What follows belongs to an exercise in optimizing a design on an open flow for small area, a short achievable clock period and few clock cycles; a production flow would make more cautious choices. RTL that was checked went through simulation tests only; none was proved equivalent to the original. Some runs may be left out. An edit can pass the tests and still lose a function that they never use. No functional check of the RTL was part of run 10. No driver is modelled on the clock port, so clocking that relies on it looks cheaper here than on a real chip.

--- design/flow/run.sh ---
#!/bin/bash
# synth_recipe.tcl (not shown) runs the flow's synth.tcl, then flattens the netlist and writes it again
# the make line also repeats each setting of config.mk as NAME=value (left out here)
make -C /OpenROAD-flow-scripts/flow DESIGN_CONFIG=/design/flow/config.mk WORK_HOME=/design/flow/orfs CLKGATE_MAP_FILE= SYNTH_SCRIPT=/design/flow/synth_recipe.tcl finish
--- design/flow/config.mk ---
export PLATFORM = sky130hd
export DESIGN_NAME = top
export DESIGN_NICKNAME = top
export VERILOG_FILES = /design/flow/design.v
export SDC_FILE = /design/flow/constraint.sdc
export NUM_CORES = 4
export LEC_CHECK = 0
export CAP_MARGIN = 20
export CORE_MARGIN = 2
export CORE_UTILIZATION = 40
export SLEW_MARGIN = 20
--- design/flow/constraint.sdc ---
create_clock -name core_clock -period 100.0 [get_ports {clk}]
set_input_delay 20.0000 -clock core_clock [delete_from_list [all_inputs] [get_ports {clk}]]
set_output_delay 20.0000 -clock core_clock [all_outputs]
set_load 0.01 [all_outputs]
--- design/flow/design.v ---
        module sqrt(
            input clk,
            input rst,
            input [31:0] in_data,
            input en,
            output out_valid,
            output [11:0] out_data
        );
reg [11:0] out_data_true;
reg [11:0] out_data_true_next;
reg out_valid_true;
reg out_valid_true_next;
reg [7:0] integer_parts;
reg [7:0] integer_parts_next;
reg [3:0] fraction_parts;
reg [3:0] fraction_parts_next;
reg integer_trigger;
reg [7:0] temp1;
reg [15:0] temp2;
reg [31:0] temp_result;
reg [31:0] difference;
reg [31:0] last_temp_result;
reg [7:0] last_integer_parts;
reg [3:0] last_fraction_parts;
always @(posedge clk or posedge rst)
begin
    if (rst)
    begin
        out_valid_true <= 0;
    end
    else if(en)
        out_valid_true <= out_valid_true_next;
    else
        out_valid_true <= 0;
end
always @(posedge clk or posedge rst)
begin
    if (rst)
    begin
        out_data_true <= 0;
    end
    else if(en)
        out_data_true <= out_data_true_next;
    else
        out_data_true <= 0;
end
always @(posedge clk or posedge rst)
begin
    if(rst)
        fraction_parts <= 0;
    else if(en)
        fraction_parts <= fraction_parts_next;
    else
        fraction_parts <= 0;
end
always @(*)
begin  
    if (fraction_parts < 15)
    begin
        fraction_parts_next = fraction_parts + 1;
        integer_trigger = 0;
    end
    else
    begin
        fraction_parts_next = 0;
        integer_trigger = 1;
    end
end
always @(posedge clk or posedge rst)
begin
    if(rst)
        integer_parts <= 0;
    else if(en == 1 && integer_trigger == 1)
        integer_parts <= integer_parts_next;
    else if(en == 1 && integer_trigger != 1)
        integer_parts <= integer_parts;
    else
        integer_parts <= 0;
end
always @(*)
begin  
    if (integer_parts < 256)
        integer_parts_next = integer_parts + 1;
    else
        integer_parts_next = 0;
end
always @(posedge clk) begin
    last_temp_result <= temp_result;
    last_fraction_parts <= fraction_parts;
    last_integer_parts  <= integer_parts;
end
always @(*) begin
    difference = in_data - last_temp_result;
end
always @(*)
begin
    temp1 = fraction_parts * fraction_parts;
    temp2 = integer_parts * integer_parts;
    temp_result = {temp2,8'b0} + temp1 +2*{integer_parts,4'b0}*fraction_parts;
    if (in_data == temp_result)
    begin
        out_data_true_next = {integer_parts,fraction_parts};
        out_valid_true_next = 1;
    end
    else if (in_data > temp_result )
    begin
        out_data_true_next = {integer_parts,fraction_parts};
        out_valid_true_next = 0;
    end
    else
    begin
        if(difference > temp_result - in_data)
        begin
            out_data_true_next = {integer_parts,fraction_parts};
            out_valid_true_next = 1;
        end
        else begin
            out_data_true_next = {last_integer_parts,last_fraction_parts};
            out_valid_true_next = 1;
        end
    end
end
assign out_data = out_data_true;    
assign out_valid = out_valid_true;
endmodule
module top(
           input clk,
           input rst,
           input [7:0] in_data,
           input in_valid,
           input storage_reset,
           output [11:0] out_data,
           output out_valid,
           output in_rdy,
           output [1:0] err_data,
           output err_valid
       );
reg [2:0] current_state,next_state;
reg [7:0] rdy_data;
reg [24:0] square_result;
reg [24:0] square_result_next;
reg [8:0] count;
reg [8:0] count_next;
reg [11:0] out_data_reg;
reg in_rdy_reg;
wire [31:0] divide_result;
reg [31:0] divide_result_reg;
wire [11:0] ROOT;
wire en;
wire out_valid_reg1;
reg out_valid_reg;
reg  en_reg;
reg  en_add_reg;
sqrt U0(.clk(clk),.rst(rst),.in_data(divide_result),.en(en),.out_valid(out_valid_reg1),.out_data(ROOT));
parameter RESET=0,READY=1, INPUT=2,CALCULATE=3,OUTPUT=4;
always@(posedge clk or posedge rst)
begin
    if(rst)
        current_state <= RESET;
    else
        current_state <= next_state;
end
always@(*)
begin
    case(current_state)
        RESET :
            next_state = (rst == 0)?READY:RESET;
        READY :
            next_state = (in_valid == 0)?READY:INPUT;
        INPUT :
            next_state = (in_valid == 1)?INPUT:CALCULATE;
        CALCULATE:
            next_state = (out_valid_reg1 == 1)?OUTPUT:CALCULATE;
        OUTPUT:
            next_state = READY;
        default:
            next_state = READY;
    endcase
end
always@(*)
begin
    case(current_state)
        RESET:
        begin
            in_rdy_reg = 0;
            en_add_reg = 0;
            out_valid_reg = 0;
            en_reg = 0;
        end
        READY:
        begin
            in_rdy_reg = 1;
            en_add_reg = 0;
            out_valid_reg = 0;
            en_reg = 0;
        end
        INPUT:
        begin
            in_rdy_reg = 0;
            out_valid_reg = 0;
            en_add_reg = 1;
            en_reg = 0;
        end
        CALCULATE:
        begin
            in_rdy_reg = 0;
            en_add_reg = 0;
            out_valid_reg = 0;
            en_reg = 1;
        end
        OUTPUT:
        begin
            in_rdy_reg = 0;
            en_add_reg = 0;
            out_valid_reg = 1;
            en_reg = 0;
        end
        default:
        begin
            in_rdy_reg = 0;
            en_add_reg = 0;
            out_valid_reg = 0;
            en_reg = 0;
        end
    endcase
end
always @(posedge clk or posedge rst)
begin
    if(rst)
        square_result <= 0;
    else if (storage_reset == 1)
        square_result <= (next_state == INPUT) ? rdy_data * rdy_data : 25'd0;
    else if(next_state == INPUT)
        square_result <= square_result_next;
    else
        square_result <= square_result;
end
always @(*)
begin  
    rdy_data = in_data;
    square_result_next = square_result + rdy_data * rdy_data;
end
always @(posedge clk or posedge rst)
begin
    if(rst)
        count <= 0;
    else if (storage_reset == 1)
        count <= (next_state == INPUT) ? 9'd1 : 9'd0;
    else if(next_state == INPUT)
        count <= count_next;
    else
        count <= count;
end
always @(*)
begin  
    count_next = count + 1;
end
always @(*)
begin
    divide_result_reg = ({square_result, 8'b0}) / count;
end
always @(posedge clk)
begin
    out_data_reg <= ROOT;
end
assign divide_result = divide_result_reg;
assign en = en_reg;
assign out_valid = out_valid_reg;
assign out_data = out_data_reg;
assign in_rdy = in_rdy_reg;
assign err_data = 0;
assign err_valid = 0;
endmodule
**Run 1: port wiring**

Drawn at 2 px/micron.
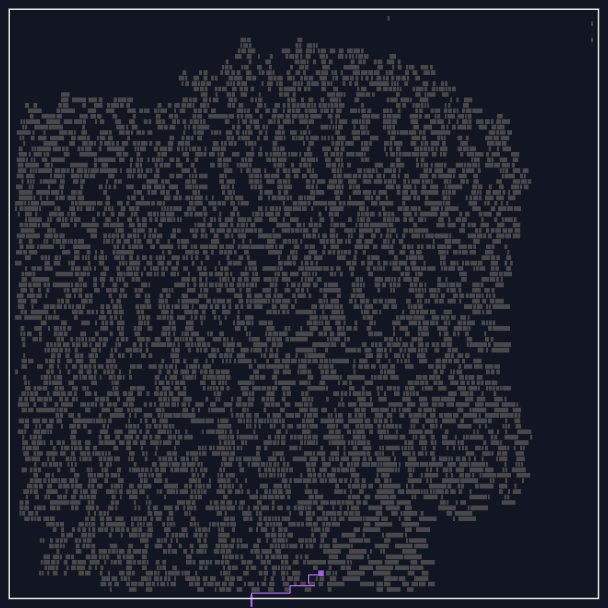
purple -> in_rdy  # direction output, edge south, end cells 1, wire 46.8 microns
I/O Buffers: 25
IO Count: 29

**Run 1: placement density heat map**

Drawn at 1 px/micron. The die is cut into 29 by 29 equal tiles; dark purple is low, yellow is high, 0 to 100% covered.
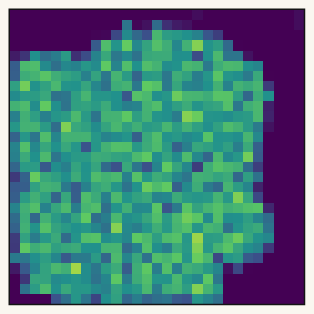
emptiest ninth of the die = north-east
tiles over 75% full = 2.7%
mean over tiles = 40%
fullest tile = 86%
core region area: 83420 sq um
end-of-flow core utilization: 43.06%
initial cell density of the core: 40.28%

==> out/results.txt, run 1 <==
Summed over all instances, the cell type with the most area after synthesis is sky130_fd_sc_hd__ha_1. Once layout is done, the placed cells without fillers occupy 35920 sq um. The tools report the cell count after synthesis as 4597. Global routing used 23.15% of the available tracks across all layers. The tree is rooted in a sky130_fd_sc_hd__clkbuf_16. The H-tree depth came out at 3. The longest clock path from root to sink contains 2 buffers. The flow ran to the end and the layout has no timing, DRC or antenna violations. The first global-routing pass estimated 165400 microns of wire. In the layout the commonest cells are sky130_fd_sc_hd__ha_1, sky130_fd_sc_hd__nor2_1, sky130_fd_sc_hd__nand2_1, sky130_fd_sc_hd__a21oi_1, sky130_fd_sc_hd__inv_1. In this run the worst setup path begins at count[8]. TritonCTS built the clock tree.

The highest fanout seen on the critical path was 23; the final worst clock skew was 0.01542 ns. The data arrival time of the worst path is 93.08 ns. Data required time of the worst path: 100.27 ns. The tools report the terminus of the critical flop-to-flop path as U0.out_data_true[9]. The largest net degree at the start of global routing is 50.

Yosys instantiated no cell more often than sky130_fd_sc_hd__ha_1. The endpoint type of the worst setup path was a flip-flop. The largest single stage delay on the critical path is 0.64 ns. In this run the critical register-to-register path is launched from count[8]. The largest registers in the layout are square_result (25), U0.last_temp_result (23). The count of unresolved DRC violations after routing is 0, and the number of flip-flops in the largest register is 25. Together, buffers and inverters on the worst path number 41. In this run, synthesis produced a sequential element count of 109.

More flip-flops sit in one register than any other, and that register is square_result. The logs give 0 for the max-cap violation count and 129 for the number of library cell types mapped by synthesis. In the final timing run, aggregate negative setup slack is 0 ns. The ratio of routed vias to standard cells is 5.961, and the final count of pins violating max slew is 0.

The number of hold buffers added after CTS was 0. The worst setup path is of the reg2reg kind. The layout overhead on the synthesized area is 6.912%, and the number of instances on the worst hold path is 0.

The nature of the critical path startpoint was a flip-flop. The final critical delay including setup and external delays came out at 92.81 ns. Measured in cells, the most critical reg-to-reg path has a length of 480. By count the netlist is led by sky130_fd_sc_hd__ha_1, sky130_fd_sc_hd__nor2_1, sky130_fd_sc_hd__nand2_1. The headroom to the max-slew limit is 27.20%, and the mean instance size in the synthesized netlist is 7.309 sq um.
Testbench counts for the RTL of run 1, summed over its fixed seeds: cycles 359,509.
**Run 1: clock nets**

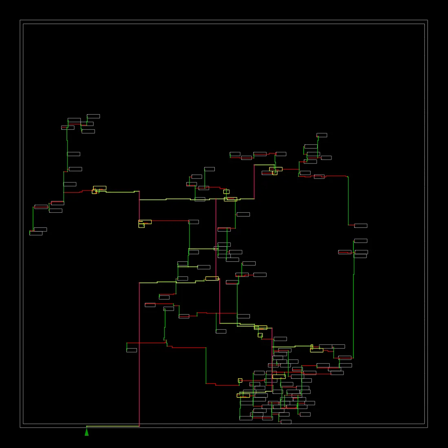
CTS sink count: 109
number of clock buffers inserted by TritonCTS: 9

## run 1: metal layers
layer  up-vias  wire length [microns]  global-route usage, %
met5         -                      0                      0
met4         0                   1552                  4.256
met3       110                   4583                  2.085
met2       864                  46710                  37.99
met1     15884                  50380                  33.05
li1      16873                      -                      -
## run 1: metrics by stage
| stage | setup WS, ns | std cells |
|---|---|---|
| 2_1_floorplan | 7.499 | 4600 |
| 3_3_place_gp | 0.5733 | 5595 |
| 3_5_place_dp | -1.730 | 5595 |
| 4_1_cts | 0.02629 | 5612 |
| 5_1_grt | -0.3196 | 5657 |
| 6_report | 7.189 | 5659 |
## run 1: kinds of logic (layout without fill, tap and decap cells)
group | Yosys count | in the layout | synth area share, %
flip-flops | 109 | 109 | 7.418
AO/OA/AOI/OAI | 1382 | 1382 | 28.17
other | 2 | 7 | 0.02235
adder cells (fa/ha/maj) | 521 | 521 | 20.84
AND/OR/NAND/NOR | 1682 | 1682 | 25.65
XOR/XNOR | 346 | 346 | 9.042
buffers and inverters | 439 | 416 | 5.180
multiplexers | 116 | 116 | 3.679
## run 1: worst reg2reg max path: cells and delay by family, from the launching register on
| kind | cells | cell delay (ns) |
|---|---|---|
| xor gates and xnor gates | 1 | 0.14 |
| adders and majority gates | 35 | 10.25 |
| and+or+nand+nor | 138 | 24.79 |
| AOI/OAI and AO/OA | 259 | 49.33 |
| muxes | 6 | 1.70 |
| buffers and inverters | 41 | 5.97 |
| DFF | 1 | 0.47 |
## run 1: cell type report
cell class,count,area [sq um]
Sequential cell,109,2492
Clock inverter,6,56.30
Fill cell,8604,47500
Timing Repair inverter,1,5.005
Antenna cell,2,5.005
Tap cell,1080,1351
Clock buffer,10,229.0
Multi-Input combinational cell,4052,29770
Timing Repair Buffer,105,859.6
Inverter,294,1151
## run 1: repair_timing
action	4_1_cts	5_1_grt
pin swaps	2	14
cloned	0	2
buffers inserted	1	43
setup endpoints to repair	12	13
gates resized for setup	14	100
**Run 1: routed metal, one colour a layer**

Drawn at 1 px/micron.
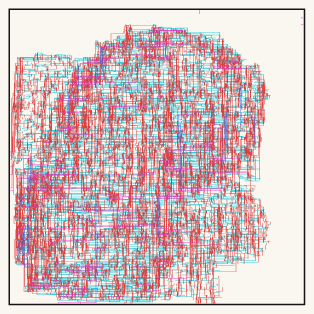

--- run 2 (changed files replaced; the others as in run 1) ---
==> design/flow/design.v <==
module rsub #(parameter W = 8) (
    input  [W-1:0] a,
    input  [W-1:0] b,
    output [W-1:0] d,
    output         ge
);
wire [W:0] c;
assign c[0] = 1'b1;
genvar i;
generate
    for (i = 0; i < W; i = i + 1) begin : bit_
        wire nb = ~b[i];
        assign d[i]   = a[i] ^ nb ^ c[i];
        assign c[i+1] = (a[i] & nb) | (a[i] & c[i]) | (nb & c[i]);
    end
endgenerate
assign ge = c[W];
endmodule
module sqrt(
    input  [8:0]  rd_in,     
    input  [1:0]  yb,        
    input  [8:0]  divisor,   
    input         zero_q,    
    input  [12:0] rs_in,     
    input  [11:0] f_in,      
    output [8:0]  rd_out,
    output [12:0] rs_out,
    output        b          
);
wire [9:0] t1 = {rd_in, yb[1]};
wire [9:0] d1;
wire       q1;
rsub #(10) s1(.a(t1), .b({1'b0, divisor}), .d(d1), .ge(q1));
wire [8:0] r1 = q1 ? d1[8:0] : t1[8:0];
wire [9:0] t2 = {r1, yb[0]};
wire [9:0] d2;
wire       q2;
rsub #(10) s2(.a(t2), .b({1'b0, divisor}), .d(d2), .ge(q2));
assign rd_out = q2 ? d2[8:0] : t2[8:0];
wire [14:0] ts = {rs_in, q1 & ~zero_q, q2 & ~zero_q};
wire [14:0] ds;
rsub #(15) s3(.a(ts), .b({1'b0, f_in, 2'b01}), .d(ds), .ge(b));
assign rs_out = b ? ds[12:0] : ts[12:0];
endmodule
module top(
    input clk,
    input rst,
    input [7:0] in_data,
    input in_valid,
    input storage_reset,
    output [11:0] out_data,
    output out_valid,
    output in_rdy,
    output [1:0] err_data,
    output err_valid
);
reg  [7:0]  xq;
reg         vq, srq;
reg  [24:0] S;
reg  [8:0]  N;
reg  [3:0]  st;         
reg         ov, rdy;
reg  [8:0]  Rd;
reg  [12:0] Rs;
reg  [11:0] F;
always @(posedge clk)
    xq <= in_data;
wire [24:0] Sn;
sqacc U1(.s(srq ? 25'd0 : S), .x(vq ? xq : 8'd0), .sn(Sn));
wire [8:0]  Nn = (srq ? 9'd0 : N) + {8'd0, vq};
wire idle  = (st == 4'd0);
wire rnd   = (st == 4'd13);
wire start = idle & vq & ~in_valid;
wire [3:0] st_next = idle ? {3'd0, start} : (rnd ? 4'd0 : st + 4'd1);
always @(posedge clk or posedge rst) begin
    if (rst) begin
        vq  <= 1'b0;
        srq <= 1'b0;
        S   <= 25'd0;
        N   <= 9'd0;
        st  <= 4'd0;
        ov  <= 1'b0;
        rdy <= 1'b1;
    end else begin
        vq  <= in_valid;
        srq <= storage_reset;
        S   <= Sn;
        N   <= Nn;
        st  <= st_next;
        ov  <= rnd;
        rdy <= (st_next == 4'd0) & ~in_valid;
    end
end
reg [1:0] yb;
always @(*) begin
    case (st)
        4'd1: yb = S[15:14];
        4'd2: yb = S[13:12];
        4'd3: yb = S[11:10];
        4'd4: yb = S[9:8];
        4'd5: yb = S[7:6];
        4'd6: yb = S[5:4];
        4'd7: yb = S[3:2];
        4'd8: yb = S[1:0];
        default: yb = 2'b00;
    endcase
end
wire [8:0]  rd_out;
wire [12:0] rs_out;
wire        b;
sqrt U0(
    .rd_in  (Rd),
    .yb     (yb),
    .divisor(N),
    .zero_q (rnd),
    .rs_in  (Rs),
    .f_in   (F),
    .rd_out (rd_out),
    .rs_out (rs_out),
    .b      (b)
);
always @(posedge clk) begin
    Rd <= idle ? Sn[24:16] : rd_out;
    Rs <= idle ? 13'd0 : rs_out;
    F  <= idle ? 12'd0 : (rnd ? F + {11'd0, b} : {F[10:0], b});
end
assign out_data  = F;
assign out_valid = ov;
assign in_rdy    = rdy;
assign err_data  = 2'b00;
assign err_valid = 1'b0;
endmodule
module sqacc(input [24:0] s, input [7:0] x, output [24:0] sn);
wire p1 = x[0] & x[1];
wire p2 = x[0] & x[2];
wire p3 = x[0] & x[3];
wire p4 = x[0] & x[4];
wire p5 = x[0] & x[5];
wire p6 = x[0] & x[6];
wire p7 = x[0] & x[7];
wire p8 = x[1] & x[2];
wire p9 = x[1] & x[3];
wire p10 = x[1] & x[4];
wire p11 = x[1] & x[5];
wire p12 = x[1] & x[6];
wire p13 = x[1] & x[7];
wire p14 = x[2] & x[3];
wire p15 = x[2] & x[4];
wire p16 = x[2] & x[5];
wire p17 = x[2] & x[6];
wire p18 = x[2] & x[7];
wire p19 = x[3] & x[4];
wire p20 = x[3] & x[5];
wire p21 = x[3] & x[6];
wire p22 = x[3] & x[7];
wire p23 = x[4] & x[5];
wire p24 = x[4] & x[6];
wire p25 = x[4] & x[7];
wire p26 = x[5] & x[6];
wire p27 = x[5] & x[7];
wire p28 = x[6] & x[7];
wire s29 = s[0] ^ x[0];
wire c30 = s[0] & x[0];
wire s31 = s[1] ^ c30;
wire c32 = s[1] & c30;
wire s33 = s[2] ^ x[1] ^ p1;
wire c34 = (s[2] & x[1]) | (s[2] & p1) | (x[1] & p1);
wire s35 = c32 ^ s33;
wire c36 = c32 & s33;
wire s37 = s[3] ^ p2 ^ c34;
wire c38 = (s[3] & p2) | (s[3] & c34) | (p2 & c34);
wire s39 = c36 ^ s37;
wire c40 = c36 & s37;
wire s41 = s[4] ^ x[2] ^ p3;
wire c42 = (s[4] & x[2]) | (s[4] & p3) | (x[2] & p3);
wire s43 = p8 ^ s41 ^ c38;
wire c44 = (p8 & s41) | (p8 & c38) | (s41 & c38);
wire s45 = c40 ^ s43;
wire c46 = c40 & s43;
wire s47 = s[5] ^ p4 ^ p9;
wire c48 = (s[5] & p4) | (s[5] & p9) | (p4 & p9);
wire s49 = c42 ^ s47 ^ c44;
wire c50 = (c42 & s47) | (c42 & c44) | (s47 & c44);
wire s51 = c46 ^ s49;
wire c52 = c46 & s49;
wire s53 = s[6] ^ x[3] ^ p5;
wire c54 = (s[6] & x[3]) | (s[6] & p5) | (x[3] & p5);
wire s55 = p10 ^ p14 ^ c48;
wire c56 = (p10 & p14) | (p10 & c48) | (p14 & c48);
wire s57 = s53 ^ s55 ^ c50;
wire c58 = (s53 & s55) | (s53 & c50) | (s55 & c50);
wire s59 = c52 ^ s57;
wire c60 = c52 & s57;
wire s61 = s[7] ^ p6 ^ p11;
wire c62 = (s[7] & p6) | (s[7] & p11) | (p6 & p11);
wire s63 = p15 ^ c54 ^ s61;
wire c64 = (p15 & c54) | (p15 & s61) | (c54 & s61);
wire s65 = c56 ^ s63 ^ c58;
wire c66 = (c56 & s63) | (c56 & c58) | (s63 & c58);
wire s67 = c60 ^ s65;
wire c68 = c60 & s65;
wire s69 = s[8] ^ x[4] ^ p7;
wire c70 = (s[8] & x[4]) | (s[8] & p7) | (x[4] & p7);
wire s71 = p12 ^ p16 ^ p19;
wire c72 = (p12 & p16) | (p12 & p19) | (p16 & p19);
wire s73 = c62 ^ s69 ^ s71;
wire c74 = (c62 & s69) | (c62 & s71) | (s69 & s71);
wire s75 = c64 ^ s73 ^ c66;
wire c76 = (c64 & s73) | (c64 & c66) | (s73 & c66);
wire s77 = c68 ^ s75;
wire c78 = c68 & s75;
wire s79 = s[9] ^ p13 ^ p17;
wire c80 = (s[9] & p13) | (s[9] & p17) | (p13 & p17);
wire s81 = p20 ^ c70 ^ c72;
wire c82 = (p20 & c70) | (p20 & c72) | (c70 & c72);
wire s83 = s79 ^ c74 ^ s81;
wire c84 = (s79 & c74) | (s79 & s81) | (c74 & s81);
wire s85 = s83 ^ c76 ^ c78;
wire c86 = (s83 & c76) | (s83 & c78) | (c76 & c78);
wire s87 = s[10] ^ x[5] ^ p18;
wire c88 = (s[10] & x[5]) | (s[10] & p18) | (x[5] & p18);
wire s89 = p21 ^ p23 ^ c80;
wire c90 = (p21 & p23) | (p21 & c80) | (p23 & c80);
wire s91 = s87 ^ c82 ^ s89;
wire c92 = (s87 & c82) | (s87 & s89) | (c82 & s89);
wire s93 = c84 ^ s91 ^ c86;
wire c94 = (c84 & s91) | (c84 & c86) | (s91 & c86);
wire s95 = s[11] ^ p22 ^ p24;
wire c96 = (s[11] & p22) | (s[11] & p24) | (p22 & p24);
wire s97 = c88 ^ s95 ^ c90;
wire c98 = (c88 & s95) | (c88 & c90) | (s95 & c90);
wire s99 = c92 ^ s97 ^ c94;
wire c100 = (c92 & s97) | (c92 & c94) | (s97 & c94);
wire s101 = s[12] ^ x[6] ^ p25;
wire c102 = (s[12] & x[6]) | (s[12] & p25) | (x[6] & p25);
wire s103 = p26 ^ c96 ^ s101;
wire c104 = (p26 & c96) | (p26 & s101) | (c96 & s101);
wire s105 = s103 ^ c98 ^ c100;
wire c106 = (s103 & c98) | (s103 & c100) | (c98 & c100);
wire s107 = s[13] ^ p27 ^ c102;
wire c108 = (s[13] & p27) | (s[13] & c102) | (p27 & c102);
wire s109 = c104 ^ s107 ^ c106;
wire c110 = (c104 & s107) | (c104 & c106) | (s107 & c106);
wire s111 = s[14] ^ x[7] ^ p28;
wire c112 = (s[14] & x[7]) | (s[14] & p28) | (x[7] & p28);
wire s113 = s111 ^ c108 ^ c110;
wire c114 = (s111 & c108) | (s111 & c110) | (c108 & c110);
wire s115 = s[15] ^ c112 ^ c114;
wire c116 = (s[15] & c112) | (s[15] & c114) | (c112 & c114);
wire s117 = s[16] ^ c116;
wire c118 = s[16] & c116;
wire s119 = s[17] ^ c118;
wire c120 = s[17] & c118;
wire s121 = s[18] ^ c120;
wire c122 = s[18] & c120;
wire s123 = s[19] ^ c122;
wire c124 = s[19] & c122;
wire s125 = s[20] ^ c124;
wire c126 = s[20] & c124;
wire s127 = s[21] ^ c126;
wire c128 = s[21] & c126;
wire s129 = s[22] ^ c128;
wire c130 = s[22] & c128;
wire s131 = s[23] ^ c130;
wire c132 = s[23] & c130;
wire s133 = s[24] ^ c132;
wire c134 = s[24] & c132;
assign sn[0] = s29;
assign sn[1] = s31;
assign sn[2] = s35;
assign sn[3] = s39;
assign sn[4] = s45;
assign sn[5] = s51;
assign sn[6] = s59;
assign sn[7] = s67;
assign sn[8] = s77;
assign sn[9] = s85;
assign sn[10] = s93;
assign sn[11] = s99;
assign sn[12] = s105;
assign sn[13] = s109;
assign sn[14] = s113;
assign sn[15] = s115;
assign sn[16] = s117;
assign sn[17] = s119;
assign sn[18] = s121;
assign sn[19] = s123;
assign sn[20] = s125;
assign sn[21] = s127;
assign sn[22] = s129;
assign sn[23] = s131;
assign sn[24] = s133;
endmodule
==> design/flow/config.mk <==
export PLATFORM = sky130hd
export DESIGN_NAME = top
export DESIGN_NICKNAME = top
export VERILOG_FILES = /design/flow/design.v
export SDC_FILE = /design/flow/constraint.sdc
export NUM_CORES = 4
export LEC_CHECK = 0
export CAP_MARGIN = 20
export CORE_MARGIN = 2
export CORE_UTILIZATION = 40
export CTS_BUF_LIST = sky130_fd_sc_hd__clkbuf_8
export CTS_CLUSTER_DIAMETER = 200
export CTS_CLUSTER_SIZE = 50
export SLEW_MARGIN = 20
**Run 2: routed metal, one colour a layer**

Drawn at 3 px/micron.
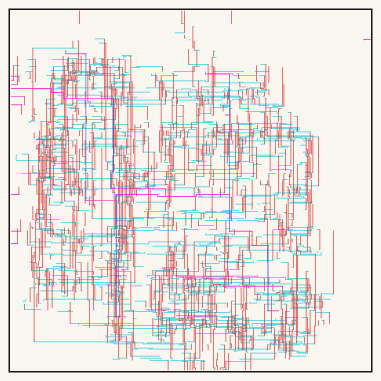
red -> met2  # wire length 5210 microns
magenta -> met3  # wire length 239 microns
cyan -> met1  # wire length 4550 microns
blue -> met4  # wire length 195 microns
all-layer global routing usage: 15.67%
final routed wirelength across all metal layers: 10190 microns
count of vias placed by the detailed router: 3646
routed length per placed instance: 13.88 microns

**Run 2: clock nets**

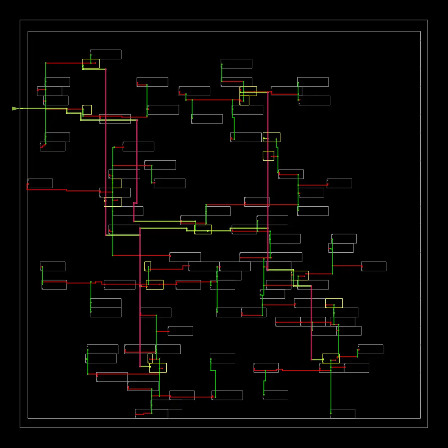
post-route clock skew: 0.01208 ns
insertion delay of the later-clocked pin in the worst-skew pair: 0.38 ns

==> out/results.txt, run 2 <==
Summing the areas of all compound-gate instances in the mapped netlist gives 7.189% of the synthesized area. The largest total area in the synthesized netlist belongs to sky130_fd_sc_hd__fa_1. The ratio of routed vias to standard cells was 4.967; the share of synthesized area spent on multiplexers was 1.872%.

In this run the tightest slew margin relative to its limit is 38.29%. The number of hold buffers added after CTS was 0. TritonCTS created 9 clock buffers. Largest family of logic cells by synthesized area: adder cells. The number of fill cells was 1307; the area fraction in and, or, nand and nor cells after synthesis was 18.89%. The run finished with no timing, DRC or antenna violations.

The number of library cell types mapped by synthesis came out at 49. The final critical delay including setup and external delays was 21.48 ns; the final core utilization was 45.02%. The worst path buffer plus inverter count was 1; the count of input and output buffers was 25. Setup total negative slack on the finished layout was measured at 0 ns. After technology mapping, the gate count stands at 538. For the number of I/O pins, the log shows 29.

The nature of the critical path startpoint is a flip-flop. Ranked by instance count, the synthesized netlist is headed by sky130_fd_sc_hd__inv_1, sky130_fd_sc_hd__fa_1, sky130_fd_sc_hd__nand2_1. The number of flip-flops in the largest register was 25. The most instantiated library cell after synthesis was sky130_fd_sc_hd__inv_1.

The mean instance size in the synthesized netlist is 10.06 sq um, and the total area of multi-input combinational cells is 3166 sq um. Of the total synthesized cell area, the portion taken by XOR and XNOR cells is 2.265%. The register with the most flip-flops in the final layout is S. Gates resized during post-CTS repair numbered 0. In the layout the commonest cells are sky130_fd_sc_hd__inv_1, sky130_fd_sc_hd__fa_1, sky130_fd_sc_hd__nand2_1, sky130_fd_sc_hd__dfxtp_1, sky130_fd_sc_hd__dfrtp_1. The region available for standard cell placement spans 13240 sq um.

Endpoint type of the worst setup path: a primary output. The tools report the number of antenna diodes as 0. Path type of the worst setup path: reg2out. In this run the number of H-tree levels came out at 3. In this run the deepest clock path goes through 2 buffers.
Testbench counts for the RTL of run 2, summed over its fixed seeds: cycles 9,702.
run 2: changes by cell type in the layout (fill, tap and decap cells not counted), moves of 86 or more:
cell / previous run / this run
sky130_fd_sc_hd__o21ai_0: 202 / 18
sky130_fd_sc_hd__xor2_1: 120 / 1
sky130_fd_sc_hd__nand2_1: 350 / 54
sky130_fd_sc_hd__inv_1: 270 / 60
sky130_fd_sc_hd__nand3_1: 135 / 19
sky130_fd_sc_hd__nor3_1: 191 / 6
sky130_fd_sc_hd__a21o_1: 135 / 1
sky130_fd_sc_hd__nor2_1: 404 / 32
sky130_fd_sc_hd__o31ai_1: 86 / 0
sky130_fd_sc_hd__xnor2_1: 225 / 13
sky130_fd_sc_hd__o21a_1: 146 / 0
sky130_fd_sc_hd__ha_1: 454 / 27
sky130_fd_sc_hd__a21oi_1: 324 / 20
run 2: area by class of cell:
| cell class | count | share of cell area (%) |
|---|---|---|
| Clock inverter | 6 | 0.6716 |
| Timing Repair Buffer | 29 | 4.701 |
| Inverter | 60 | 3.778 |
| Sequential cell | 84 | 31.75 |
| Multi-Input combinational cell | 369 | 53.10 |
| Tap cell | 176 | 3.694 |
| Clock buffer | 10 | 2.308 |
run 2: per-layer routing:
metal	up-vias	wire [microns]	GRT usage, %
met3	15	239	2.547
met4	0	194	6.541
li1	1776	-	-
met2	34	5206	26.63
met1	1821	4545	19.89
met5	-	0	0
run 2: path summary, 6_finish.rpt:
| path | endpoint | depth (start not counted) | slack (ns) | start |
|---|---|---|---|---|
| max | out_data[3] | 1 | 78.52 | F[3] |
| min reg2reg | Rs[10] | 2 | 0.50 | Rs[8] |
| min in group asynchronous | srq | 3 | 20.06 | rst |
| min | Rs[10] | 2 | 0.50 | Rs[8] |
| max in group asynchronous | N[8] | 3 | 79.57 | rst |
| max reg2reg | F[11] | 50 | 84.72 | st[0] |
run 2: through the flow:
stage | area (sq um) | setup slack [ns] | cells
finish | 5962 | 78.52 | 734
global route | 5962 | 78.46 | 734
CTS | 5962 | 78.51 | 734
detailed placement | 5784 | 78.70 | 718
global placement | 5784 | 78.78 | 718
floorplan | 5420 | 79.03 | 540
**Run 2: port wiring**

Drawn at 4 px/micron.
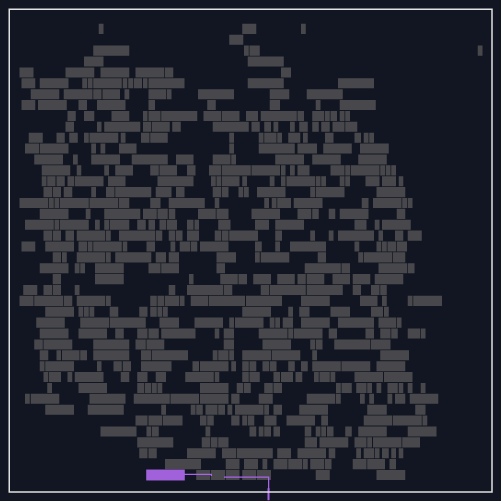

## Run 3: what changed since run 2
==> design/flow/flow/run.sh (new file) <==
#!/bin/bash
# Standard layout, with plain buffers (buf_1) on the ports.
bash standard.sh BUFFER_PORTS_ARGS="-buffer_cell sky130_fd_sc_hd__buf_1" finish > standard.log 2>&1
==> design/flow/standard.sh (new file) <==
#!/bin/bash
# synth_recipe.tcl (not shown) runs the flow's synth.tcl, then flattens the netlist and writes it again
# the make line also repeats each setting of config.mk as NAME=value (left out here)
make -C /OpenROAD-flow-scripts/flow DESIGN_CONFIG=/design/flow/config.mk WORK_HOME=/design/flow/orfs CLKGATE_MAP_FILE= SYNTH_SCRIPT=/design/flow/synth_recipe.tcl "${@:-finish}"
removed: design/flow/run.sh
**Run 3: port wiring**

Drawn at 4 px/micron.
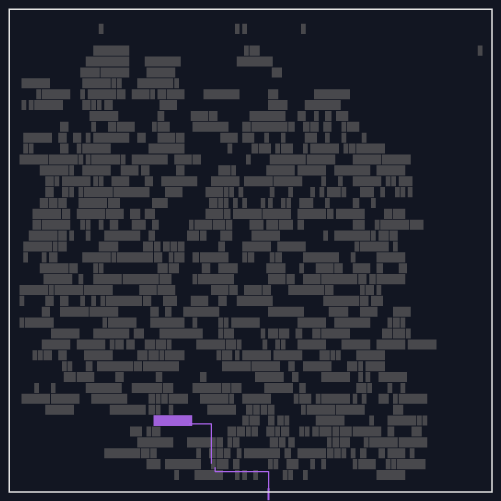
purple -> in_rdy  # direction output, edge south, end cells 1, wire 34.3 microns

==> out/results.txt, run 3 <==
The run finished with no timing, DRC or antenna violations. After detailed routing, the total wire length is 10160 microns. The repair_antennas step left the layout with diodes totalling 0. The multi-input combinational cells in the finished layout cover a total of 3166 sq um. In this run the count of I/O pins placed on the die edge is 29. For the worst-skew pair, the clock arrives at the later sink with an insertion delay of 0.38 ns.

CTS built an H-tree with a depth of 3. STA classifies the critical path startpoint as a flip-flop. The longest clock path from root to sink contains 2 buffers. The number of flip-flops in the largest register was 25. The biggest area contributor in the post-synthesis netlist is sky130_fd_sc_hd__fa_1.

The layout overhead on the synthesized area came out at 7.975%. For the total track usage, the log shows 15.78%. TritonCTS built the clock tree. STA puts the critical path data arrival time at 1.09 ns. For the finished layout, the period the worst path requires is 21.09 ns. For the global-route wire length before repair, the log shows 18140 microns. The library cells used most frequently in the layout, excluding fill and tap cells, are sky130_fd_sc_hd__inv_1, sky130_fd_sc_hd__fa_1, sky130_fd_sc_hd__nand2_1, sky130_fd_sc_hd__dfxtp_1, sky130_fd_sc_hd__dfrtp_1. Total via count after detailed routing: 3622. The post-route non-filler standard cell count is 734.

Between clock sinks in the finished design, the worst skew comes to 0.01414 ns. Max-cap violations in this run came to 0. For the headroom to the max-slew limit, the log shows 38.56%. Each instance of the synthesized netlist takes up on average 10.06 sq um. Count of input and output buffers: 25.

The root buffer cell chosen for the clock tree is sky130_fd_sc_hd__clkbuf_8. In this run the most critical hold path is launched from Rs[4].
**Run 3: placement density heat map**

Drawn at 3 px/micron. The die is cut into 12 by 12 equal tiles; dark purple is low, yellow is high, 0 to 100% covered.
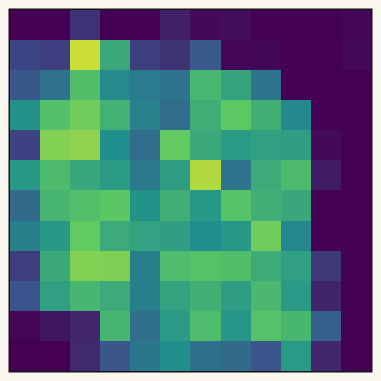
emptiest ninth of the die = north-east
nearly empty tiles = 21%
fullest tile = 92%
tiles over 75% full = 6.9%
initial cell density of the core: 40.87%
core region area: 13240 sq um

## run 3: cell count changes in the layout (fill, tap and decap cells not counted), moves of 2 or more
cell,before,now
sky130_fd_sc_hd__clkinvlp_4,3,1
sky130_fd_sc_hd__buf_1,0,25
sky130_fd_sc_hd__bufinv_16,0,2
sky130_fd_sc_hd__clkdlybuf4s50_1,25,0
## run 3: cells by family (layout without fill, tap and decap cells)
logic type | Yosys count | after routing | synth area share (%)
XOR/XNOR | 14 | 14 | 2.265
flip-flops | 84 | 84 | 34.97
AND/OR/NAND/NOR | 193 | 193 | 18.89
buffers and inverters | 87 | 105 | 6.681
other | 1 | 3 | 0.06928
adder cells (fa/ha/maj) | 86 | 86 | 28.06
multiplexers | 10 | 10 | 1.872
AO/OA/AOI/OAI | 63 | 63 | 7.190
## run 3: path summary, 6_finish.rpt
kind,to,cells past startpoint
setup / recovery,out_data[9],1
hold / removal,Rs[6],2
setup reg to reg,F[11],50
hold reg to reg,Rs[6],2
max in group asynchronous,N[7],3
min in group asynchronous,srq,3
## run 3: cell type report
type	instances	area share, %
clock inverter	7	1.584
timing repair buffer	29	2.119
clock buffer	9	2.119
inverter	60	3.854
tap	176	3.768
multi-input combinational	369	54.16
sequential	84	32.39
## run 3: worst reg2reg max path, delay by kind of cell (launching register included)
| kind | cells | cell delay, ns |
|---|---|---|
| AO/OA/AOI/OAI | 7 | 0.93 |
| adder cells (fa/ha/maj) | 30 | 10.27 |
| buffers and inverters | 3 | 0.19 |
| flip-flops | 1 | 0.75 |
| AND/OR/NAND/NOR | 10 | 3.12 |
## run 3: through the flow
| stage | cell area [sq um] | worst slack [ns] |
|---|---|---|
| 2_1_floorplan | 5420 | 79.03 |
| 3_3_place_gp | 5628 | 79.16 |
| 3_5_place_dp | 5628 | 79.09 |
| 4_1_cts | 5844 | 78.91 |
| 5_1_grt | 5844 | 78.86 |
| 6_report | 5844 | 78.91 |
## run 3: per-layer routing
layer,wire length [microns],track usage [%]
met5,0,0
met4,178,6.177
met3,229,2.642
met2,5097,26.49
met1,4658,20.46
**Run 3: path with the least slack**

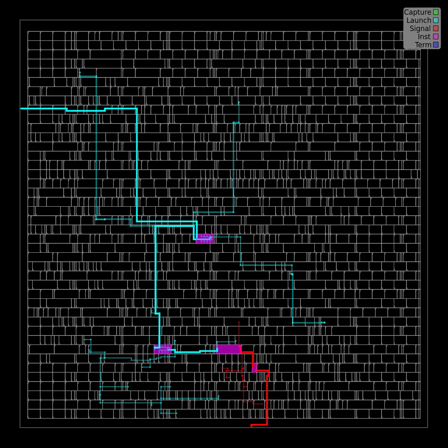

## Run 4: what changed since run 3
==> design/flow/flow/run.sh (replaced) <==
#!/bin/bash
# Standard layout, with plain buffers (buf_2) on the ports.
bash standard.sh BUFFER_PORTS_ARGS="-buffer_cell sky130_fd_sc_hd__buf_2" finish > standard.log 2>&1
**Run 4: path with the least slack**

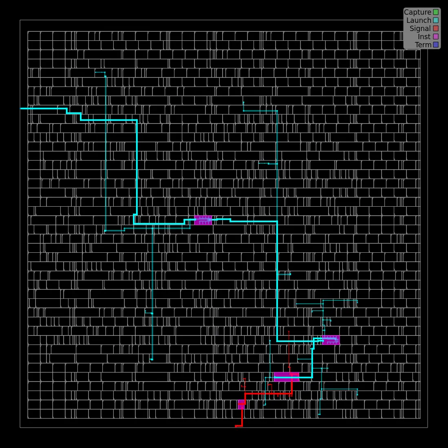
end-of-flow core utilization: 44.26%
final standard cell count with taps included and fillers excluded: 734
total negative slack for setup checks: 0 ns
final critical path time including I/O delays and setup: 21.07 ns

**Run 4: port wiring**

Drawn at 4 px/micron.
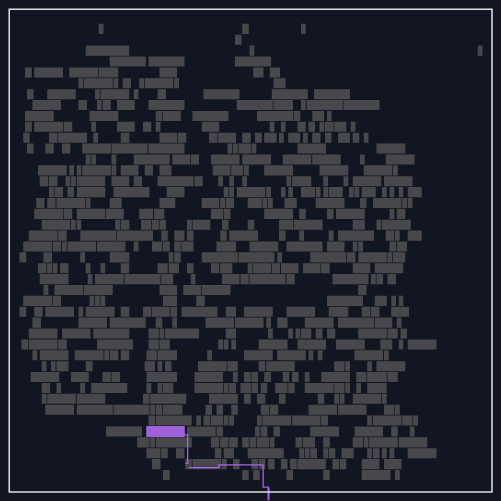
purple -> in_rdy  # direction output, edge south, end cells 1, wire 35.6 microns

==> out/results.txt, run 4 <==
Most crowded layer after global routing: met2. On the worst path, the slowest cell contributes a delay of 0.50 ns. The setup path with the least slack is of type reg2out. The detailed router placed 3612 vias in this run. The run gives 0 as the count of unresolved DRC violations after routing. The number of flip-flops in the largest register was 25. The adder-cell share of the synthesized area is 28.06%. The number of fill cells came out at 1320. The first global-routing pass estimated 17600 microns of wire.

The nature of the critical path startpoint was a flip-flop. Counting tap cells, the placed design contains a total of 718 instances. The most common cell in the synthesized netlist is sky130_fd_sc_hd__inv_1. STA puts the critical path data arrival time at 1.07 ns. The highest fanout seen on the critical path works out to 8. Synthesis instantiated 49 different standard cells from the library. Worst path buffer plus inverter count: 1. At the worst endpoint, the required time is 80.00 ns. The mean instance size in the synthesized netlist is 10.06 sq um, and the number of clock sinks is 84. The total track usage was 15.30%; the area fraction in and, or, nand and nor cells after synthesis was 18.89%.

The number of hold buffers added after CTS is 0. Setup slack on the critical path of the routed design comes to 78.93 ns. Largest net degree at the start of global routing: 45. Summed over all instances, the cell type with the most area after synthesis is sky130_fd_sc_hd__fa_1. OpenSTA, run right after detailed placement, puts the worst setup slack at 79.14 ns. The largest family of logic cells by synthesized area is adder cells. Counting the buffers created by CTS gives 9. The xor and xnor area share after synthesis works out to 2.265%. The tools report the core box area as 13240 sq um. S holds more flip-flops than any other register. In this run the post-CTS setup repair buffer count came out at 0. The portion of synthesized area spent on multiplexers is 1.872%.

For the max-cap violation count, the log shows 0. The clock tree root buffer cell is sky130_fd_sc_hd__clkbuf_8. The run finished with no timing, DRC or antenna violations. The cell count after synthesis is 538. The largest registers in the layout are S (25), Rs (13), F (12). The maximum root-to-sink buffer count was 2; the number of antenna diodes was 0. After synthesis, the most frequently instantiated cells are sky130_fd_sc_hd__inv_1, sky130_fd_sc_hd__fa_1, sky130_fd_sc_hd__nand2_1.

In the global route stage, met3 resource usage came out at 2.406%. Leaving out fill and tap cells, the most frequent cells in the layout are sky130_fd_sc_hd__inv_1, sky130_fd_sc_hd__fa_1, sky130_fd_sc_hd__nand2_1, sky130_fd_sc_hd__dfxtp_1, sky130_fd_sc_hd__dfrtp_1. The ratio of routed vias to standard cells is 4.921. TritonCTS built the clock tree. Summing the areas of all compound-gate instances in the mapped netlist gives 7.189% of the synthesized area. The latest clock arrival within the worst-skew pair was 0.38 ns; the average wire per standard cell was 13.73 microns. Gates resized during post-CTS repair numbered 0. Synthesis inferred 84 register bits. Relative to the synthesized area, the layout overhead comes to 8.299%. The endpoint type of the worst setup path is a primary output.

Met2 usage: 26.53%.
run 4: cell types whose count changed in the layout (fill, tap and decap cells not counted), sizes merged:
cell and delta:
clkinv +3, inv -2, bufinv -1, clkbuf +1
clkinvlp -1
run 4: worst paths after layout:
kind,start,end,slack [ns],cells past startpoint
worst min register to register,Rs[9],Rs[11],0.50,2
min in group asynchronous,rst,S[4],19.74,3
worst min-delay path,Rs[9],Rs[11],0.50,2
worst max-delay path,F[3],out_data[3],78.93,1
max in group asynchronous,rst,rdy,79.88,3
worst max register to register,st[0],F[11],84.74,50
run 4: layout make-up:
cell class	count	area, sq um	area share (%)
well taps	176	220.2	3.757
multi-input cells	369	3166	54.00
clock inverters	6	65.06	1.110
inverters	60	225.2	3.842
repair buffers	29	155.1	2.647
flip-flops and latches	84	1893	32.29
clock buffers	10	137.6	2.348
run 4: metrics by stage:
stage / util, % / hold slack, ns / cell area, sq um
detailed placement: 42.73 / 0.4867 / 5659
global route: 44.26 / 0.5285 / 5862
global placement: 42.73 / 0.4875 / 5659
floorplan: - / 0.4714 / 5420
CTS: 44.26 / 0.5076 / 5862
finish: 44.26 / 0.5033 / 5862
run 4: cells by family after synthesis:
logic type,after synthesis
adders and majority gates,86
muxes,10
xor gates and xnor gates,14
and+or+nand+nor,193
DFF,84
buffers and inverters,87
other,1
AOI/OAI and AO/OA,63
run 4: per-layer routing:
| layer | up-vias | share of wire (%) |
|---|---|---|
| met5 | - | 0 |
| met3 | 12 | 2.2 |
| li1 | 1771 | - |
| met2 | 37 | 51 |
| met1 | 1792 | 45 |
| met4 | 0 | 1.8 |
**Run 4: placement density heat map**

Drawn at 3 px/micron. The die is cut into 12 by 12 equal tiles; dark purple is low, yellow is high, 0 to 100% covered.
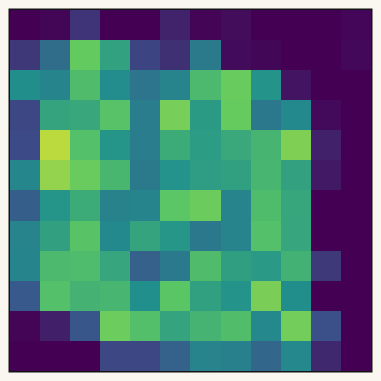

## Run 5: what changed since run 4
==> design/flow/run.sh (new file) <==
#!/bin/bash
# synth_recipe.tcl (not shown) runs the flow's synth.tcl, then flattens the netlist and writes it again
# the make line also repeats each setting of config.mk as NAME=value (left out here)
make -C /OpenROAD-flow-scripts/flow DESIGN_CONFIG=/design/flow/config.mk WORK_HOME=/design/flow/orfs CLKGATE_MAP_FILE= SYNTH_SCRIPT=/design/flow/synth_recipe.tcl finish
--- a/design/flow/config.mk
+++ b/design/flow/config.mk
@@ -8,7 +8,4 @@
 export CAP_MARGIN = 20
 export CORE_MARGIN = 2
 export CORE_UTILIZATION = 40
-export CTS_BUF_LIST = sky130_fd_sc_hd__clkbuf_8
-export CTS_CLUSTER_DIAMETER = 200
-export CTS_CLUSTER_SIZE = 50
 export SLEW_MARGIN = 20
removed: design/flow/flow/run.sh
removed: design/flow/standard.sh
**Run 5: placement density heat map**

Drawn at 3 px/micron. The die is cut into 12 by 12 equal tiles; dark purple is low, yellow is high, 0 to 100% covered.
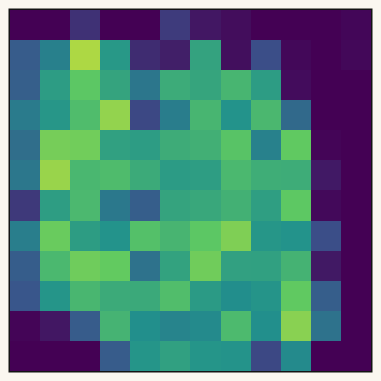
fullest tile = 87%
tiles over 75% full = 9.0%
nearly empty tiles = 19%
emptiest ninth of the die = north-east
densest ninth of the die = centre
end-of-flow core utilization: 45.79%

**Run 5: path with the least slack**

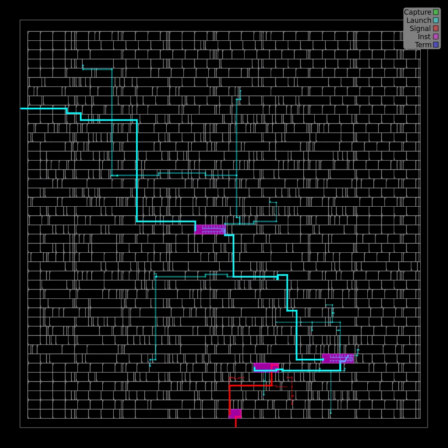
post-route worst setup slack: 78.57 ns
final critical path time including I/O delays and setup: 21.43 ns

==> out/results.txt, run 5 <==
The run finished with no timing, DRC or antenna violations. In the final layout, the registers with the most flip-flops are S (25), Rs (13), F (12). In this run the number of H-tree levels came out at 3. The worst setup path is of the reg2out kind. Entering global routing, the biggest net connects 45 pins. For this configuration, the core starts out at a cell density of 40.87%. For the data required time of the worst path, the log shows 80.00 ns. The top cell types in the final layout, fill and taps aside, are sky130_fd_sc_hd__inv_1, sky130_fd_sc_hd__fa_1, sky130_fd_sc_hd__nand2_1, sky130_fd_sc_hd__dfxtp_1, sky130_fd_sc_hd__dfrtp_1.

After routing, the total negative slack on setup checks comes to 0 ns. The maximum root-to-sink buffer count is 2, and the critical path's largest stage delay is 0.60 ns. Summing all non-filler instances in the final layout gives an area of 6063 sq um. For the number of hold buffers added after CTS, the log shows 0. The register with the most flip-flops in the layout has 25 of them.

Summing all placed instances gives a cell area of 5784 sq um. The global-route wire length before repair is 17860 microns. The number of setup buffers added after CTS was 0. The run gives 84 as the number of clock sinks. Input and output buffers added on the ports amount to 25.

Global routing consumed, over all layers together, 15.72% of the routing resources. Summed over all layers, the routed wires come to 10220 microns. Final count of pins violating max slew: 0. In this run, post-CTS repair resized a total of 0 instances. The number of buffers added by the clock tree synthesis step came out at 9. The number of antenna diodes in the final layout is 0. Along the worst path, the maximum fanout reaches 8.

Averaged over all synthesized cells, the footprint is 10.06 sq um. For the headroom to the max-slew limit, the log shows 38.52%. The finished layout holds 734 standard cells, fillers aside. Endpoint type of the worst setup path: a primary output. The average wire per standard cell is 13.92 microns. STA classifies the critical path startpoint as a flip-flop. The layout overhead on the synthesized area was 12.02%; the number of I/O pins was 29. The worst path buffer plus inverter count is 1, and the number of library cell types mapped by synthesis is 49.

After detailed routing, the number of vias per cell comes to 4.962. For the final database, setup skew stands at 0.005571 ns.
-- run 5: changes by cell type in the layout (fill, tap and decap cells not counted) --
cell and delta:
sky130_fd_sc_hd__buf_2 -25, sky130_fd_sc_hd__bufinv_16 -1, sky130_fd_sc_hd__clkbuf_1 +1, sky130_fd_sc_hd__clkbuf_16 +9, sky130_fd_sc_hd__clkbuf_8 -9, sky130_fd_sc_hd__clkdlybuf4s50_1 +25
sky130_fd_sc_hd__clkinv_4 -3, sky130_fd_sc_hd__clkinvlp_4 +3, sky130_fd_sc_hd__inv_1 -1, sky130_fd_sc_hd__inv_6 +1
-- run 5: routing by layer --
layer	part of all wire, %	GRT usage (%)
met1	44	19.99
met2	52	26.60
met3	2.8	3.255
met4	1.3	5.669
met5	0	0
-- run 5: kinds of logic after synthesis --
kind of cell             synth area share, %
AND/OR/NAND/NOR                        18.89
adder cells (fa/ha/maj)                28.06
other                                0.06928
AO/OA/AOI/OAI                          7.190
multiplexers                           1.872
XOR/XNOR                               2.265
buffers and inverters                  6.681
flip-flops                             34.97
-- run 5: stage by stage --
step | hold slack (ns) | util [%] | setup slack [ns]
after global placement | 0.4880 | 43.68 | 78.78
after global routing | 0.5165 | 45.79 | 78.50
after floorplan | 0.4714 | - | 79.03
final | 0.4966 | 45.79 | 78.57
after detailed placement | 0.4874 | 43.68 | 78.70
after CTS | 0.4948 | 45.79 | 78.56
-- run 5: final timing paths --
path                             from     endpoint  slack (ns)  cells after the start
worst min register to register  Rs[9]       Rs[11]        0.50                      2
max in group asynchronous         rst          rdy       79.52                      3
min in group asynchronous         rst          srq       20.10                      3
worst min-delay path            Rs[9]       Rs[11]        0.50                      2
worst max register to register  st[0]        F[11]       84.74                     50
worst max-delay path             F[3]  out_data[3]       78.57                      1
-- run 5: area by class of cell --
cell class,instances,area (sq um),area share (%)
Multi-Input combinational cell,369,3166,52.21
Clock inverter,5,36.28,0.5984
Inverter,60,225.2,3.714
Tap cell,176,220.2,3.632
Sequential cell,84,1893,31.22
Clock buffer,11,242.7,4.003
Timing Repair Buffer,29,280.3,4.622
**Run 5: sequential cells coloured by netlist name**

Drawn at 4 px/micron. Other sequential cells in the stronger grey, the rest of the logic in the fainter grey.
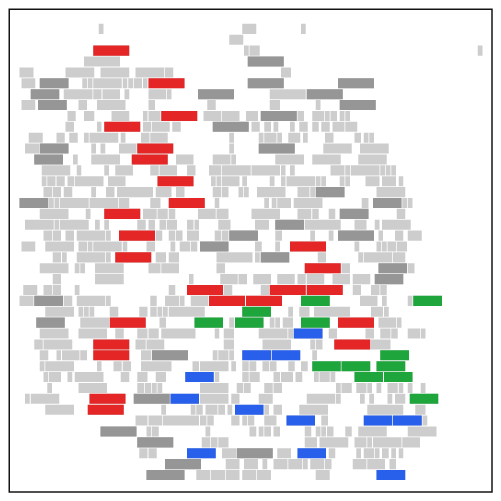

## Run 6: what changed since run 5
==> design/flow/flow/run.sh (new file) <==
#!/bin/bash
# Standard layout with plain port buffers and a small clock tree without dummy loads.
bash standard.sh BUFFER_PORTS_ARGS="-buffer_cell sky130_fd_sc_hd__buf_1" \
  CTS_ARGS="-sink_clustering_enable -repair_clock_nets -dont_use_dummy_load -sink_clustering_size 100 -sink_clustering_max_diameter 1000 -buf_list sky130_fd_sc_hd__clkbuf_16 -root_buf sky130_fd_sc_hd__clkbuf_16" \
  finish > standard.log 2>&1
==> design/flow/standard.sh (new file) <==
#!/bin/bash
# synth_recipe.tcl (not shown) runs the flow's synth.tcl, then flattens the netlist and writes it again
# the make line also repeats each setting of config.mk as NAME=value (left out here)
make -C /OpenROAD-flow-scripts/flow DESIGN_CONFIG=/design/flow/config.mk WORK_HOME=/design/flow/orfs CLKGATE_MAP_FILE= SYNTH_SCRIPT=/design/flow/synth_recipe.tcl "${@:-finish}"
removed: design/flow/run.sh
**Run 6: sequential cells coloured by netlist name**

Drawn at 4 px/micron. Other sequential cells in the stronger grey, the rest of the logic in the fainter grey.
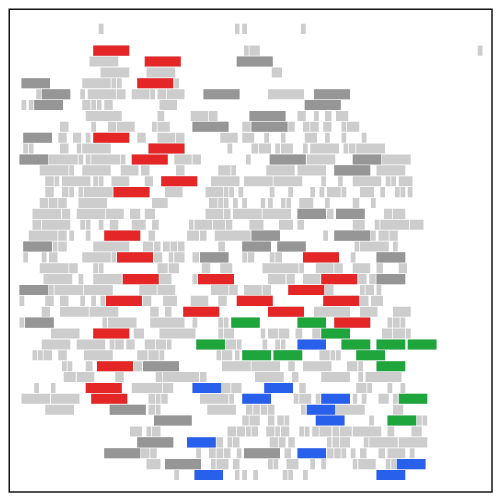
blue -> F  # placed flops 12
red -> S  # placed flops 25
green -> Rs  # placed flops 13
not coloured = 34
FF+latch area: 1893 sq um
sequential portion of the cell area: 32.34%
end-of-flow core utilization: 44.20%

==> out/results.txt, run 6 <==
The logs give 80.00 ns for the data required time of the worst path and 0.01642 ns for the final worst clock skew. The initial utilization of the core area, before any placement, comes to 40.87%. The number of instances on the worst hold path is 2, and the max-cap violation count is 0.

The flow ran to the end and the layout has no timing, DRC or antenna violations. The slack of the worst reg-to-reg path was 84.75 ns. Across all layers, the routed design uses 3633 vias.

Global routing consumed, on the met1 layer, 20.40% of the routing resources. The largest registers in the layout are S (25), Rs (13), F (12).

Counting instances in the post-synthesis netlist gives the leading cell types as sky130_fd_sc_hd__inv_1, sky130_fd_sc_hd__fa_1, sky130_fd_sc_hd__nand2_1. For this design the top-level I/O count stands at 29. After detailed routing, the number of vias per cell comes to 4.997.

Global routing consumed, on the met2 layer, 26.81% of the routing resources. CTS placed an instance of sky130_fd_sc_hd__clkbuf_16 at the clock tree root. In this run, synthesis produced a sequential element count of 84.

S holds more flip-flops than any other register. The most instantiated library cell after synthesis was sky130_fd_sc_hd__inv_1. In this run the deepest clock path goes through 2 buffers.

The final count of pins violating max slew came out at 0. The number of library cell types mapped by synthesis was 49; the layout overhead on the synthesized area was 8.137%. TritonCTS built the clock tree.

For hold timing, the worst endpoint is Rs[11].
**Run 6: placement density heat map**

Drawn at 3 px/micron. The die is cut into 12 by 12 equal tiles; dark purple is low, yellow is high, 0 to 100% covered.
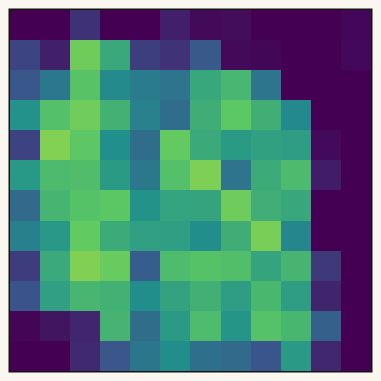
tiles over 75% full = 6.9%
nearly empty tiles = 20%
fullest tile = 81%
mean over tiles = 39%

[run 6: worst max path at each step]
stage	slack, ns	cells past startpoint	endpoint	start
finish	78.97	1	out_data[3]	F[3]
detailed placement	79.09	5	rdy	in_valid
global placement	79.16	5	rdy	in_valid
floorplan	79.03	1	N[0]	rst
CTS	78.96	1	in_rdy	rdy
global route	78.91	1	out_data[9]	F[9]
[run 6: metal layers]
layer  share of wire (%)  up-vias
li1                    -     1769
met1                  45     1798
met2                  50       52
met3                 3.1       14
met4                 1.4        0
met5                   0        -
[run 6: kinds of logic after synthesis]
kind of cell               count (synthesis)  synth area share, %
muxes                                     10                1.872
and+or+nand+nor                          193                18.89
other                                      1              0.06928
buffers and inverters                     87                6.681
xor gates and xnor gates                  14                2.265
AOI/OAI and AO/OA                         63                7.190
adders and majority gates                 86                28.06
DFF                                       84                34.97
[run 6: stage by stage]
stage	instance area (sq um)	hold slack, ns	util [%]
2_1_floorplan	5420	0.4714	-
3_3_place_gp	5628	0.4841	42.50
3_5_place_dp	5628	0.4888	42.50
4_1_cts	5853	0.4946	44.20
5_1_grt	5853	0.5140	44.20
6_report	5853	0.4907	44.20
[run 6: cell type report]
type / count / area, sq um
Fill cell: 1293 / 7390
Sequential cell: 84 / 1893
Tap cell: 176 / 220.2
Multi-Input combinational cell: 369 / 3166
Clock buffer: 9 / 225.2
Inverter: 60 / 225.2
Timing Repair Buffer: 29 / 123.9
## Run 7: what changed since run 6
==> design/flow/flow/run.sh (replaced) <==
#!/bin/bash
# Standard layout with plain port buffers and a small clock tree without dummy loads.
bash standard.sh BUFFER_PORTS_ARGS="-buffer_cell sky130_fd_sc_hd__buf_1" \
  CTS_ARGS="-sink_clustering_enable -repair_clock_nets -dont_use_dummy_load -sink_clustering_size 100 -sink_clustering_max_diameter 1000 -buf_list sky130_fd_sc_hd__clkbuf_8 -root_buf sky130_fd_sc_hd__clkbuf_16" \
  finish > standard.log 2>&1
**Run 7: path with the least slack**

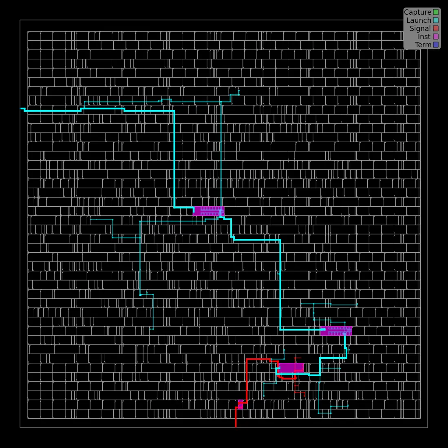
post-route worst setup slack: 78.97 ns
final critical path time including I/O delays and setup: 21.03 ns
final standard cell count with taps included and fillers excluded: 727

==> out/results.txt, run 7 <==
The highest metal layer used by the detailed router is met4. In the final routed layout, each cell accounts on average for 14.01 microns. The flow ran to the end and the layout has no timing, DRC or antenna violations. The core box area was 13240 sq um; the number of I/O pins was 29.

The critical path's largest stage delay is 0.49 ns, and the number of flip-flops in the largest register is 25. The cell depth of the worst flop-to-flop path was 50. By startpoint and endpoint, the worst setup path is classified as reg2out.

For the final routed database, the setup TNS stands at 0 ns. After detailed routing, the met3 layer carries 312 microns of wire. After detailed routing, the number of vias per cell comes to 4.997.

The data required time of the worst path is 80.00 ns. The fraction of layout cells with a size suffix above 1 came out at 3.811%. The synthesized design contains 84 register bits. At the placement stage, the worst setup path has a slack of 79.09 ns. Counting instances, the worst hold path has a depth of 2. Across all layers, the routed design uses 3633 vias. The first global-routing pass estimated 18220 microns of wire. The logic depth of the worst path, buffers included came out at 1.

The commonest cells after synthesis are sky130_fd_sc_hd__inv_1, sky130_fd_sc_hd__fa_1, sky130_fd_sc_hd__nand2_1. Counting flops per register, the top entry is S. The largest registers in the layout are S (25), Rs (13), F (12). The most common cell in the synthesized netlist is sky130_fd_sc_hd__inv_1. The detailed-route wire length came out at 10190 microns. The count of unresolved DRC violations after routing came out at 0.

The top cell types in the final layout, fill and taps aside, are sky130_fd_sc_hd__inv_1, sky130_fd_sc_hd__fa_1, sky130_fd_sc_hd__nand2_1, sky130_fd_sc_hd__dfxtp_1, sky130_fd_sc_hd__dfrtp_1. The longest clock path from root to sink contains 2 buffers. The logs give 4 for the number of detailed-route iterations in the first pass and 0 for the quantity of gates resized following cts. TritonCTS built the clock tree. The worst setup path is launched from a flip-flop. The run gives 45 as the largest net degree at the start of global routing. The post-layout instance area was 5853 sq um.

The run gives 40.87% as the starting density of the core. The cell sitting at the root of the clock tree is a sky130_fd_sc_hd__clkbuf_16.

In this run, placement finished with an instance count of 718. Fill cells in the final layout number 1293. Relative to the synthesized area, the layout overhead comes to 8.137%. In this run, CTS created clock tree buffers numbering 9. The worst setup path is captured at a primary output. The logs give 15.79% for the total track usage and 0 for the final count of pins violating max slew. Placed instance area: 5628 sq um. Hold repair after CTS inserted 0 buffers. In this run the worst path has a maximum fanout of 8. The largest area contributor in the synthesized netlist is sky130_fd_sc_hd__fa_1. The repair_antennas step left the layout with diodes totalling 0.

The count of input and output buffers works out to 25. The met2 wire length is 5099 microns. The worst path buffer plus inverter count works out to 1.

The headroom to the max-slew limit came out at 38.94%.
**Run 7: clock nets**

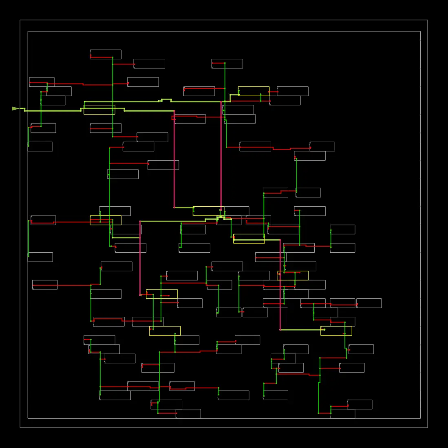
post-route clock skew: 0.01642 ns
CTS sink count: 84

-- run 7: worst paths after layout --
check	to	from	slack [ns]
setup / recovery	out_data[3]	F[3]	78.97
hold / removal	Rs[11]	Rs[9]	0.49
setup reg to reg	F[11]	st[0]	84.75
hold reg to reg	Rs[11]	Rs[9]	0.49
max in group asynchronous	N[7]	rst	79.84
min in group asynchronous	srq	rst	19.76
-- run 7: worst register-to-register path, delay by kind of cell (launching register included) --
kind / cells / cell delay, ns
AOI/OAI and AO/OA: 7 / 0.93
adders and majority gates: 30 / 10.25
DFF: 1 / 0.73
buffers and inverters: 3 / 0.19
and+or+nand+nor: 10 / 3.11
-- run 7: metal layers --
metal / vias up / global-route usage (%)
li1: 1769 / -
met1: 1798 / 20.40
met2: 52 / 26.81
met3: 14 / 3.491
met4: 0 / 4.433
met5: - / 0
-- run 7: cells by family (layout without fill, tap and decap cells) --
kind of cell / count (synthesis) / after routing / synth area share, %
multiplexers: 10 / 10 / 1.872
AO/OA/AOI/OAI: 63 / 63 / 7.190
flip-flops: 84 / 84 / 34.97
other: 1 / 3 / 0.06928
buffers and inverters: 87 / 98 / 6.681
adder cells (fa/ha/maj): 86 / 86 / 28.06
XOR/XNOR: 14 / 14 / 2.265
AND/OR/NAND/NOR: 193 / 193 / 18.89
-- run 7: cell type report --
class                   count  area (sq um)  area share (%)
multi-input cells         369          3166           54.08
clock buffers               9         225.2           3.848
repair buffers             29         123.9           2.116
inverters                  60         225.2           3.848
flip-flops and latches     84          1893           32.34
well taps                 176         220.2           3.762
-- run 7: stage by stage --
stage | hold slack (ns) | util [%]
6_report | 0.4907 | 44.20
5_1_grt | 0.5140 | 44.20
4_1_cts | 0.4946 | 44.20
3_5_place_dp | 0.4888 | 42.50
3_3_place_gp | 0.4841 | 42.50
2_1_floorplan | 0.4714 | -
## Run 8: what changed since run 7
==> design/flow/flow/run.sh (replaced) <==
#!/bin/bash
# The standard layout (standard.sh, standard synthesis) with two
# changes: plain buf_1 cells as the port buffers, and a one-level clock tree
# built by flow/clock_tree.tcl before CTS (2 clkbuf_16 driving the
# flip-flops) instead of TritonCTS's H-tree.
export FLOW_CLK_BUFS=2
export FLOW_CLK_CELL=sky130_fd_sc_hd__clkbuf_16
bash standard.sh BUFFER_PORTS_ARGS="-buffer_cell sky130_fd_sc_hd__buf_1" \
  PRE_CTS_TCL="$PWD/flow/clock_tree.tcl" finish > standard.log 2>&1
==> design/flow/flow/clock_tree.tcl (new file) <==
# PRE_CTS hook: a one-level clock tree. The clock port drives a few clock
# buffers, each driving the flip-flops of one cluster (k-means on the
# flip-flop positions). TritonCTS then finds the clock net already buffered
# and leaves it alone.
proc my_clock_tree {nbuf cell} {
  set net [$block findNet clk]
  set pts {}
  foreach it [$net getITerms] {
    set b [[$it getInst] getBBox]
    lappend pts [list $it [expr {([$b xMin]+[$b xMax])/2.0}] [expr {([$b yMin]+[$b yMax])/2.0}]]
  }
  set pts [lsort -real -index 1 $pts]
  set n [llength $pts]
  # initial centres spread along x
  set cs {}
  for {set k 0} {$k < $nbuf} {incr k} {
    set p [lindex $pts [expr {int(($k + 0.5) * $n / $nbuf)}]]
    lappend cs [list [lindex $p 1] [lindex $p 2]]
  }
  for {set iter 0} {$iter < 30} {incr iter} {
    set groups {}
    for {set k 0} {$k < $nbuf} {incr k} { lappend groups {} }
    foreach p $pts {
      set best 0; set bd 1e30
      for {set k 0} {$k < $nbuf} {incr k} {
        set c [lindex $cs $k]
        set d [expr {abs([lindex $p 1]-[lindex $c 0]) + abs([lindex $p 2]-[lindex $c 1])}]
        if {$d < $bd} { set bd $d; set best $k }
      }
      lset groups $best [concat [lindex $groups $best] [list $p]]
    }
    set cs {}
    foreach g $groups {
      set sx 0; set sy 0
      foreach p $g { set sx [expr {$sx + [lindex $p 1]}]; set sy [expr {$sy + [lindex $p 2]}] }
      set m [expr {max(1, [llength $g])}]
      lappend cs [list [expr {$sx / $m}] [expr {$sy / $m}]]
    }
  }
  set dbu [$block getDbUnitsPerMicron]
  for {set k 0} {$k < $nbuf} {incr k} {
    set g [lindex $groups $k]
    if {[llength $g] == 0} continue
    set pins {}
    foreach p $g {
      set it [lindex $p 0]
      lappend pins [get_pins "[[$it getInst] getName]/[[$it getMTerm] getName]"]
    }
    set c [lindex $cs $k]
    insert_buffer -buffer_cell $cell -net clk -load_pins $pins \
      -location [list [expr {[lindex $c 0] / $dbu}] [expr {[lindex $c 1] / $dbu}]]
    puts "clock buffer $k: [llength $g] flip-flops"
  }
}
my_clock_tree $::env(FLOW_CLK_BUFS) $::env(FLOW_CLK_CELL)
==> out/results.txt, run 8 <==
Summing all placed instances gives a cell area of 5628 sq um. The run gives 42 as the site row count. The mean instance size in the synthesized netlist was 10.06 sq um. The share of synthesized registers carrying an async set or reset was 50.00%.

The most used flip-flop cell after synthesis is sky130_fd_sc_hd__dfxtp_1. In the post-synthesis netlist, the cell with the most instances is sky130_fd_sc_hd__inv_1. The initial utilization of the core area, before any placement, comes to 40.87%.

The cell count after synthesis came out at 538. By area the synthesized netlist is led by sky130_fd_sc_hd__fa_1, sky130_fd_sc_hd__dfrtp_1, sky130_fd_sc_hd__dfxtp_1. Last flow stage reached: 4_1_cts. After synthesis, the largest area contributor takes up 21.82% of total cell area. The summed instance area of the synthesized netlist is 5413 sq um, and the number of enable-type register cells in the synthesized netlist is 0. Ranked by instance count, the synthesized netlist is headed by sky130_fd_sc_hd__inv_1, sky130_fd_sc_hd__fa_1, sky130_fd_sc_hd__nand2_1.

The number of library cell types mapped by synthesis is 49, and the post-placement cell count is 718. The count of buffers added on input and output ports is 25. The sequential share of the synthesized area came out at 34.97%. The run gives 1 as the synthesis warning total. The run stopped with a tool error.

Summed over all nets, the half-perimeter wirelength after detailed placement is 7588 microns. The weighted congestion at the end of routability-driven global placement is 0.8142. Summed over all instances, the cell type with the most area after synthesis is sky130_fd_sc_hd__fa_1. In this run the vertical extent of the chip is 120.3 microns. Measured along the x axis, the die boundary spans 120.3 microns. After synthesis the netlist holds a flip-flop and latch count of 84. In this run the count of I/O pins placed on the die edge is 29. The first error in the log reads "Error: cts.tcl, 6 can't read ”block”: no such variable".
## run 8: metrics by stage
| stage | setup slack [ns] | hold WS (ns) |
|---|---|---|
| after global placement | 79.16 | 0.4841 |
| after floorplan | 79.03 | 0.4714 |
| after detailed placement | 79.09 | 0.4888 |
## run 8: kinds of logic after synthesis
kind of cell               Yosys count  synth area share (%)
xor gates and xnor gates            14                 2.265
other                                1               0.06928
and+or+nand+nor                    193                 18.89
adders and majority gates           86                 28.06
AOI/OAI and AO/OA                   63                 7.190
muxes                               10                 1.872
buffers and inverters               87                 6.681
DFF                                 84                 34.97
## run 8: worst max-delay path by stage
stage               cells past startpoint  endpoint
floorplan                               1      N[0]
global placement                        5       rdy
detailed placement                      5       rdy
## Run 9: what changed since run 8
==> design/flow/flow/run.sh (replaced) <==
#!/bin/bash
# The standard layout (standard.sh, standard synthesis) with two
# changes: plain buf_1 cells as the port buffers, and a one-level clock tree
# built by flow/clock_tree.tcl before CTS (4 clkbuf_16 driving the
# flip-flops) instead of TritonCTS's H-tree.
export FLOW_CLK_BUFS=4
export FLOW_CLK_CELL=sky130_fd_sc_hd__clkbuf_16
bash standard.sh BUFFER_PORTS_ARGS="-buffer_cell sky130_fd_sc_hd__buf_1" \
  PRE_CTS_TCL="$PWD/flow/clock_tree.tcl" finish > standard.log 2>&1
--- a/design/flow/flow/clock_tree.tcl
+++ b/design/flow/flow/clock_tree.tcl
@@ -3,6 +3,7 @@
 # flip-flop positions). TritonCTS then finds the clock net already buffered
 # and leaves it alone.
 proc my_clock_tree {nbuf cell} {
+  set block [ord::get_db_block]
   set net [$block findNet clk]
   set pts {}
   foreach it [$net getITerms] {
**Run 9: sequential cells coloured by netlist name**

Drawn at 4 px/micron. Other sequential cells in the stronger grey, the rest of the logic in the fainter grey.
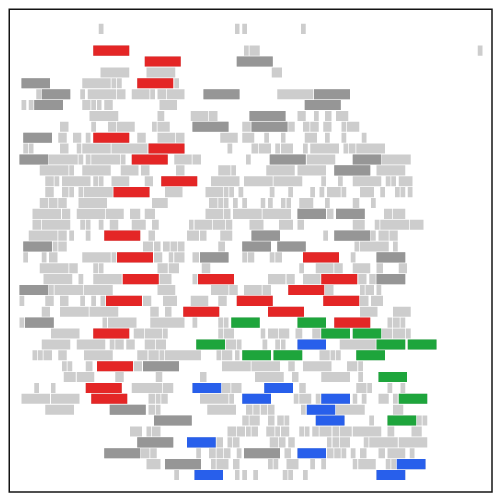
red -> S  # placed flops 25
green -> Rs  # placed flops 13
blue -> F  # placed flops 12
sequential portion of the cell area: 33.05%
end-of-flow core utilization: 43.25%

==> out/results.txt, run 9 <==
Dividing the detail-routed via count by the number of cells gives 4.967. The largest registers in the layout are S (25), Rs (13), F (12). On the worst path, the slowest cell contributes a delay of 0.51 ns.

The height of the die works out to 120.3 microns. The largest area contributor in the synthesized netlist is sky130_fd_sc_hd__fa_1. The logs give 6 for the number of detailed-route iterations in the first pass and 0.87 ns for the data arrival time of the worst path.

Nature of the critical path startpoint: a flip-flop. The number of enable-type register cells in the synthesized netlist is 0. Leaving out filler cells and counting taps, the final layout contains 722.

In the final layout, the share of cells above drive strength 1 is 2.930%. At the worst endpoint, the required time is 80.00 ns. The worst path buffer plus inverter count was 1; the latest clock arrival within the worst-skew pair was 0.17 ns. Relative to the synthesized area, the layout overhead comes to 5.825%. S holds more flip-flops than any other register. The average wire per standard cell came out at 13.87 microns. The flow ran to the end and the layout has no timing, DRC or antenna violations. In this run, synthesis produced a sequential element count of 84.

The final total negative setup slack is 0 ns, and the detailed-route wire length is 10010 microns. In the synthesized netlist the async set-or-reset flop fraction comes to 50.00%. The headroom to the max-slew limit is 37.50%.

The commonest cells after synthesis are sky130_fd_sc_hd__inv_1, sky130_fd_sc_hd__fa_1, sky130_fd_sc_hd__nand2_1. The cell depth of the worst flop-to-flop path is 50, and the half-perimeter wire length of the detailed placement result is 7588 microns. The startpoint identified for the worst hold timing path is Rs[8]. Fill cells in the final layout number 1305. In this run the critical register-to-register path is captured at F[11]. The site row count was 42; the total track usage was 14.67%. The final count of pins violating max slew was 0. The core box area is 13240 sq um. The number of hold buffers added after CTS is 0. The tools report the terminating pin of the worst hold path as Rs[10].

The logs give 17930 microns for the global-route wire length before repair and 5413 sq um for the summed instance area of the synthesized netlist. Each instance of the synthesized netlist takes up on average 10.06 sq um. The logs give 0 for the number of setup buffers added after CTS and 0 for the count of unresolved DRC violations after routing. The tools report the critical register-to-register path startpoint as st[0].
**Run 9: clock nets**

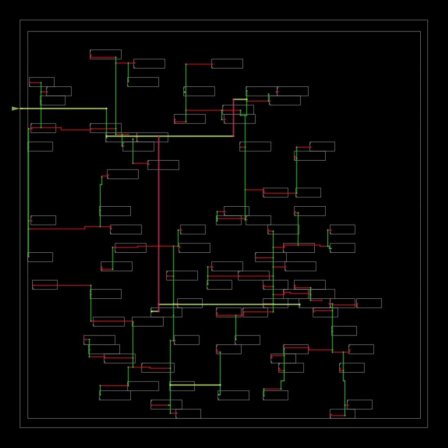
number of sequential storage elements: 84
post-route clock skew: 0.03699 ns

-- run 9: cell counts after synthesis --
Identical to the previous run, type by type.
-- run 9: cells by family after synthesis --
family,after synthesis,synth area share [%]
and+or+nand+nor,193,18.89
buffers and inverters,87,6.681
adders and majority gates,86,28.06
DFF,84,34.97
AOI/OAI and AO/OA,63,7.190
xor gates and xnor gates,14,2.265
muxes,10,1.872
other,1,0.06928
-- run 9: how the worst max path moves through the flow --
stage / from / end / slack (ns) / depth (start not counted)
after floorplan: rst / N[0] / 79.03 / 1
after global placement: in_valid / rdy / 79.16 / 5
after detailed placement: in_valid / rdy / 79.09 / 5
after CTS: in_valid / rdy / 79.09 / 5
after global routing: F[2] / out_data[2] / 79.07 / 1
final: F[3] / out_data[3] / 79.13 / 1
-- run 9: final cells by class, without the clock buffers --
cell class / count / area, sq um / share of cell area [%]
multi-input cells: 369 / 3166 / 55.26
flip-flops and latches: 84 / 1893 / 33.05
inverters: 60 / 225.2 / 3.932
well taps: 176 / 220.2 / 3.844
repair buffers: 29 / 123.9 / 2.163
-- run 9: metrics by stage --
step | instance area, sq um | hold slack (ns) | worst slack (ns) | util [%]
6_report | 5728 | 0.4985 | 79.13 | 43.25
2_1_floorplan | 5420 | 0.4714 | 79.03 | -
3_3_place_gp | 5628 | 0.4841 | 79.16 | 42.50
5_1_grt | 5728 | 0.5245 | 79.07 | 43.25
3_5_place_dp | 5628 | 0.4888 | 79.09 | 42.50
4_1_cts | 5728 | 0.4940 | 79.09 | 43.25
-- run 9: per-layer routing --
| layer | global-route usage (%) | routed length, microns |
|---|---|---|
| met1 | 20.28 | 4566 |
| met5 | 0 | 0 |
| met3 | 0.9434 | 203 |
| met2 | 26.46 | 5158 |
| met4 | 1.308 | 85 |
**Run 9: port wiring**

Drawn at 4 px/micron.
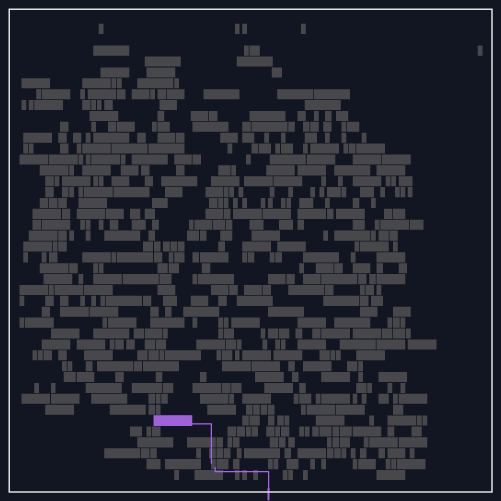

## Run 10: what changed since run 9
--- a/design/flow/design.v
+++ b/design/flow/design.v
@@ -54,28 +54,26 @@
     output [1:0] err_data,
     output err_valid
 );
-reg  [7:0]  xq;
-reg         vq, srq;
+reg  [7:0]  xq;         
+reg         vq;
 reg  [24:0] S;
 reg  [8:0]  N;
 reg  [3:0]  st;         
 reg         ov, rdy;
 reg  [8:0]  Rd;
 reg  [12:0] Rs;
-reg  [11:0] F;
-always @(posedge clk)
-    xq <= in_data;
-wire [24:0] Sn;
-sqacc U1(.s(srq ? 25'd0 : S), .x(vq ? xq : 8'd0), .sn(Sn));
-wire [8:0]  Nn = (srq ? 9'd0 : N) + {8'd0, vq};
+reg  [3:0]  Fh;         
 wire idle  = (st == 4'd0);
+wire first = (st == 4'd1);
 wire rnd   = (st == 4'd13);
 wire start = idle & vq & ~in_valid;
 wire [3:0] st_next = idle ? {3'd0, start} : (rnd ? 4'd0 : st + 4'd1);
+wire [24:0] Sn;
+sqacc U1(.s(S), .x(vq ? xq : 8'd0), .sn(Sn));
+wire [8:0]  Nn = N + {8'd0, vq};
 always @(posedge clk or posedge rst) begin
     if (rst) begin
         vq  <= 1'b0;
-        srq <= 1'b0;
         S   <= 25'd0;
         N   <= 9'd0;
         st  <= 4'd0;
@@ -83,9 +81,8 @@
         rdy <= 1'b1;
     end else begin
         vq  <= in_valid;
-        srq <= storage_reset;
-        S   <= Sn;
-        N   <= Nn;
+        S   <= storage_reset ? 25'd0 : Sn;
+        N   <= storage_reset ? 9'd0 : Nn;
         st  <= st_next;
         ov  <= rnd;
         rdy <= (st_next == 4'd0) & ~in_valid;
@@ -105,6 +102,7 @@
         default: yb = 2'b00;
     endcase
 end
+wire [11:0] F = {Fh, first ? 8'd0 : xq};
 wire [8:0]  rd_out;
 wire [12:0] rs_out;
 wire        b;
@@ -119,12 +117,14 @@
     .rs_out (rs_out),
     .b      (b)
 );
+wire [11:0] f_next = rnd ? F + {11'd0, b} : {F[10:0], b};
 always @(posedge clk) begin
+    xq <= idle ? in_data : f_next[7:0];
+    Fh <= idle ? 4'd0 : f_next[11:8];
     Rd <= idle ? Sn[24:16] : rd_out;
     Rs <= idle ? 13'd0 : rs_out;
-    F  <= idle ? 12'd0 : (rnd ? F + {11'd0, b} : {F[10:0], b});
 end
-assign out_data  = F;
+assign out_data  = {Fh, xq};
 assign out_valid = ov;
 assign in_rdy    = rdy;
 assign err_data  = 2'b00;
**Run 10: port wiring**

Drawn at 4 px/micron.
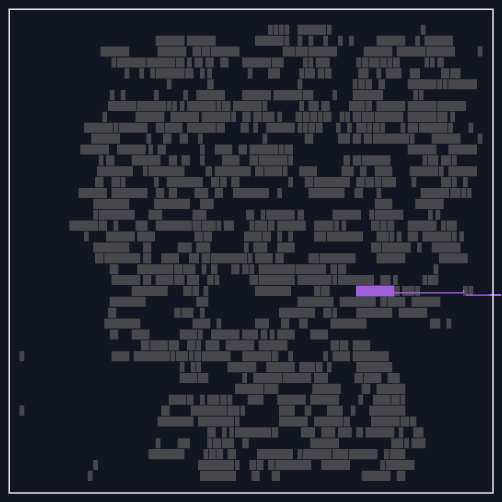
purple -> in_rdy  # direction output, edge east, end cells 1, wire 24.5 microns

==> out/results.txt, run 10 <==
For the cell count after synthesis, the log shows 542. The largest register by flop count is S. For the summed instance area of the synthesized netlist, the log shows 5434 sq um. The library cells used most frequently in the layout, excluding fill and tap cells, are sky130_fd_sc_hd__inv_1, sky130_fd_sc_hd__fa_1, sky130_fd_sc_hd__dfrtp_1, sky130_fd_sc_hd__nand2_1, sky130_fd_sc_hd__nor2_1. The initial utilization of the core area, before any placement, comes to 41.03%.

The largest single stage delay on the critical path is 0.69 ns. After synthesis, the cell types taking the most area are sky130_fd_sc_hd__fa_1, sky130_fd_sc_hd__dfrtp_1, sky130_fd_sc_hd__dfxtp_1. Count of unresolved DRC violations after routing: 0. sky130_fd_sc_hd__inv_1 is the most common cell in the netlist.

The average instance in the mapped netlist occupies 10.03 sq um. The run gives 79.16 ns as the worst setup slack before clock tree synthesis. The synthesis warning total was 1; the height of the die was 120.6 microns. The half-perimeter wire length of the detailed placement result was 8401 microns.

Among all flip-flop cells after synthesis, the most frequent one is sky130_fd_sc_hd__dfrtp_1. The run finished with no timing, DRC or antenna violations. The largest registers in the layout are S (25), Rs (13). The headroom to the max-slew limit is 33.88%. Yosys mapped a number of flops with a built-in enable equal to 0. The netlist uses 51 different library cells.

By count the netlist is led by sky130_fd_sc_hd__inv_1, sky130_fd_sc_hd__fa_1, sky130_fd_sc_hd__dfrtp_1, sky130_fd_sc_hd__nand2_1, sky130_fd_sc_hd__nor2_1. The largest net degree at the start of global routing is 46. The count of input and output buffers came out at 25.

The share of the Yosys chip area taken by registers is 31.43%. The global-route wire length before repair is 19550 microns, and the number of I/O pins is 29. Total via count after detailed routing: 3701.

The startpoint identified for the worst register-to-register timing path is st[1]. In the routed layout, each cell is associated on average with a via count of 5.147. Before antenna repair, the detailed router went through 4 iterations.

The average wire per standard cell is 15.51 microns. The run gives 80.00 ns as the data required time of the worst path. 0 antenna diodes ended up in the layout. Adding up every negative setup slack in the final design gives 0 ns. The number of setup buffers added after CTS is 0, and the number of flip-flops in the largest register is 25. The fraction of layout cells with a size suffix above 1 is 4.052%.

Number of fill cells: 1296. Data on the critical path arrives at its endpoint at 1.06 ns. The share of synthesized area in the top cell type comes to 21.74%. The worst path buffer plus inverter count is 1. Total track usage: 16.25%. The overall die width came out at 120.6 microns.

After floorplanning, the core was divided into 42 placement rows.
**Run 10: path with the least slack**

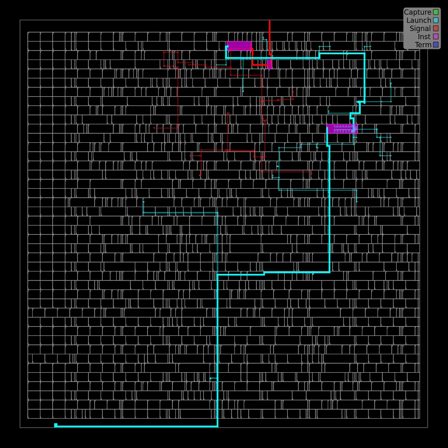
end-of-flow core utilization: 43.06%
post-route worst setup slack: 78.94 ns
final critical path time including I/O delays and setup: 21.06 ns
final standard cell count with taps included and fillers excluded: 719

## run 10: cell type report, without the clock buffers
type / count / area, sq um / area share [%]
multi-input combinational: 376 / 3332 / 58.44
sequential: 75 / 1708 / 29.95
inverter: 60 / 225.2 / 3.950
tap: 176 / 220.2 / 3.862
timing repair buffer: 28 / 116.4 / 2.041
## run 10: cell families (layout without fill, tap and decap cells)
family | count (synthesis) | in the layout | share of synthesized area, %
xor gates and xnor gates | 13 | 13 | 2.095
buffers and inverters | 93 | 92 | 7.391
adders and majority gates | 86 | 86 | 27.95
and+or+nand+nor | 175 | 175 | 17.68
muxes | 22 | 22 | 4.237
other | 1 | 3 | 0.06901
AOI/OAI and AO/OA | 77 | 77 | 9.142
DFF | 75 | 75 | 31.43
## run 10: stage by stage
| step | hold WS (ns) | instance area, sq um | utilization, % | instances |
|---|---|---|---|---|
| 6_report | 0.5044 | 5702 | 43.06 | 719 |
| 5_1_grt | 0.5390 | 5702 | 43.06 | 719 |
| 4_1_cts | 0.5000 | 5702 | 43.06 | 719 |
| 3_5_place_dp | 0.4996 | 5602 | 42.30 | 715 |
| 3_3_place_gp | 0.4919 | 5602 | 42.30 | 715 |
| 2_1_floorplan | 0.4781 | 5441 | - | 544 |
## run 10: path summary, 6_finish.rpt
path	end	slack [ns]	depth (start not counted)
worst max-delay path	out_data[3]	78.94	1
worst min-delay path	Rs[2]	0.50	2
worst max register to register	xq[5]	84.36	53
worst min register to register	Rs[2]	0.50	2
max in group asynchronous	N[7]	79.45	2
min in group asynchronous	S[4]	20.01	2
## run 10: per-layer routing
layer	vias up	GRT usage (%)	wire, microns
li1	1776	-	-
met3	9	1.132	317
met5	-	0	0
met4	0	1.890	138
met1	1865	22.50	5148
met2	51	28.88	5549
**Run 10: sequential cells coloured by netlist name**

Drawn at 4 px/micron. Other sequential cells in the stronger grey, the rest of the logic in the fainter grey.
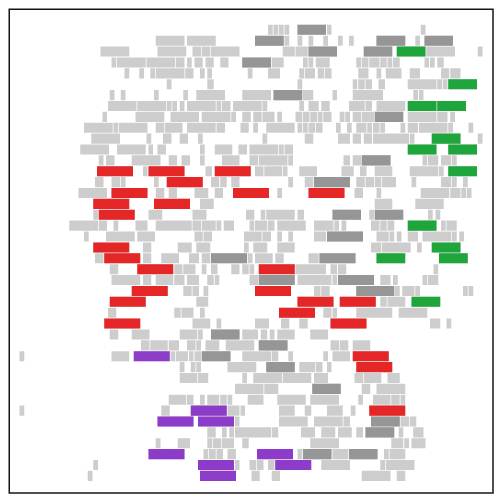

## Run 11: what changed since run 10
--- a/design/flow/design.v
+++ b/design/flow/design.v
@@ -54,7 +54,7 @@
     output [1:0] err_data,
     output err_valid
 );
-reg  [7:0]  xq;         
+reg  [7:0]  xq;
 reg         vq;
 reg  [24:0] S;
 reg  [8:0]  N;
@@ -62,15 +62,16 @@
 reg         ov, rdy;
 reg  [8:0]  Rd;
 reg  [12:0] Rs;
-reg  [3:0]  Fh;         
+reg  [11:0] F;
+always @(posedge clk)
+    xq <= in_data;
+wire [24:0] Sn;
+sqacc U1(.s(S), .x(vq ? xq : 8'd0), .sn(Sn));
+wire [8:0]  Nn = N + {8'd0, vq};
 wire idle  = (st == 4'd0);
-wire first = (st == 4'd1);
 wire rnd   = (st == 4'd13);
 wire start = idle & vq & ~in_valid;
 wire [3:0] st_next = idle ? {3'd0, start} : (rnd ? 4'd0 : st + 4'd1);
-wire [24:0] Sn;
-sqacc U1(.s(S), .x(vq ? xq : 8'd0), .sn(Sn));
-wire [8:0]  Nn = N + {8'd0, vq};
 always @(posedge clk or posedge rst) begin
     if (rst) begin
         vq  <= 1'b0;
@@ -78,14 +79,14 @@
         N   <= 9'd0;
         st  <= 4'd0;
         ov  <= 1'b0;
-        rdy <= 1'b1;
+        rdy <= 1'b0;
     end else begin
         vq  <= in_valid;
         S   <= storage_reset ? 25'd0 : Sn;
         N   <= storage_reset ? 9'd0 : Nn;
         st  <= st_next;
         ov  <= rnd;
-        rdy <= (st_next == 4'd0) & ~in_valid;
+        rdy <= ~in_valid & (idle ? ~vq : rnd);    
     end
 end
 reg [1:0] yb;
@@ -102,7 +103,6 @@
         default: yb = 2'b00;
     endcase
 end
-wire [11:0] F = {Fh, first ? 8'd0 : xq};
 wire [8:0]  rd_out;
 wire [12:0] rs_out;
 wire        b;
@@ -117,14 +117,12 @@
     .rs_out (rs_out),
     .b      (b)
 );
-wire [11:0] f_next = rnd ? F + {11'd0, b} : {F[10:0], b};
 always @(posedge clk) begin
-    xq <= idle ? in_data : f_next[7:0];
-    Fh <= idle ? 4'd0 : f_next[11:8];
     Rd <= idle ? Sn[24:16] : rd_out;
     Rs <= idle ? 13'd0 : rs_out;
+    F  <= idle ? 12'd0 : (rnd ? F + {11'd0, b} : {F[10:0], b});
 end
-assign out_data  = {Fh, xq};
+assign out_data  = F;
 assign out_valid = ov;
 assign in_rdy    = rdy;
 assign err_data  = 2'b00;
==> design/flow/flow/run.sh (replaced) <==
#!/bin/bash
# The standard layout (standard.sh) with three changes:
#  1. after the standard synthesis, flow/fa_polarity.py flips full-adder
#     cells (all inputs and outputs complemented, same function) to remove
#     inverters; the result is used only if Yosys proves it equivalent to
#     the standard netlist (flow/fa_equiv.ys);
#  2. plain buf_1 cells as the port buffers;
#  3. a one-level clock tree built by flow/clock_tree.tcl before CTS
#     (4 clkbuf_16 driving the flip-flops) instead of TritonCTS's H-tree.
# Each tool's output goes to its own log file in this folder.
set -u
export FLOW_CLK_BUFS=4
export FLOW_CLK_CELL=sky130_fd_sc_hd__clkbuf_16
RES=orfs/results/sky130hd/top/base
bash standard.sh synth > synth.log 2>&1 || exit 1
cp $RES/1_2_yosys.v 1_2_yosys.std.v
if python3 flow/fa_polarity.py 1_2_yosys.std.v 1_2_yosys.fa.v > fa_polarity.log 2>&1 &&
   yosys -l fa_equiv.log -q flow/fa_equiv.ys > /dev/null 2>&1 &&
   grep -q "Equivalence successfully proven" fa_equiv.log; then
  echo "using the full-adder polarity netlist" >> fa_polarity.log
  cp 1_2_yosys.fa.v $RES/1_2_yosys.v
  rm -f $RES/1_synth.odb $RES/1_synth.sdc
else
  echo "keeping the standard netlist" >> fa_polarity.log
fi
bash standard.sh BUFFER_PORTS_ARGS="-buffer_cell sky130_fd_sc_hd__buf_1" \
  PRE_CTS_TCL="$PWD/flow/clock_tree.tcl" finish > standard.log 2>&1
==> design/flow/flow/fa_equiv.ys (new file) <==
# Prove the full-adder polarity netlist equivalent to the standard netlist.
read_liberty -ignore_miss_func /OpenROAD-flow-scripts/flow/platforms/sky130hd/lib/sky130_fd_sc_hd__tt_025C_1v80.lib
read_verilog 1_2_yosys.std.v
rename top gold
read_verilog 1_2_yosys.fa.v
rename top gate
flatten
async2sync
rename -hide w:*.*
opt_clean -purge
equiv_make gold gate eq
hierarchy -top eq
equiv_simple -seq 2
equiv_induct
equiv_status -assert
==> design/flow/flow/fa_polarity.py (new file) <==
#!/usr/bin/env python3
"""Remove inverters around full-adder cells in a flat gate-level netlist.

A full adder is self-dual: FA(~a,~b,~c) = (~sum, ~cout). Each fa cell may so
be "flipped" (all its inputs and outputs complemented) without changing the
circuit's function. This script chooses flips that minimise the number of
inverters needed and rewrites the netlist. Only inv_1/clkinv_1 cells whose
nets are internal are rebuilt; every other cell keeps its function.

usage: fa_polarity.py IN.v OUT.v
"""
import re, sys, random

OUTPINS = {"X", "Y", "Q", "Q_N", "SUM", "COUT", "HI", "LO"}
INV = {"sky130_fd_sc_hd__inv_1", "sky130_fd_sc_hd__clkinv_1"}
FA = {"sky130_fd_sc_hd__fa_1", "sky130_fd_sc_hd__fa_2", "sky130_fd_sc_hd__fa_4"}

src = open(sys.argv[1]).read()
inst_re = re.compile(r"^(\s*)(sky130_fd_sc_hd__\w+)\s+(\S+)\s*\((.*?)\);\n", re.S | re.M)
pin_re = re.compile(r"\.(\w+)\(\s*(.*?)\s*\)\s*(?:,|$)", re.S)

insts = []
for m in inst_re.finditer(src):
    pins = [(p, n.strip()) for p, n in pin_re.findall(m.group(4))]
    insts.append({"span": m.span(), "ind": m.group(1), "type": m.group(2),
                  "name": m.group(3), "pins": pins})

hdr = re.search(r"module\s+\w+\s*\((.*?)\);", src, re.S).group(1)
special = set()
for d in re.findall(r"^\s*(?:input|output|inout)\b([^;]*);", src, re.M):
    d = re.sub(r"\[[^\]]*\]", " ", d)
    for t in d.replace(",", " ").split():
        special.add(t)
assign_txt = " ".join(re.findall(r"^\s*assign\s+(.*?);", src, re.M | re.S))

def base(n):
    return re.sub(r"\s*\[\d+\]$", "", n.lstrip("\\").strip())

def is_special(n):
    b = base(n)
    return b in special or (n.strip() in assign_txt) or b in assign_txt

driver = {}
for i, c in enumerate(insts):
    for p, n in c["pins"]:
        if p in OUTPINS:
            driver[n] = (i, p)

# inverters we may rebuild
rebuild = set()
for i, c in enumerate(insts):
    if c["type"] in INV:
        d = dict(c["pins"])
        if not is_special(d["Y"]) and not is_special(d["A"]):
            rebuild.add(i)

def root(n):
    pol = 0
    seen = 0
    while n in driver and driver[n][0] in rebuild and seen < 100:
        i = driver[n][0]
        n = dict(insts[i]["pins"])["A"]
        pol ^= 1
        seen += 1
    return n, pol

fas = [i for i, c in enumerate(insts) if c["type"] in FA]
fa_index = {i: k for k, i in enumerate(fas)}

# consumers: (root, needed polarity, fa index or None)
cons = {}   # root -> list of (pol, fa or None)
for i, c in enumerate(insts):
    if i in rebuild:
        continue
    for p, n in c["pins"]:
        if p in OUTPINS:
            continue
        r, pol = root(n)
        cons.setdefault(r, []).append((pol, fa_index.get(i)))
# nets referenced by ports / assigns with rebuilt-inverter drivers
for n in list(driver):
    if is_special(n) and driver[n][0] in rebuild:
        r, pol = root(n)
        cons.setdefault(r, []).append((pol, None))

# source of each root: fa output?
src_fa = {}
for i in fas:
    for p, n in insts[i]["pins"]:
        if p in ("SUM", "COUT"):
            src_fa[n] = fa_index[i]

def cost(flip):
    tot = 0
    for r, lst in cons.items():
        sp = flip[src_fa[r]] if r in src_fa else 0
        need = set(pol ^ (flip[f] if f is not None else 0) for pol, f in lst)
        if any(q != sp for q in need):
            tot += 1
    return tot

# roots touched by each fa
touch = {k: set() for k in range(len(fas))}
for r, lst in cons.items():
    for pol, f in lst:
        if f is not None:
            touch[f].add(r)
for r, f in src_fa.items():
    touch[f].add(r)

def local_cost(flip, roots):
    tot = 0
    for r in roots:
        lst = cons.get(r, [])
        sp = flip[src_fa[r]] if r in src_fa else 0
        if any((pol ^ (flip[f] if f is not None else 0)) != sp for pol, f in lst):
            tot += 1
    return tot

best = [0] * len(fas)
bestc = cost(best)
start_cost = bestc
rng = random.Random(1)
for restart in range(30):
    flip = best[:] if restart == 0 else [rng.randint(0, 1) for _ in fas]
    improved = True
    while improved:
        improved = False
        for k in range(len(fas)):
            before = local_cost(flip, touch[k])
            flip[k] ^= 1
            after = local_cost(flip, touch[k])
            if after < before:
                improved = True
            else:
                flip[k] ^= 1
    c = cost(flip)
    if c < bestc:
        best, bestc = flip, c
print(f"fa cells {len(fas)}, rebuildable inverters {len(rebuild)}, "
      f"inverters needed: before {start_cost}, after {bestc}", file=sys.stderr)

# rebuild netlist
flip = best
newwires = []
newinsts = []
cnt = [0]
def fmt(n):
    return n + " " if n.startswith("\\") else n

def fresh(prefix):
    cnt[0] += 1
    return f"{prefix}{cnt[0]}_"

pol_net = {}  # (root, pol) -> net name
for r in cons:
    sp = flip[src_fa[r]] if r in src_fa else 0
    pol_net[(r, sp)] = r if sp == 0 else None  # filled below for flipped fa
for r, f in src_fa.items():
    if flip[f]:
        n = fresh("fapn_")
        newwires.append(n)
        pol_net[(r, 1)] = n
        pol_net[(r, 0)] = None

def net_for(r, pol):
    k = (r, pol)
    if pol_net.get(k):
        return pol_net[k]
    other = pol_net.get((r, pol ^ 1))
    if other is None:
        other = r
        pol_net[(r, pol ^ 1)] = r
    if pol == 0 and r in src_fa and flip[src_fa[r]]:
        n = r   # keep the original name for the true polarity
    else:
        n = fresh("fapi_")
        newwires.append(n)
    newinsts.append(("sky130_fd_sc_hd__inv_1", fresh("fapinv_"), [("A", other), ("Y", n)]))
    pol_net[k] = n
    return n

out = []
last = 0
for i, c in enumerate(insts):
    s, e = c["span"]
    out.append(src[last:s])
    last = e
    if i in rebuild:
        d = dict(c["pins"])
        if is_special(d["Y"]):
            r, pol = root(d["Y"])
            out.append(f"{c['ind']}{c['type']} {c['name']} (\n    .A({fmt(net_for(r, pol ^ 1))}),\n    .Y({fmt(d['Y'])})\n  );\n")
            # note: keeps the port-facing inverter, input rebuilt
        continue
    f = fa_index.get(i)
    fl = flip[f] if f is not None else 0
    pins = []
    for p, n in c["pins"]:
        if p in OUTPINS:
            if fl and p in ("SUM", "COUT"):
                n = pol_net[(n, 1)]
            pins.append((p, n))
        else:
            r, pol = root(n)
            pins.append((p, net_for(r, pol ^ fl)))
    body = ",\n".join(f"    .{p}({fmt(n)})" for p, n in pins)
    out.append(f"{c['ind']}{c['type']} {c['name']} (\n{body}\n  );\n")
out.append(src[last:])
txt = "".join(out)
decl = "".join(f"  wire {w};\n" for w in newwires)
body = "".join(f"  {t} {nm} (\n" + ",\n".join(f"    .{p}({fmt(n)})" for p, n in pins) + "\n  );\n"
               for t, nm, pins in newinsts)
k = txt.rfind("endmodule")
txt = txt[:k] + decl + body + txt[k:]
open(sys.argv[2], "w").write(txt)
**Run 11: sequential cells coloured by netlist name**

Drawn at 4 px/micron. Other sequential cells in the stronger grey, the rest of the logic in the fainter grey.
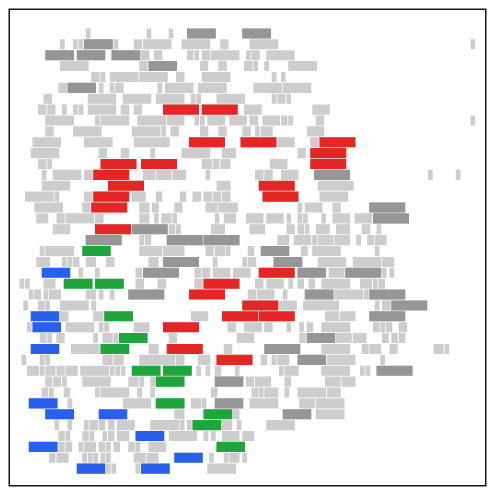
green -> Rs  # placed flops 13
blue -> F  # placed flops 12, where south-west
red -> S  # placed flops 25
not coloured = 33
sequential portion of the cell area: 33.47%
end-of-flow core utilization: 43.84%
FF+latch area: 1867 sq um

==> out/results.txt, run 11 <==
The run finished with no timing, DRC or antenna violations. The final count of pins violating max slew is 0. The average wire per standard cell was 14.13 microns.

For the worst-skew pair, the clock arrives at the later sink with an insertion delay of 0.18 ns. For the data arrival time of the worst path, the log shows 0.87 ns. The largest registers in the layout are S (25), Rs (13), F (12). By startpoint and endpoint, the worst setup path is classified as reg2out. The max-cap violation count is 0.

The quantity of gates resized following cts is 0, and the ratio of routed vias to standard cells is 4.982. Slack of the worst reg-to-reg path: 84.71 ns. The worst path buffer plus inverter count came out at 1.

The multi-input combinational cells in the finished layout cover a total of 3141 sq um. Leaving out fill and tap cells, the most frequent cells in the layout are sky130_fd_sc_hd__fa_1, sky130_fd_sc_hd__dfxtp_1, sky130_fd_sc_hd__nand2_1, sky130_fd_sc_hd__dfrtp_1, sky130_fd_sc_hd__inv_1. For the final total negative setup slack, the log shows 0 ns. The die covers 14100 sq um. Data on the critical path is required at its endpoint by 80.00 ns. The number of flip-flops in the largest register is 25.

The run gives 0 as the number of setup buffers added after CTS. The terminus of the critical flop-to-flop path was F[11]. In this run, post-CTS hold repair placed 0 buffers. The synthesis warning total was 1; the total via count after detailed routing was 3363.

Walking the worst path, the cells encountered are buf_1. For this run, the detailed router's first-pass iteration total came to 4. The filler cells instantiated in the layout total 1284. Along the worst path, the maximum fanout reaches 8.

The number of antenna diodes is 0, and the critical path's largest stage delay is 0.50 ns. Total track usage: 14.26%. The tools report the endpoint type of the worst setup path as a primary output.

Worst hold slack across all endpoints: 0.5053 ns. Input and output buffers added on the ports amount to 25. More flip-flops sit in one register than any other, and that register is S. For this run, design rule violations remaining after detail routing come to 0. The height of the die is 118.7 microns, and the number of I/O pins is 29.

Of the cells placed in the final design, the portion with a size suffix greater than 1 is 4.374%. The tools report the summed instance area of the synthesized netlist as 5266 sq um. The nature of the critical path startpoint is a flip-flop. Entering global routing, the biggest net connects 42 pins. The final critical delay including setup and external delays works out to 20.87 ns. The overall die width works out to 118.7 microns. The final layout contains routed wiring with a total length of 9541 microns. The worst hold path begins at Rs[4]. The most critical setup path has its startpoint at F[2]. Mean instance size in the synthesized netlist: 10.68 sq um. Cell depth of the worst flop-to-flop path: 49. At the end of routability-driven placement, the weighted congestion stood at 0.8116. Critical register-to-register path startpoint: st[0]. The first global-routing pass estimated 17050 microns of wire.

The layout overhead on the synthesized area is 5.916%. The worst hold path terminates at Rs[6]. Half-perimeter wire length of the detailed placement result: 7326 microns.

The number of instances on the worst hold path came out at 2.
Testbench counts for the RTL of run 11, summed over its fixed seeds: cycles 9,702.
**Run 11: placement density heat map**

Drawn at 3 px/micron. The die is cut into 12 by 12 equal tiles; dark purple is low, yellow is high, 0 to 100% covered.
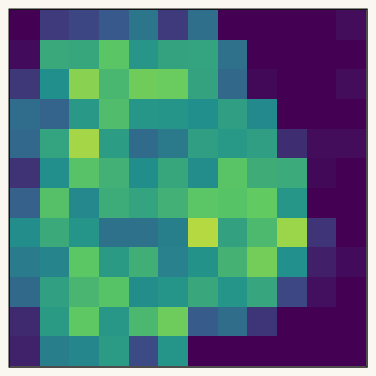
densest ninth of the die = centre
fullest tile = 89%
mean over tiles = 38%
emptiest ninth of the die = north-east
initial cell density of the core: 41.39%
core region area: 12720 sq um

run 11: worst min-delay path: cells and delay by family (launching register included):
kind             cells  cell delay [ns]
flip-flops           1             0.34
AND/OR/NAND/NOR      1             0.10
AO/OA/AOI/OAI        1             0.04
run 11: metrics by stage:
stage	instance area, sq um	utilization, %	instances	setup slack (ns)
after floorplan	5274	-	495	79.05
after detailed placement	5478	43.06	671	79.20
after global placement	5478	43.06	671	79.22
after CTS	5578	43.84	675	79.19
final	5578	43.84	675	79.13
after global routing	5578	43.84	675	79.07
run 11: routing by layer:
| metal | up-vias | share of wire (%) | global-route usage (%) |
|---|---|---|---|
| met5 | - | 0 | 0 |
| met4 | 0 | 1.1 | 1.190 |
| met3 | 6 | 1.8 | 0.4826 |
| met2 | 28 | 48 | 23.67 |
| met1 | 1677 | 49 | 21.68 |
| li1 | 1652 | - | - |
run 11: area by class of cell, without the clock buffers:
cell class              instances  share of cell area [%]
flip-flops and latches         83                   33.47
well taps                     172                   3.858
inverters                      39                   2.624
multi-input cells             350                   56.30
repair buffers                 27                   1.952
run 11: worst max-delay path by stage:
stage                       end  slack, ns  cells past startpoint
finish              out_data[2]      79.13                      1
global route        out_data[5]      79.07                      1
CTS                         rdy      79.19                      2
detailed placement          rdy      79.20                      2
global placement          S[23]      79.22                      2
floorplan                  N[0]      79.05                      1
**Run 11: path with the least slack**

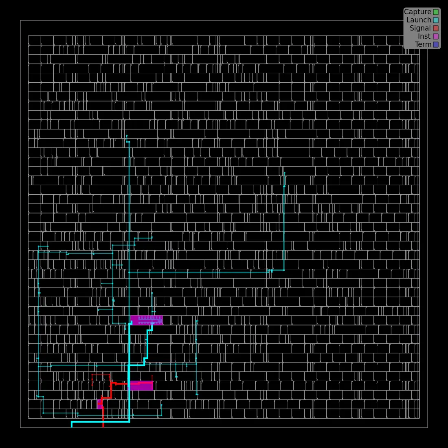

## Run 12: what changed since run 11
--- a/design/flow/design.v
+++ b/design/flow/design.v
@@ -55,7 +55,7 @@
     output err_valid
 );
 reg  [7:0]  xq;
-reg         vq;
+reg         vq, srq;
 reg  [24:0] S;
 reg  [8:0]  N;
 reg  [3:0]  st;         
@@ -66,8 +66,8 @@
 always @(posedge clk)
     xq <= in_data;
 wire [24:0] Sn;
-sqacc U1(.s(S), .x(vq ? xq : 8'd0), .sn(Sn));
-wire [8:0]  Nn = N + {8'd0, vq};
+sqacc U1(.s(srq ? 25'd0 : S), .x(vq ? xq : 8'd0), .sn(Sn));
+wire [8:0]  Nn = (srq ? 9'd0 : N) + {8'd0, vq};
 wire idle  = (st == 4'd0);
 wire rnd   = (st == 4'd13);
 wire start = idle & vq & ~in_valid;
@@ -75,18 +75,20 @@
 always @(posedge clk or posedge rst) begin
     if (rst) begin
         vq  <= 1'b0;
+        srq <= 1'b0;
         S   <= 25'd0;
         N   <= 9'd0;
         st  <= 4'd0;
         ov  <= 1'b0;
-        rdy <= 1'b0;
+        rdy <= 1'b1;
     end else begin
         vq  <= in_valid;
-        S   <= storage_reset ? 25'd0 : Sn;
-        N   <= storage_reset ? 9'd0 : Nn;
+        srq <= storage_reset;
+        S   <= Sn;
+        N   <= Nn;
         st  <= st_next;
         ov  <= rnd;
-        rdy <= ~in_valid & (idle ? ~vq : rnd);    
+        rdy <= (st_next == 4'd0) & ~in_valid;
     end
 end
 reg [1:0] yb;
**Run 12: path with the least slack**

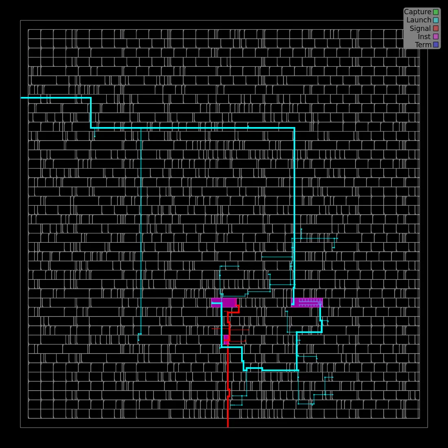
post-route worst setup slack: 79.14 ns
final critical path time including I/O delays and setup: 20.86 ns

**Run 12: sequential cells coloured by netlist name**

Drawn at 4 px/micron. Other sequential cells in the stronger grey, the rest of the logic in the fainter grey.
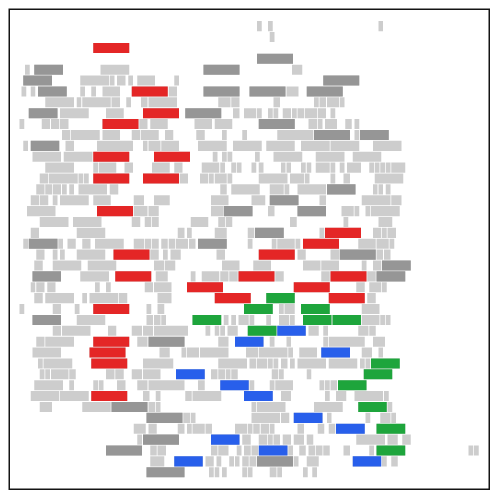
green -> Rs  # placed flops 13
red -> S  # placed flops 25
blue -> F  # placed flops 12, where south
not coloured = 34
end-of-flow core utilization: 43.06%
FF+latch area: 1893 sq um
sequential portion of the cell area: 33.47%

==> out/results.txt, run 12 <==
The number of fill cells was 1307. The ratio of routed vias to standard cells works out to 4.977. The synthesis warning total is 1. The number of instances on the worst hold path is 2. In the final layout, the share of cells above drive strength 1 is 3.030%.

The data required time of the worst path was 80.00 ns; the number of detailed-route iterations in the first pass was 4. The largest register by flop count was S. The synthesized netlist occupies a cell area of 5349 sq um.

The headroom to the max-slew limit is 39.23%. Setup slack on the worst reg-to-reg path comes out at 84.81 ns. 29 I/O pins were placed.

The register with the most flip-flops in the layout has 25 of them. From synthesis to final layout, the design area changed by 5.754%. The number of gates resized after CTS was 0.

The tools report the final count of pins violating max slew as 0. By startpoint and endpoint, the worst setup path is classified as reg2out. Dividing the detail-routed wire length by the instance count gives 14.10 microns.

The number of antenna diodes in the final layout is 0. The number of cells on the worst reg-to-reg path is 50. The latest clock arrival within the worst-skew pair came out at 0.17 ns. Highest fanout seen on the critical path: 7. The global-route wire length before repair is 17530 microns, and the post-layout instance area is 5657 sq um. The mean instance size in the synthesized netlist was 10.27 sq um; the post-route non-filler standard cell count was 704.

The logic depth of the worst path, buffers included is 1, and the area enclosed by the die boundary is 14310 sq um. In this design, the stage delay of the slowest critical-path cell is 0.48 ns. The floorplan step set the die width to 119.6 microns. The flow ran to the end and the layout has no timing, DRC or antenna violations. Summed over all layers, the routed wires come to 9926 microns.

The initialized floorplan defines 42 standard-cell rows. Detailed placement ended at an HPWL of 7564 microns. The max-cap violation count is 0. The routed layout has 3504 vias. The number of placed instances, taps included, is 700.

In the final layout, the registers with the most flip-flops are S (25), Rs (13), F (12). In the layout the commonest cells are sky130_fd_sc_hd__fa_1, sky130_fd_sc_hd__nand2_1, sky130_fd_sc_hd__dfxtp_1, sky130_fd_sc_hd__inv_1, sky130_fd_sc_hd__dfrtp_1. The endpoint type of the worst setup path was a primary output.

The worst setup path is launched from a flip-flop. Routability-driven placement finished with a final weighted congestion of 0.7961. The run gives 0.02666 ns as the final worst clock skew. The count of unresolved DRC violations after routing is 0, and the data arrival time of the worst path is 0.86 ns.
Testbench counts for the RTL of run 12, summed over its fixed seeds: cycles 9,702.
## run 12: cell count changes in the layout (fill, tap and decap cells not counted), moves of 4 or more
cell                       before  now
sky130_fd_sc_hd__nand2_1       42   54
sky130_fd_sc_hd__nand3_1        9   19
sky130_fd_sc_hd__a21oi_1       11   20
sky130_fd_sc_hd__mux2_2         8    1
sky130_fd_sc_hd__nor2b_1       28   21
sky130_fd_sc_hd__inv_1         37   42
sky130_fd_sc_hd__nand2b_1       7   11
sky130_fd_sc_hd__o21ai_0       22   18
## run 12: area by class of cell, without the clock buffers
type	instances	area share [%]
sequential	84	33.47
timing repair buffer	28	2.057
tap	176	3.893
multi-input combinational	369	55.96
inverter	43	2.853
## run 12: per-stage QoR
stage / setup WS (ns) / hold WS (ns)
floorplan: 79.03 / 0.4714
global placement: 79.16 / 0.4833
detailed placement: 79.09 / 0.4878
CTS: 79.09 / 0.4901
global route: 79.09 / 0.5109
finish: 79.14 / 0.4839
## run 12: final timing paths
kind,from,end
worst max-delay path,F[2],out_data[2]
max in group asynchronous,rst,S[9]
min in group asynchronous,rst,S[20]
worst min-delay path,Rs[5],Rs[7]
worst max register to register,st[0],F[11]
worst min register to register,Rs[5],Rs[7]
## run 12: per-layer routing
layer	GRT usage (%)	routed length [microns]	part of all wire, %	vias to the layer above
met5	0	0	0	-
met2	26.93	5199	52	33
li1	-	-	-	1730
met3	0.5703	208	2.1	8
met4	1.471	123	1.2	0
met1	19.37	4394	44	1733
**Run 12: routed metal, one colour a layer**

Drawn at 3 px/micron.
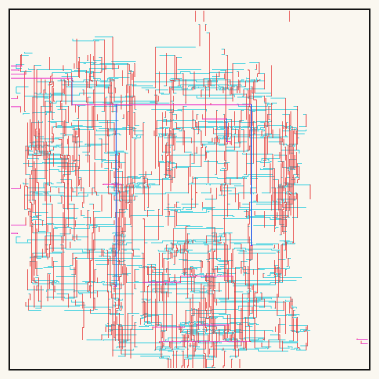

## Run 13: what changed since run 12
--- a/design/flow/design.v
+++ b/design/flow/design.v
@@ -55,7 +55,7 @@
     output err_valid
 );
 reg  [7:0]  xq;
-reg         vq, srq;
+reg         vq;
 reg  [24:0] S;
 reg  [8:0]  N;
 reg  [3:0]  st;         
@@ -66,8 +66,8 @@
 always @(posedge clk)
     xq <= in_data;
 wire [24:0] Sn;
-sqacc U1(.s(srq ? 25'd0 : S), .x(vq ? xq : 8'd0), .sn(Sn));
-wire [8:0]  Nn = (srq ? 9'd0 : N) + {8'd0, vq};
+sqacc U1(.s(S), .x(vq ? xq : 8'd0), .sn(Sn));
+wire [8:0]  Nn = N + {8'd0, vq};
 wire idle  = (st == 4'd0);
 wire rnd   = (st == 4'd13);
 wire start = idle & vq & ~in_valid;
@@ -75,20 +75,18 @@
 always @(posedge clk or posedge rst) begin
     if (rst) begin
         vq  <= 1'b0;
-        srq <= 1'b0;
         S   <= 25'd0;
         N   <= 9'd0;
         st  <= 4'd0;
         ov  <= 1'b0;
-        rdy <= 1'b1;
+        rdy <= 1'b0;
     end else begin
         vq  <= in_valid;
-        srq <= storage_reset;
-        S   <= Sn;
-        N   <= Nn;
+        S   <= storage_reset ? 25'd0 : Sn;
+        N   <= storage_reset ? 9'd0 : Nn;
         st  <= st_next;
         ov  <= rnd;
-        rdy <= (st_next == 4'd0) & ~in_valid;
+        rdy <= ~in_valid & (idle ? ~vq : rnd);    
     end
 end
 reg [1:0] yb;
--- a/design/flow/flow/run.sh
+++ b/design/flow/flow/run.sh
@@ -6,10 +6,10 @@
 #     the standard netlist (flow/fa_equiv.ys);
 #  2. plain buf_1 cells as the port buffers;
 #  3. a one-level clock tree built by flow/clock_tree.tcl before CTS
-#     (4 clkbuf_16 driving the flip-flops) instead of TritonCTS's H-tree.
+#     (4 clkbuf_16, each driving a quarter of the flip-flops) instead of TritonCTS's H-tree.
 # Each tool's output goes to its own log file in this folder.
 set -u
-export FLOW_CLK_BUFS=4
+
 export FLOW_CLK_CELL=sky130_fd_sc_hd__clkbuf_16
 RES=orfs/results/sky130hd/top/base
 bash standard.sh synth > synth.log 2>&1 || exit 1
==> design/flow/flow/clock_tree.tcl (replaced) <==
# PRE_CTS hook: a one-level clock tree. The clock port drives four clock
# buffers; each drives one quarter of the flip-flops (split at the median x,
# then each half at its median y), placed at the quarter's centre. TritonCTS
# then finds the clock net already buffered and leaves it alone.
proc my_clock_tree {cell} {
  set block [ord::get_db_block]
  set net [$block findNet clk]
  set pts {}
  foreach it [$net getITerms] {
    set b [[$it getInst] getBBox]
    lappend pts [list $it [expr {([$b xMin]+[$b xMax])/2.0}] [expr {([$b yMin]+[$b yMax])/2.0}]]
  }
  set pts [lsort -real -index 1 $pts]
  set h [expr {[llength $pts] / 2}]
  set groups {}
  foreach half [list [lrange $pts 0 [expr {$h - 1}]] [lrange $pts $h end]] {
    set half [lsort -real -index 2 $half]
    set q [expr {[llength $half] / 2}]
    lappend groups [lrange $half 0 [expr {$q - 1}]] [lrange $half $q end]
  }
  set dbu [$block getDbUnitsPerMicron]
  set k 0
  foreach g $groups {
    set pins {}
    set sx 0; set sy 0
    foreach p $g {
      set it [lindex $p 0]
      lappend pins [get_pins "[[$it getInst] getName]/[[$it getMTerm] getName]"]
      set sx [expr {$sx + [lindex $p 1]}]; set sy [expr {$sy + [lindex $p 2]}]
    }
    set n [llength $g]
    insert_buffer -buffer_cell $cell -net clk -load_pins $pins \
      -location [list [expr {$sx / $n / $dbu}] [expr {$sy / $n / $dbu}]]
    puts "clock buffer $k: $n flip-flops"
    incr k
  }
}
my_clock_tree $::env(FLOW_CLK_CELL)
--- a/design/flow/config.mk
+++ b/design/flow/config.mk
@@ -7,5 +7,5 @@
 export LEC_CHECK = 0
 export CAP_MARGIN = 20
 export CORE_MARGIN = 2
-export CORE_UTILIZATION = 40
+export CORE_UTILIZATION = 65
 export SLEW_MARGIN = 20
**Run 13: routed metal, one colour a layer**

Drawn at 4 px/micron.
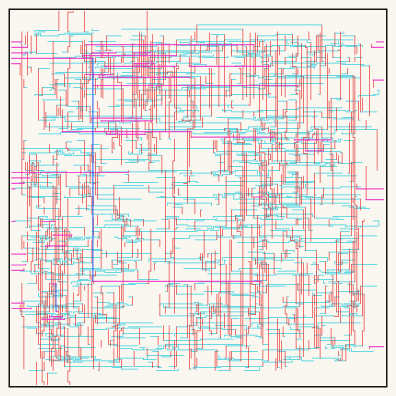
magenta -> met3  # wire length 478 microns
cyan -> met1  # wire length 4640 microns
red -> met2  # wire length 4280 microns
blue -> met4  # wire length 62.6 microns
all-layer global routing usage: 22.75%
routed length per placed instance: 15.59 microns
count of vias placed by the detailed router: 3411
final routed wirelength across all metal layers: 9461 microns

**Run 13: port wiring**

Drawn at 6 px/micron.
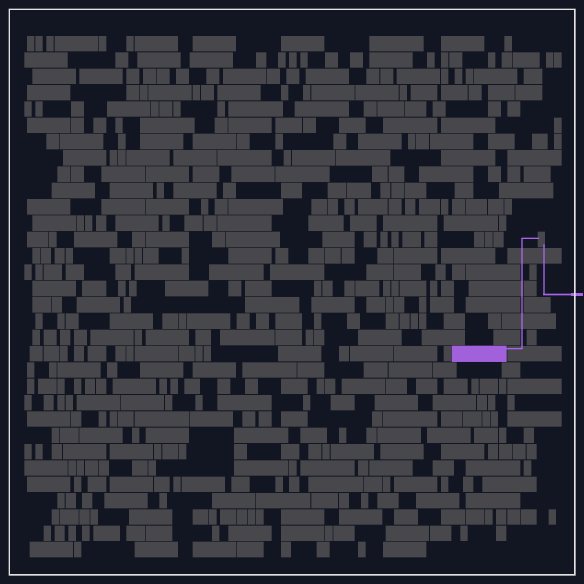
purple -> in_rdy  # direction output, edge east, end cells 1, wire 36.6 microns

==> out/results.txt, run 13 <==
The layout overhead on the synthesized area is 4.538%. The nature of the critical path startpoint was a flip-flop. The floorplan step defined a die boundary enclosing 8838 sq um. The endpoint identified for the worst register-to-register timing path is F[10]. For the worst flop-to-flop path, the logic depth is 51.

Registers take 1867 sq um. The run finished with no timing, DRC or antenna violations. The worst hold path terminates at Rs[9]. In this run the mean area of a mapped cell was 10.68 sq um. For the worst-skew pair, the clock arrives at the later sink with an insertion delay of 0.15 ns. From left edge to right edge, the die measures 94.01 microns. Headroom to the max-slew limit came out at 51.16%.

The final total negative setup slack is 0 ns. In this run the worst path has a maximum fanout of 8.

After detailed routing, the number of remaining DRC violations is 0. The global-route wire length before repair came out at 16100 microns. The largest register by flop count was S.

The run gives 0 as the final count of pins violating max slew. STA classifies the critical path endpoint as a primary output. The data arrival time of the worst path is 0.83 ns. The run gives 0 as the quantity of gates resized following cts. Prior to clock tree synthesis, the placed netlist has a worst setup slack of 79.35 ns.

In this run the register-to-register setup slack is 85.07 ns. Entering global routing, the biggest net connects 42 pins. The number of detailed-route iterations in the first pass was 6.

The number of instances on the worst hold path was 2; the final worst clock skew was 0.007337 ns. Buffers placed on the I/O ports in this run total 25. The library cells used most frequently in the layout, excluding fill and tap cells, are sky130_fd_sc_hd__fa_1, sky130_fd_sc_hd__dfxtp_1, sky130_fd_sc_hd__nand2_1, sky130_fd_sc_hd__dfrtp_1, sky130_fd_sc_hd__inv_1. The total area of multi-input combinational cells was 3141 sq um. At the end of routability-driven placement, the weighted congestion stood at 0.8114.

After legalization and detailed placement, the total HPWL measured 7159 microns. Of the cells placed in the final design, the portion with a size suffix greater than 1 is 4.554%. The tools report the number of fill cells as 616. The initialized floorplan defines 32 standard-cell rows. For the number of antenna diodes, the log shows 0.

The worst setup margin is 79.17 ns. The startpoint identified for the worst hold timing path is Rs[7]. The synthesized netlist occupies a cell area of 5266 sq um. For the worst setup path, the data required time is 80.00 ns. The max-cap violation count is 0.

Core box area: 7807 sq um. Walking the worst path, the cells encountered are buf_1. The height of the die was 94.01 microns; the synthesis warning total was 1. The critical path's largest stage delay came out at 0.49 ns.

The largest registers in the layout are S (25), Rs (13), F (12). In the routed layout, each cell is associated on average with a via count of 5.619. The number of I/O pins was 29; the final critical delay including setup and external delays was 20.83 ns. The run gives 493 as the cell count after synthesis. The worst path buffer plus inverter count is 1. After global routing the overflow that remains totals 0.
Testbench counts for the RTL of run 13, summed over its fixed seeds: cycles 9,702.
run 13: changes by cell type in the layout (fill, tap and decap cells not counted), sizes merged, moves of 5 or more:
cell,change
a21oi,-9
mux2,+7
nor2b,+7
nand3,-10
o21ai,+7
inv,-5
nand2,-12
run 13: worst max path at each step:
stage | to | cells past startpoint | slack [ns] | start
after floorplan | N[0] | 1 | 79.05 | rst
after global placement | out_data[2] | 1 | 79.36 | F[2]
after detailed placement | out_data[2] | 1 | 79.35 | F[2]
after CTS | S[3] | 3 | 79.34 | storage_reset
after global routing | out_data[3] | 1 | 79.13 | F[3]
final | out_data[3] | 1 | 79.17 | F[3]
run 13: through the flow:
stage	utilization [%]	instances	cell area (sq um)	hold WS [ns]
finish	70.51	607	5505	0.4946
global route	70.51	607	5505	0.5248
CTS	70.51	607	5505	0.4905
detailed placement	69.23	603	5405	0.4863
global placement	69.23	603	5405	0.4858
floorplan	-	495	5274	0.4714
run 13: cell type report, without the clock buffers:
cell class / count / area share (%)
Tap cell: 102 / 2.318
Timing Repair Buffer: 29 / 2.250
Inverter: 39 / 2.659
Multi-Input combinational cell: 350 / 57.05
Sequential cell: 83 / 33.91
run 13: metal layers:
layer	GRT usage, %	vias to the layer above	share of wire, %
li1	-	1648	-
met4	0.9662	0	0.66
met3	2.568	5	5.1
met5	0	-	0
met1	34.95	1683	49
met2	37.20	75	45
**Run 13: clock nets**

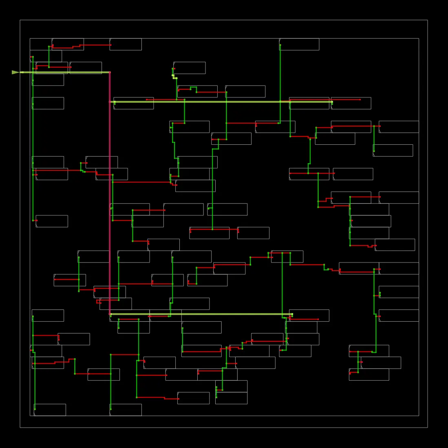

## Run 14: what changed since run 13
--- a/design/flow/config.mk
+++ b/design/flow/config.mk
@@ -7,5 +7,5 @@
 export LEC_CHECK = 0
 export CAP_MARGIN = 20
 export CORE_MARGIN = 2
-export CORE_UTILIZATION = 65
+export CORE_UTILIZATION = 40
 export SLEW_MARGIN = 20
**Run 14: clock nets**

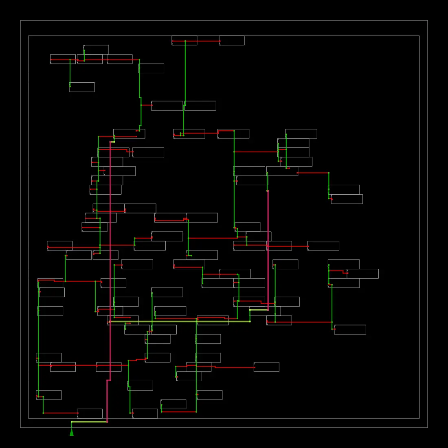
post-route clock skew: 0.01028 ns
number of sequential storage elements: 83
insertion delay of the later-clocked pin in the worst-skew pair: 0.15 ns

**Run 14: sequential cells coloured by netlist name**

Drawn at 4 px/micron. Other sequential cells in the stronger grey, the rest of the logic in the fainter grey.
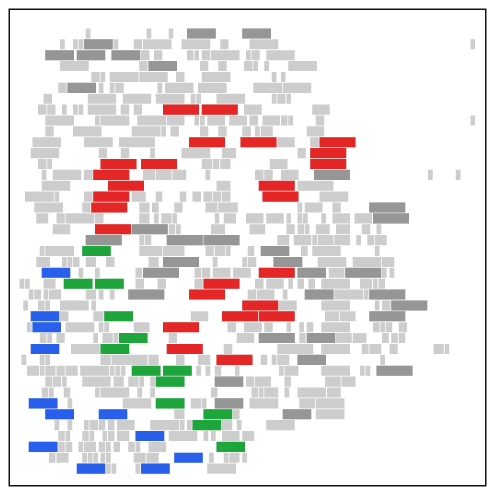
red -> S  # placed flops 25
green -> Rs  # placed flops 13
blue -> F  # placed flops 12, where south-west
not coloured = 33
sequential portion of the cell area: 33.47%
FF+latch area: 1867 sq um
end-of-flow core utilization: 43.84%

==> out/results.txt, run 14 <==
The run finished with no timing, DRC or antenna violations. For the total area of multi-input combinational cells, the log shows 3141 sq um. The worst path buffer plus inverter count is 1, and the largest net degree at the start of global routing is 42.

Global route total overflow: 0. The largest registers in the layout are S (25), Rs (13), F (12). The tightest hold path in the finished design has a slack of 0.5037 ns.

Synthesis produced 493 cells. Overall die width: 118.7 microns. At the worst endpoint, the required time is 80.00 ns.

The final critical delay including setup and external delays is 20.83 ns, and the mean instance size in the synthesized netlist is 10.68 sq um. Placed instance area: 5478 sq um. The summed instance area of the synthesized netlist is 5266 sq um.

During placement, the flow inserted port buffers numbering 25. At the placement stage, the worst setup path has a slack of 79.20 ns. In this run the worst path has a maximum fanout of 8.

In this run, post-CTS hold repair placed 0 buffers. In this run the vertical extent of the chip is 118.7 microns. 0 antenna diodes ended up in the layout. Of the cells placed in the final design, the portion with a size suffix greater than 1 is 4.374%. The total via count after detailed routing is 3352.

At the end of routability-driven placement, the weighted congestion stood at 0.8116. The area enclosed by the die boundary is 14100 sq um. The half-perimeter wire length of the detailed placement result is 7326 microns.
[run 14: layer usage]
metal | up-vias | track usage (%) | routed length [microns]
li1 | 1650 | - | -
met1 | 1671 | 22.17 | 4695
met2 | 26 | 23.60 | 4592
met3 | 5 | 0.4344 | 144
met4 | 0 | 1.339 | 117
met5 | - | 0 | 0
[run 14: path summary, 6_finish.rpt]
check,from,to,slack [ns],depth (start not counted)
worst max register to register,st[1],F[11],84.74,49
max in group asynchronous,rst,vq,79.46,2
worst min register to register,Rs[7],Rs[9],0.50,2
worst min-delay path,Rs[7],Rs[9],0.50,2
worst max-delay path,F[2],out_data[2],79.17,1
min in group asynchronous,rst,N[3],20.00,2
[run 14: cell type report, without the clock buffers]
class	count	share of cell area (%)
multi-input combinational	350	56.30
tap	172	3.858
sequential	83	33.47
timing repair buffer	27	1.952
inverter	39	2.624

[static timing again, ports no longer ideal]
No port has a modelled driver above. Below, the same layouts with a new extraction and two added sets of constraints.
Step 1 sets driving cells, clkbuf_16 on the clock port and buf_2 on the other inputs (assumed; they add their load-dependent delay and slew).
Step 2 also shifts input and output timing later by t, the mid clock arrival at the registers, as if the neighbouring blocks saw the same clock.
Three values: no drivers, after step 1, after step 2; two values: the first two.
run | shift t [ns] | setup slack, ns | hold slack, ns | cell pins on the clock port's net
run 1 | 0.452 | 7.189 / 7.189 / 7.189 | 0.339 / 0.339 / 0.339 | 1
run 2 | 0.407 | 78.523 / 78.490 / 78.692 | 0.501 / 0.501 / 0.501 | 1
run 3 | 0.402 | 78.913 / 78.881 / 79.090 | 0.505 / 0.505 / 0.505 | 1
run 4 | 0.402 | 78.929 / 78.897 / 79.139 | 0.503 / 0.503 / 0.503 | 1
run 5 | 0.380 | 78.573 / 78.536 / 78.694 | 0.497 / 0.497 / 0.497 | 1
run 6 | 0.369 | 78.969 / 78.934 / 79.085 | 0.491 / 0.491 / 0.491 | 1
run 7 | 0.369 | 78.969 / 78.934 / 79.085 | 0.491 / 0.491 / 0.491 | 1
run 9 | 0.230 | 79.126 / 79.047 / 79.083 | 0.499 / 0.499 / 0.499 | 4
run 10 | 0.225 | 78.942 / 78.860 / 79.085 | 0.504 / 0.504 / 0.504 | 4
run 11 | 0.228 | 79.133 / 79.055 / 79.255 | 0.505 / 0.505 / 0.505 | 4
run 12 | 0.238 | 79.145 / 79.059 / 79.076 | 0.484 / 0.484 / 0.484 | 4
run 13 | 0.228 | 79.168 / 79.089 / 79.317 | 0.495 / 0.495 / 0.495 | 4
run 14 | 0.226 | 79.169 / 79.090 / 79.287 | 0.504 / 0.504 / 0.504 | 4
After both steps setup and hold are still met in every run listed. The setup slack of run 12, which loses most, moves by -0.086 ns with the drivers and by -0.069 ns with both steps. Setup slack includes reset recovery checks.
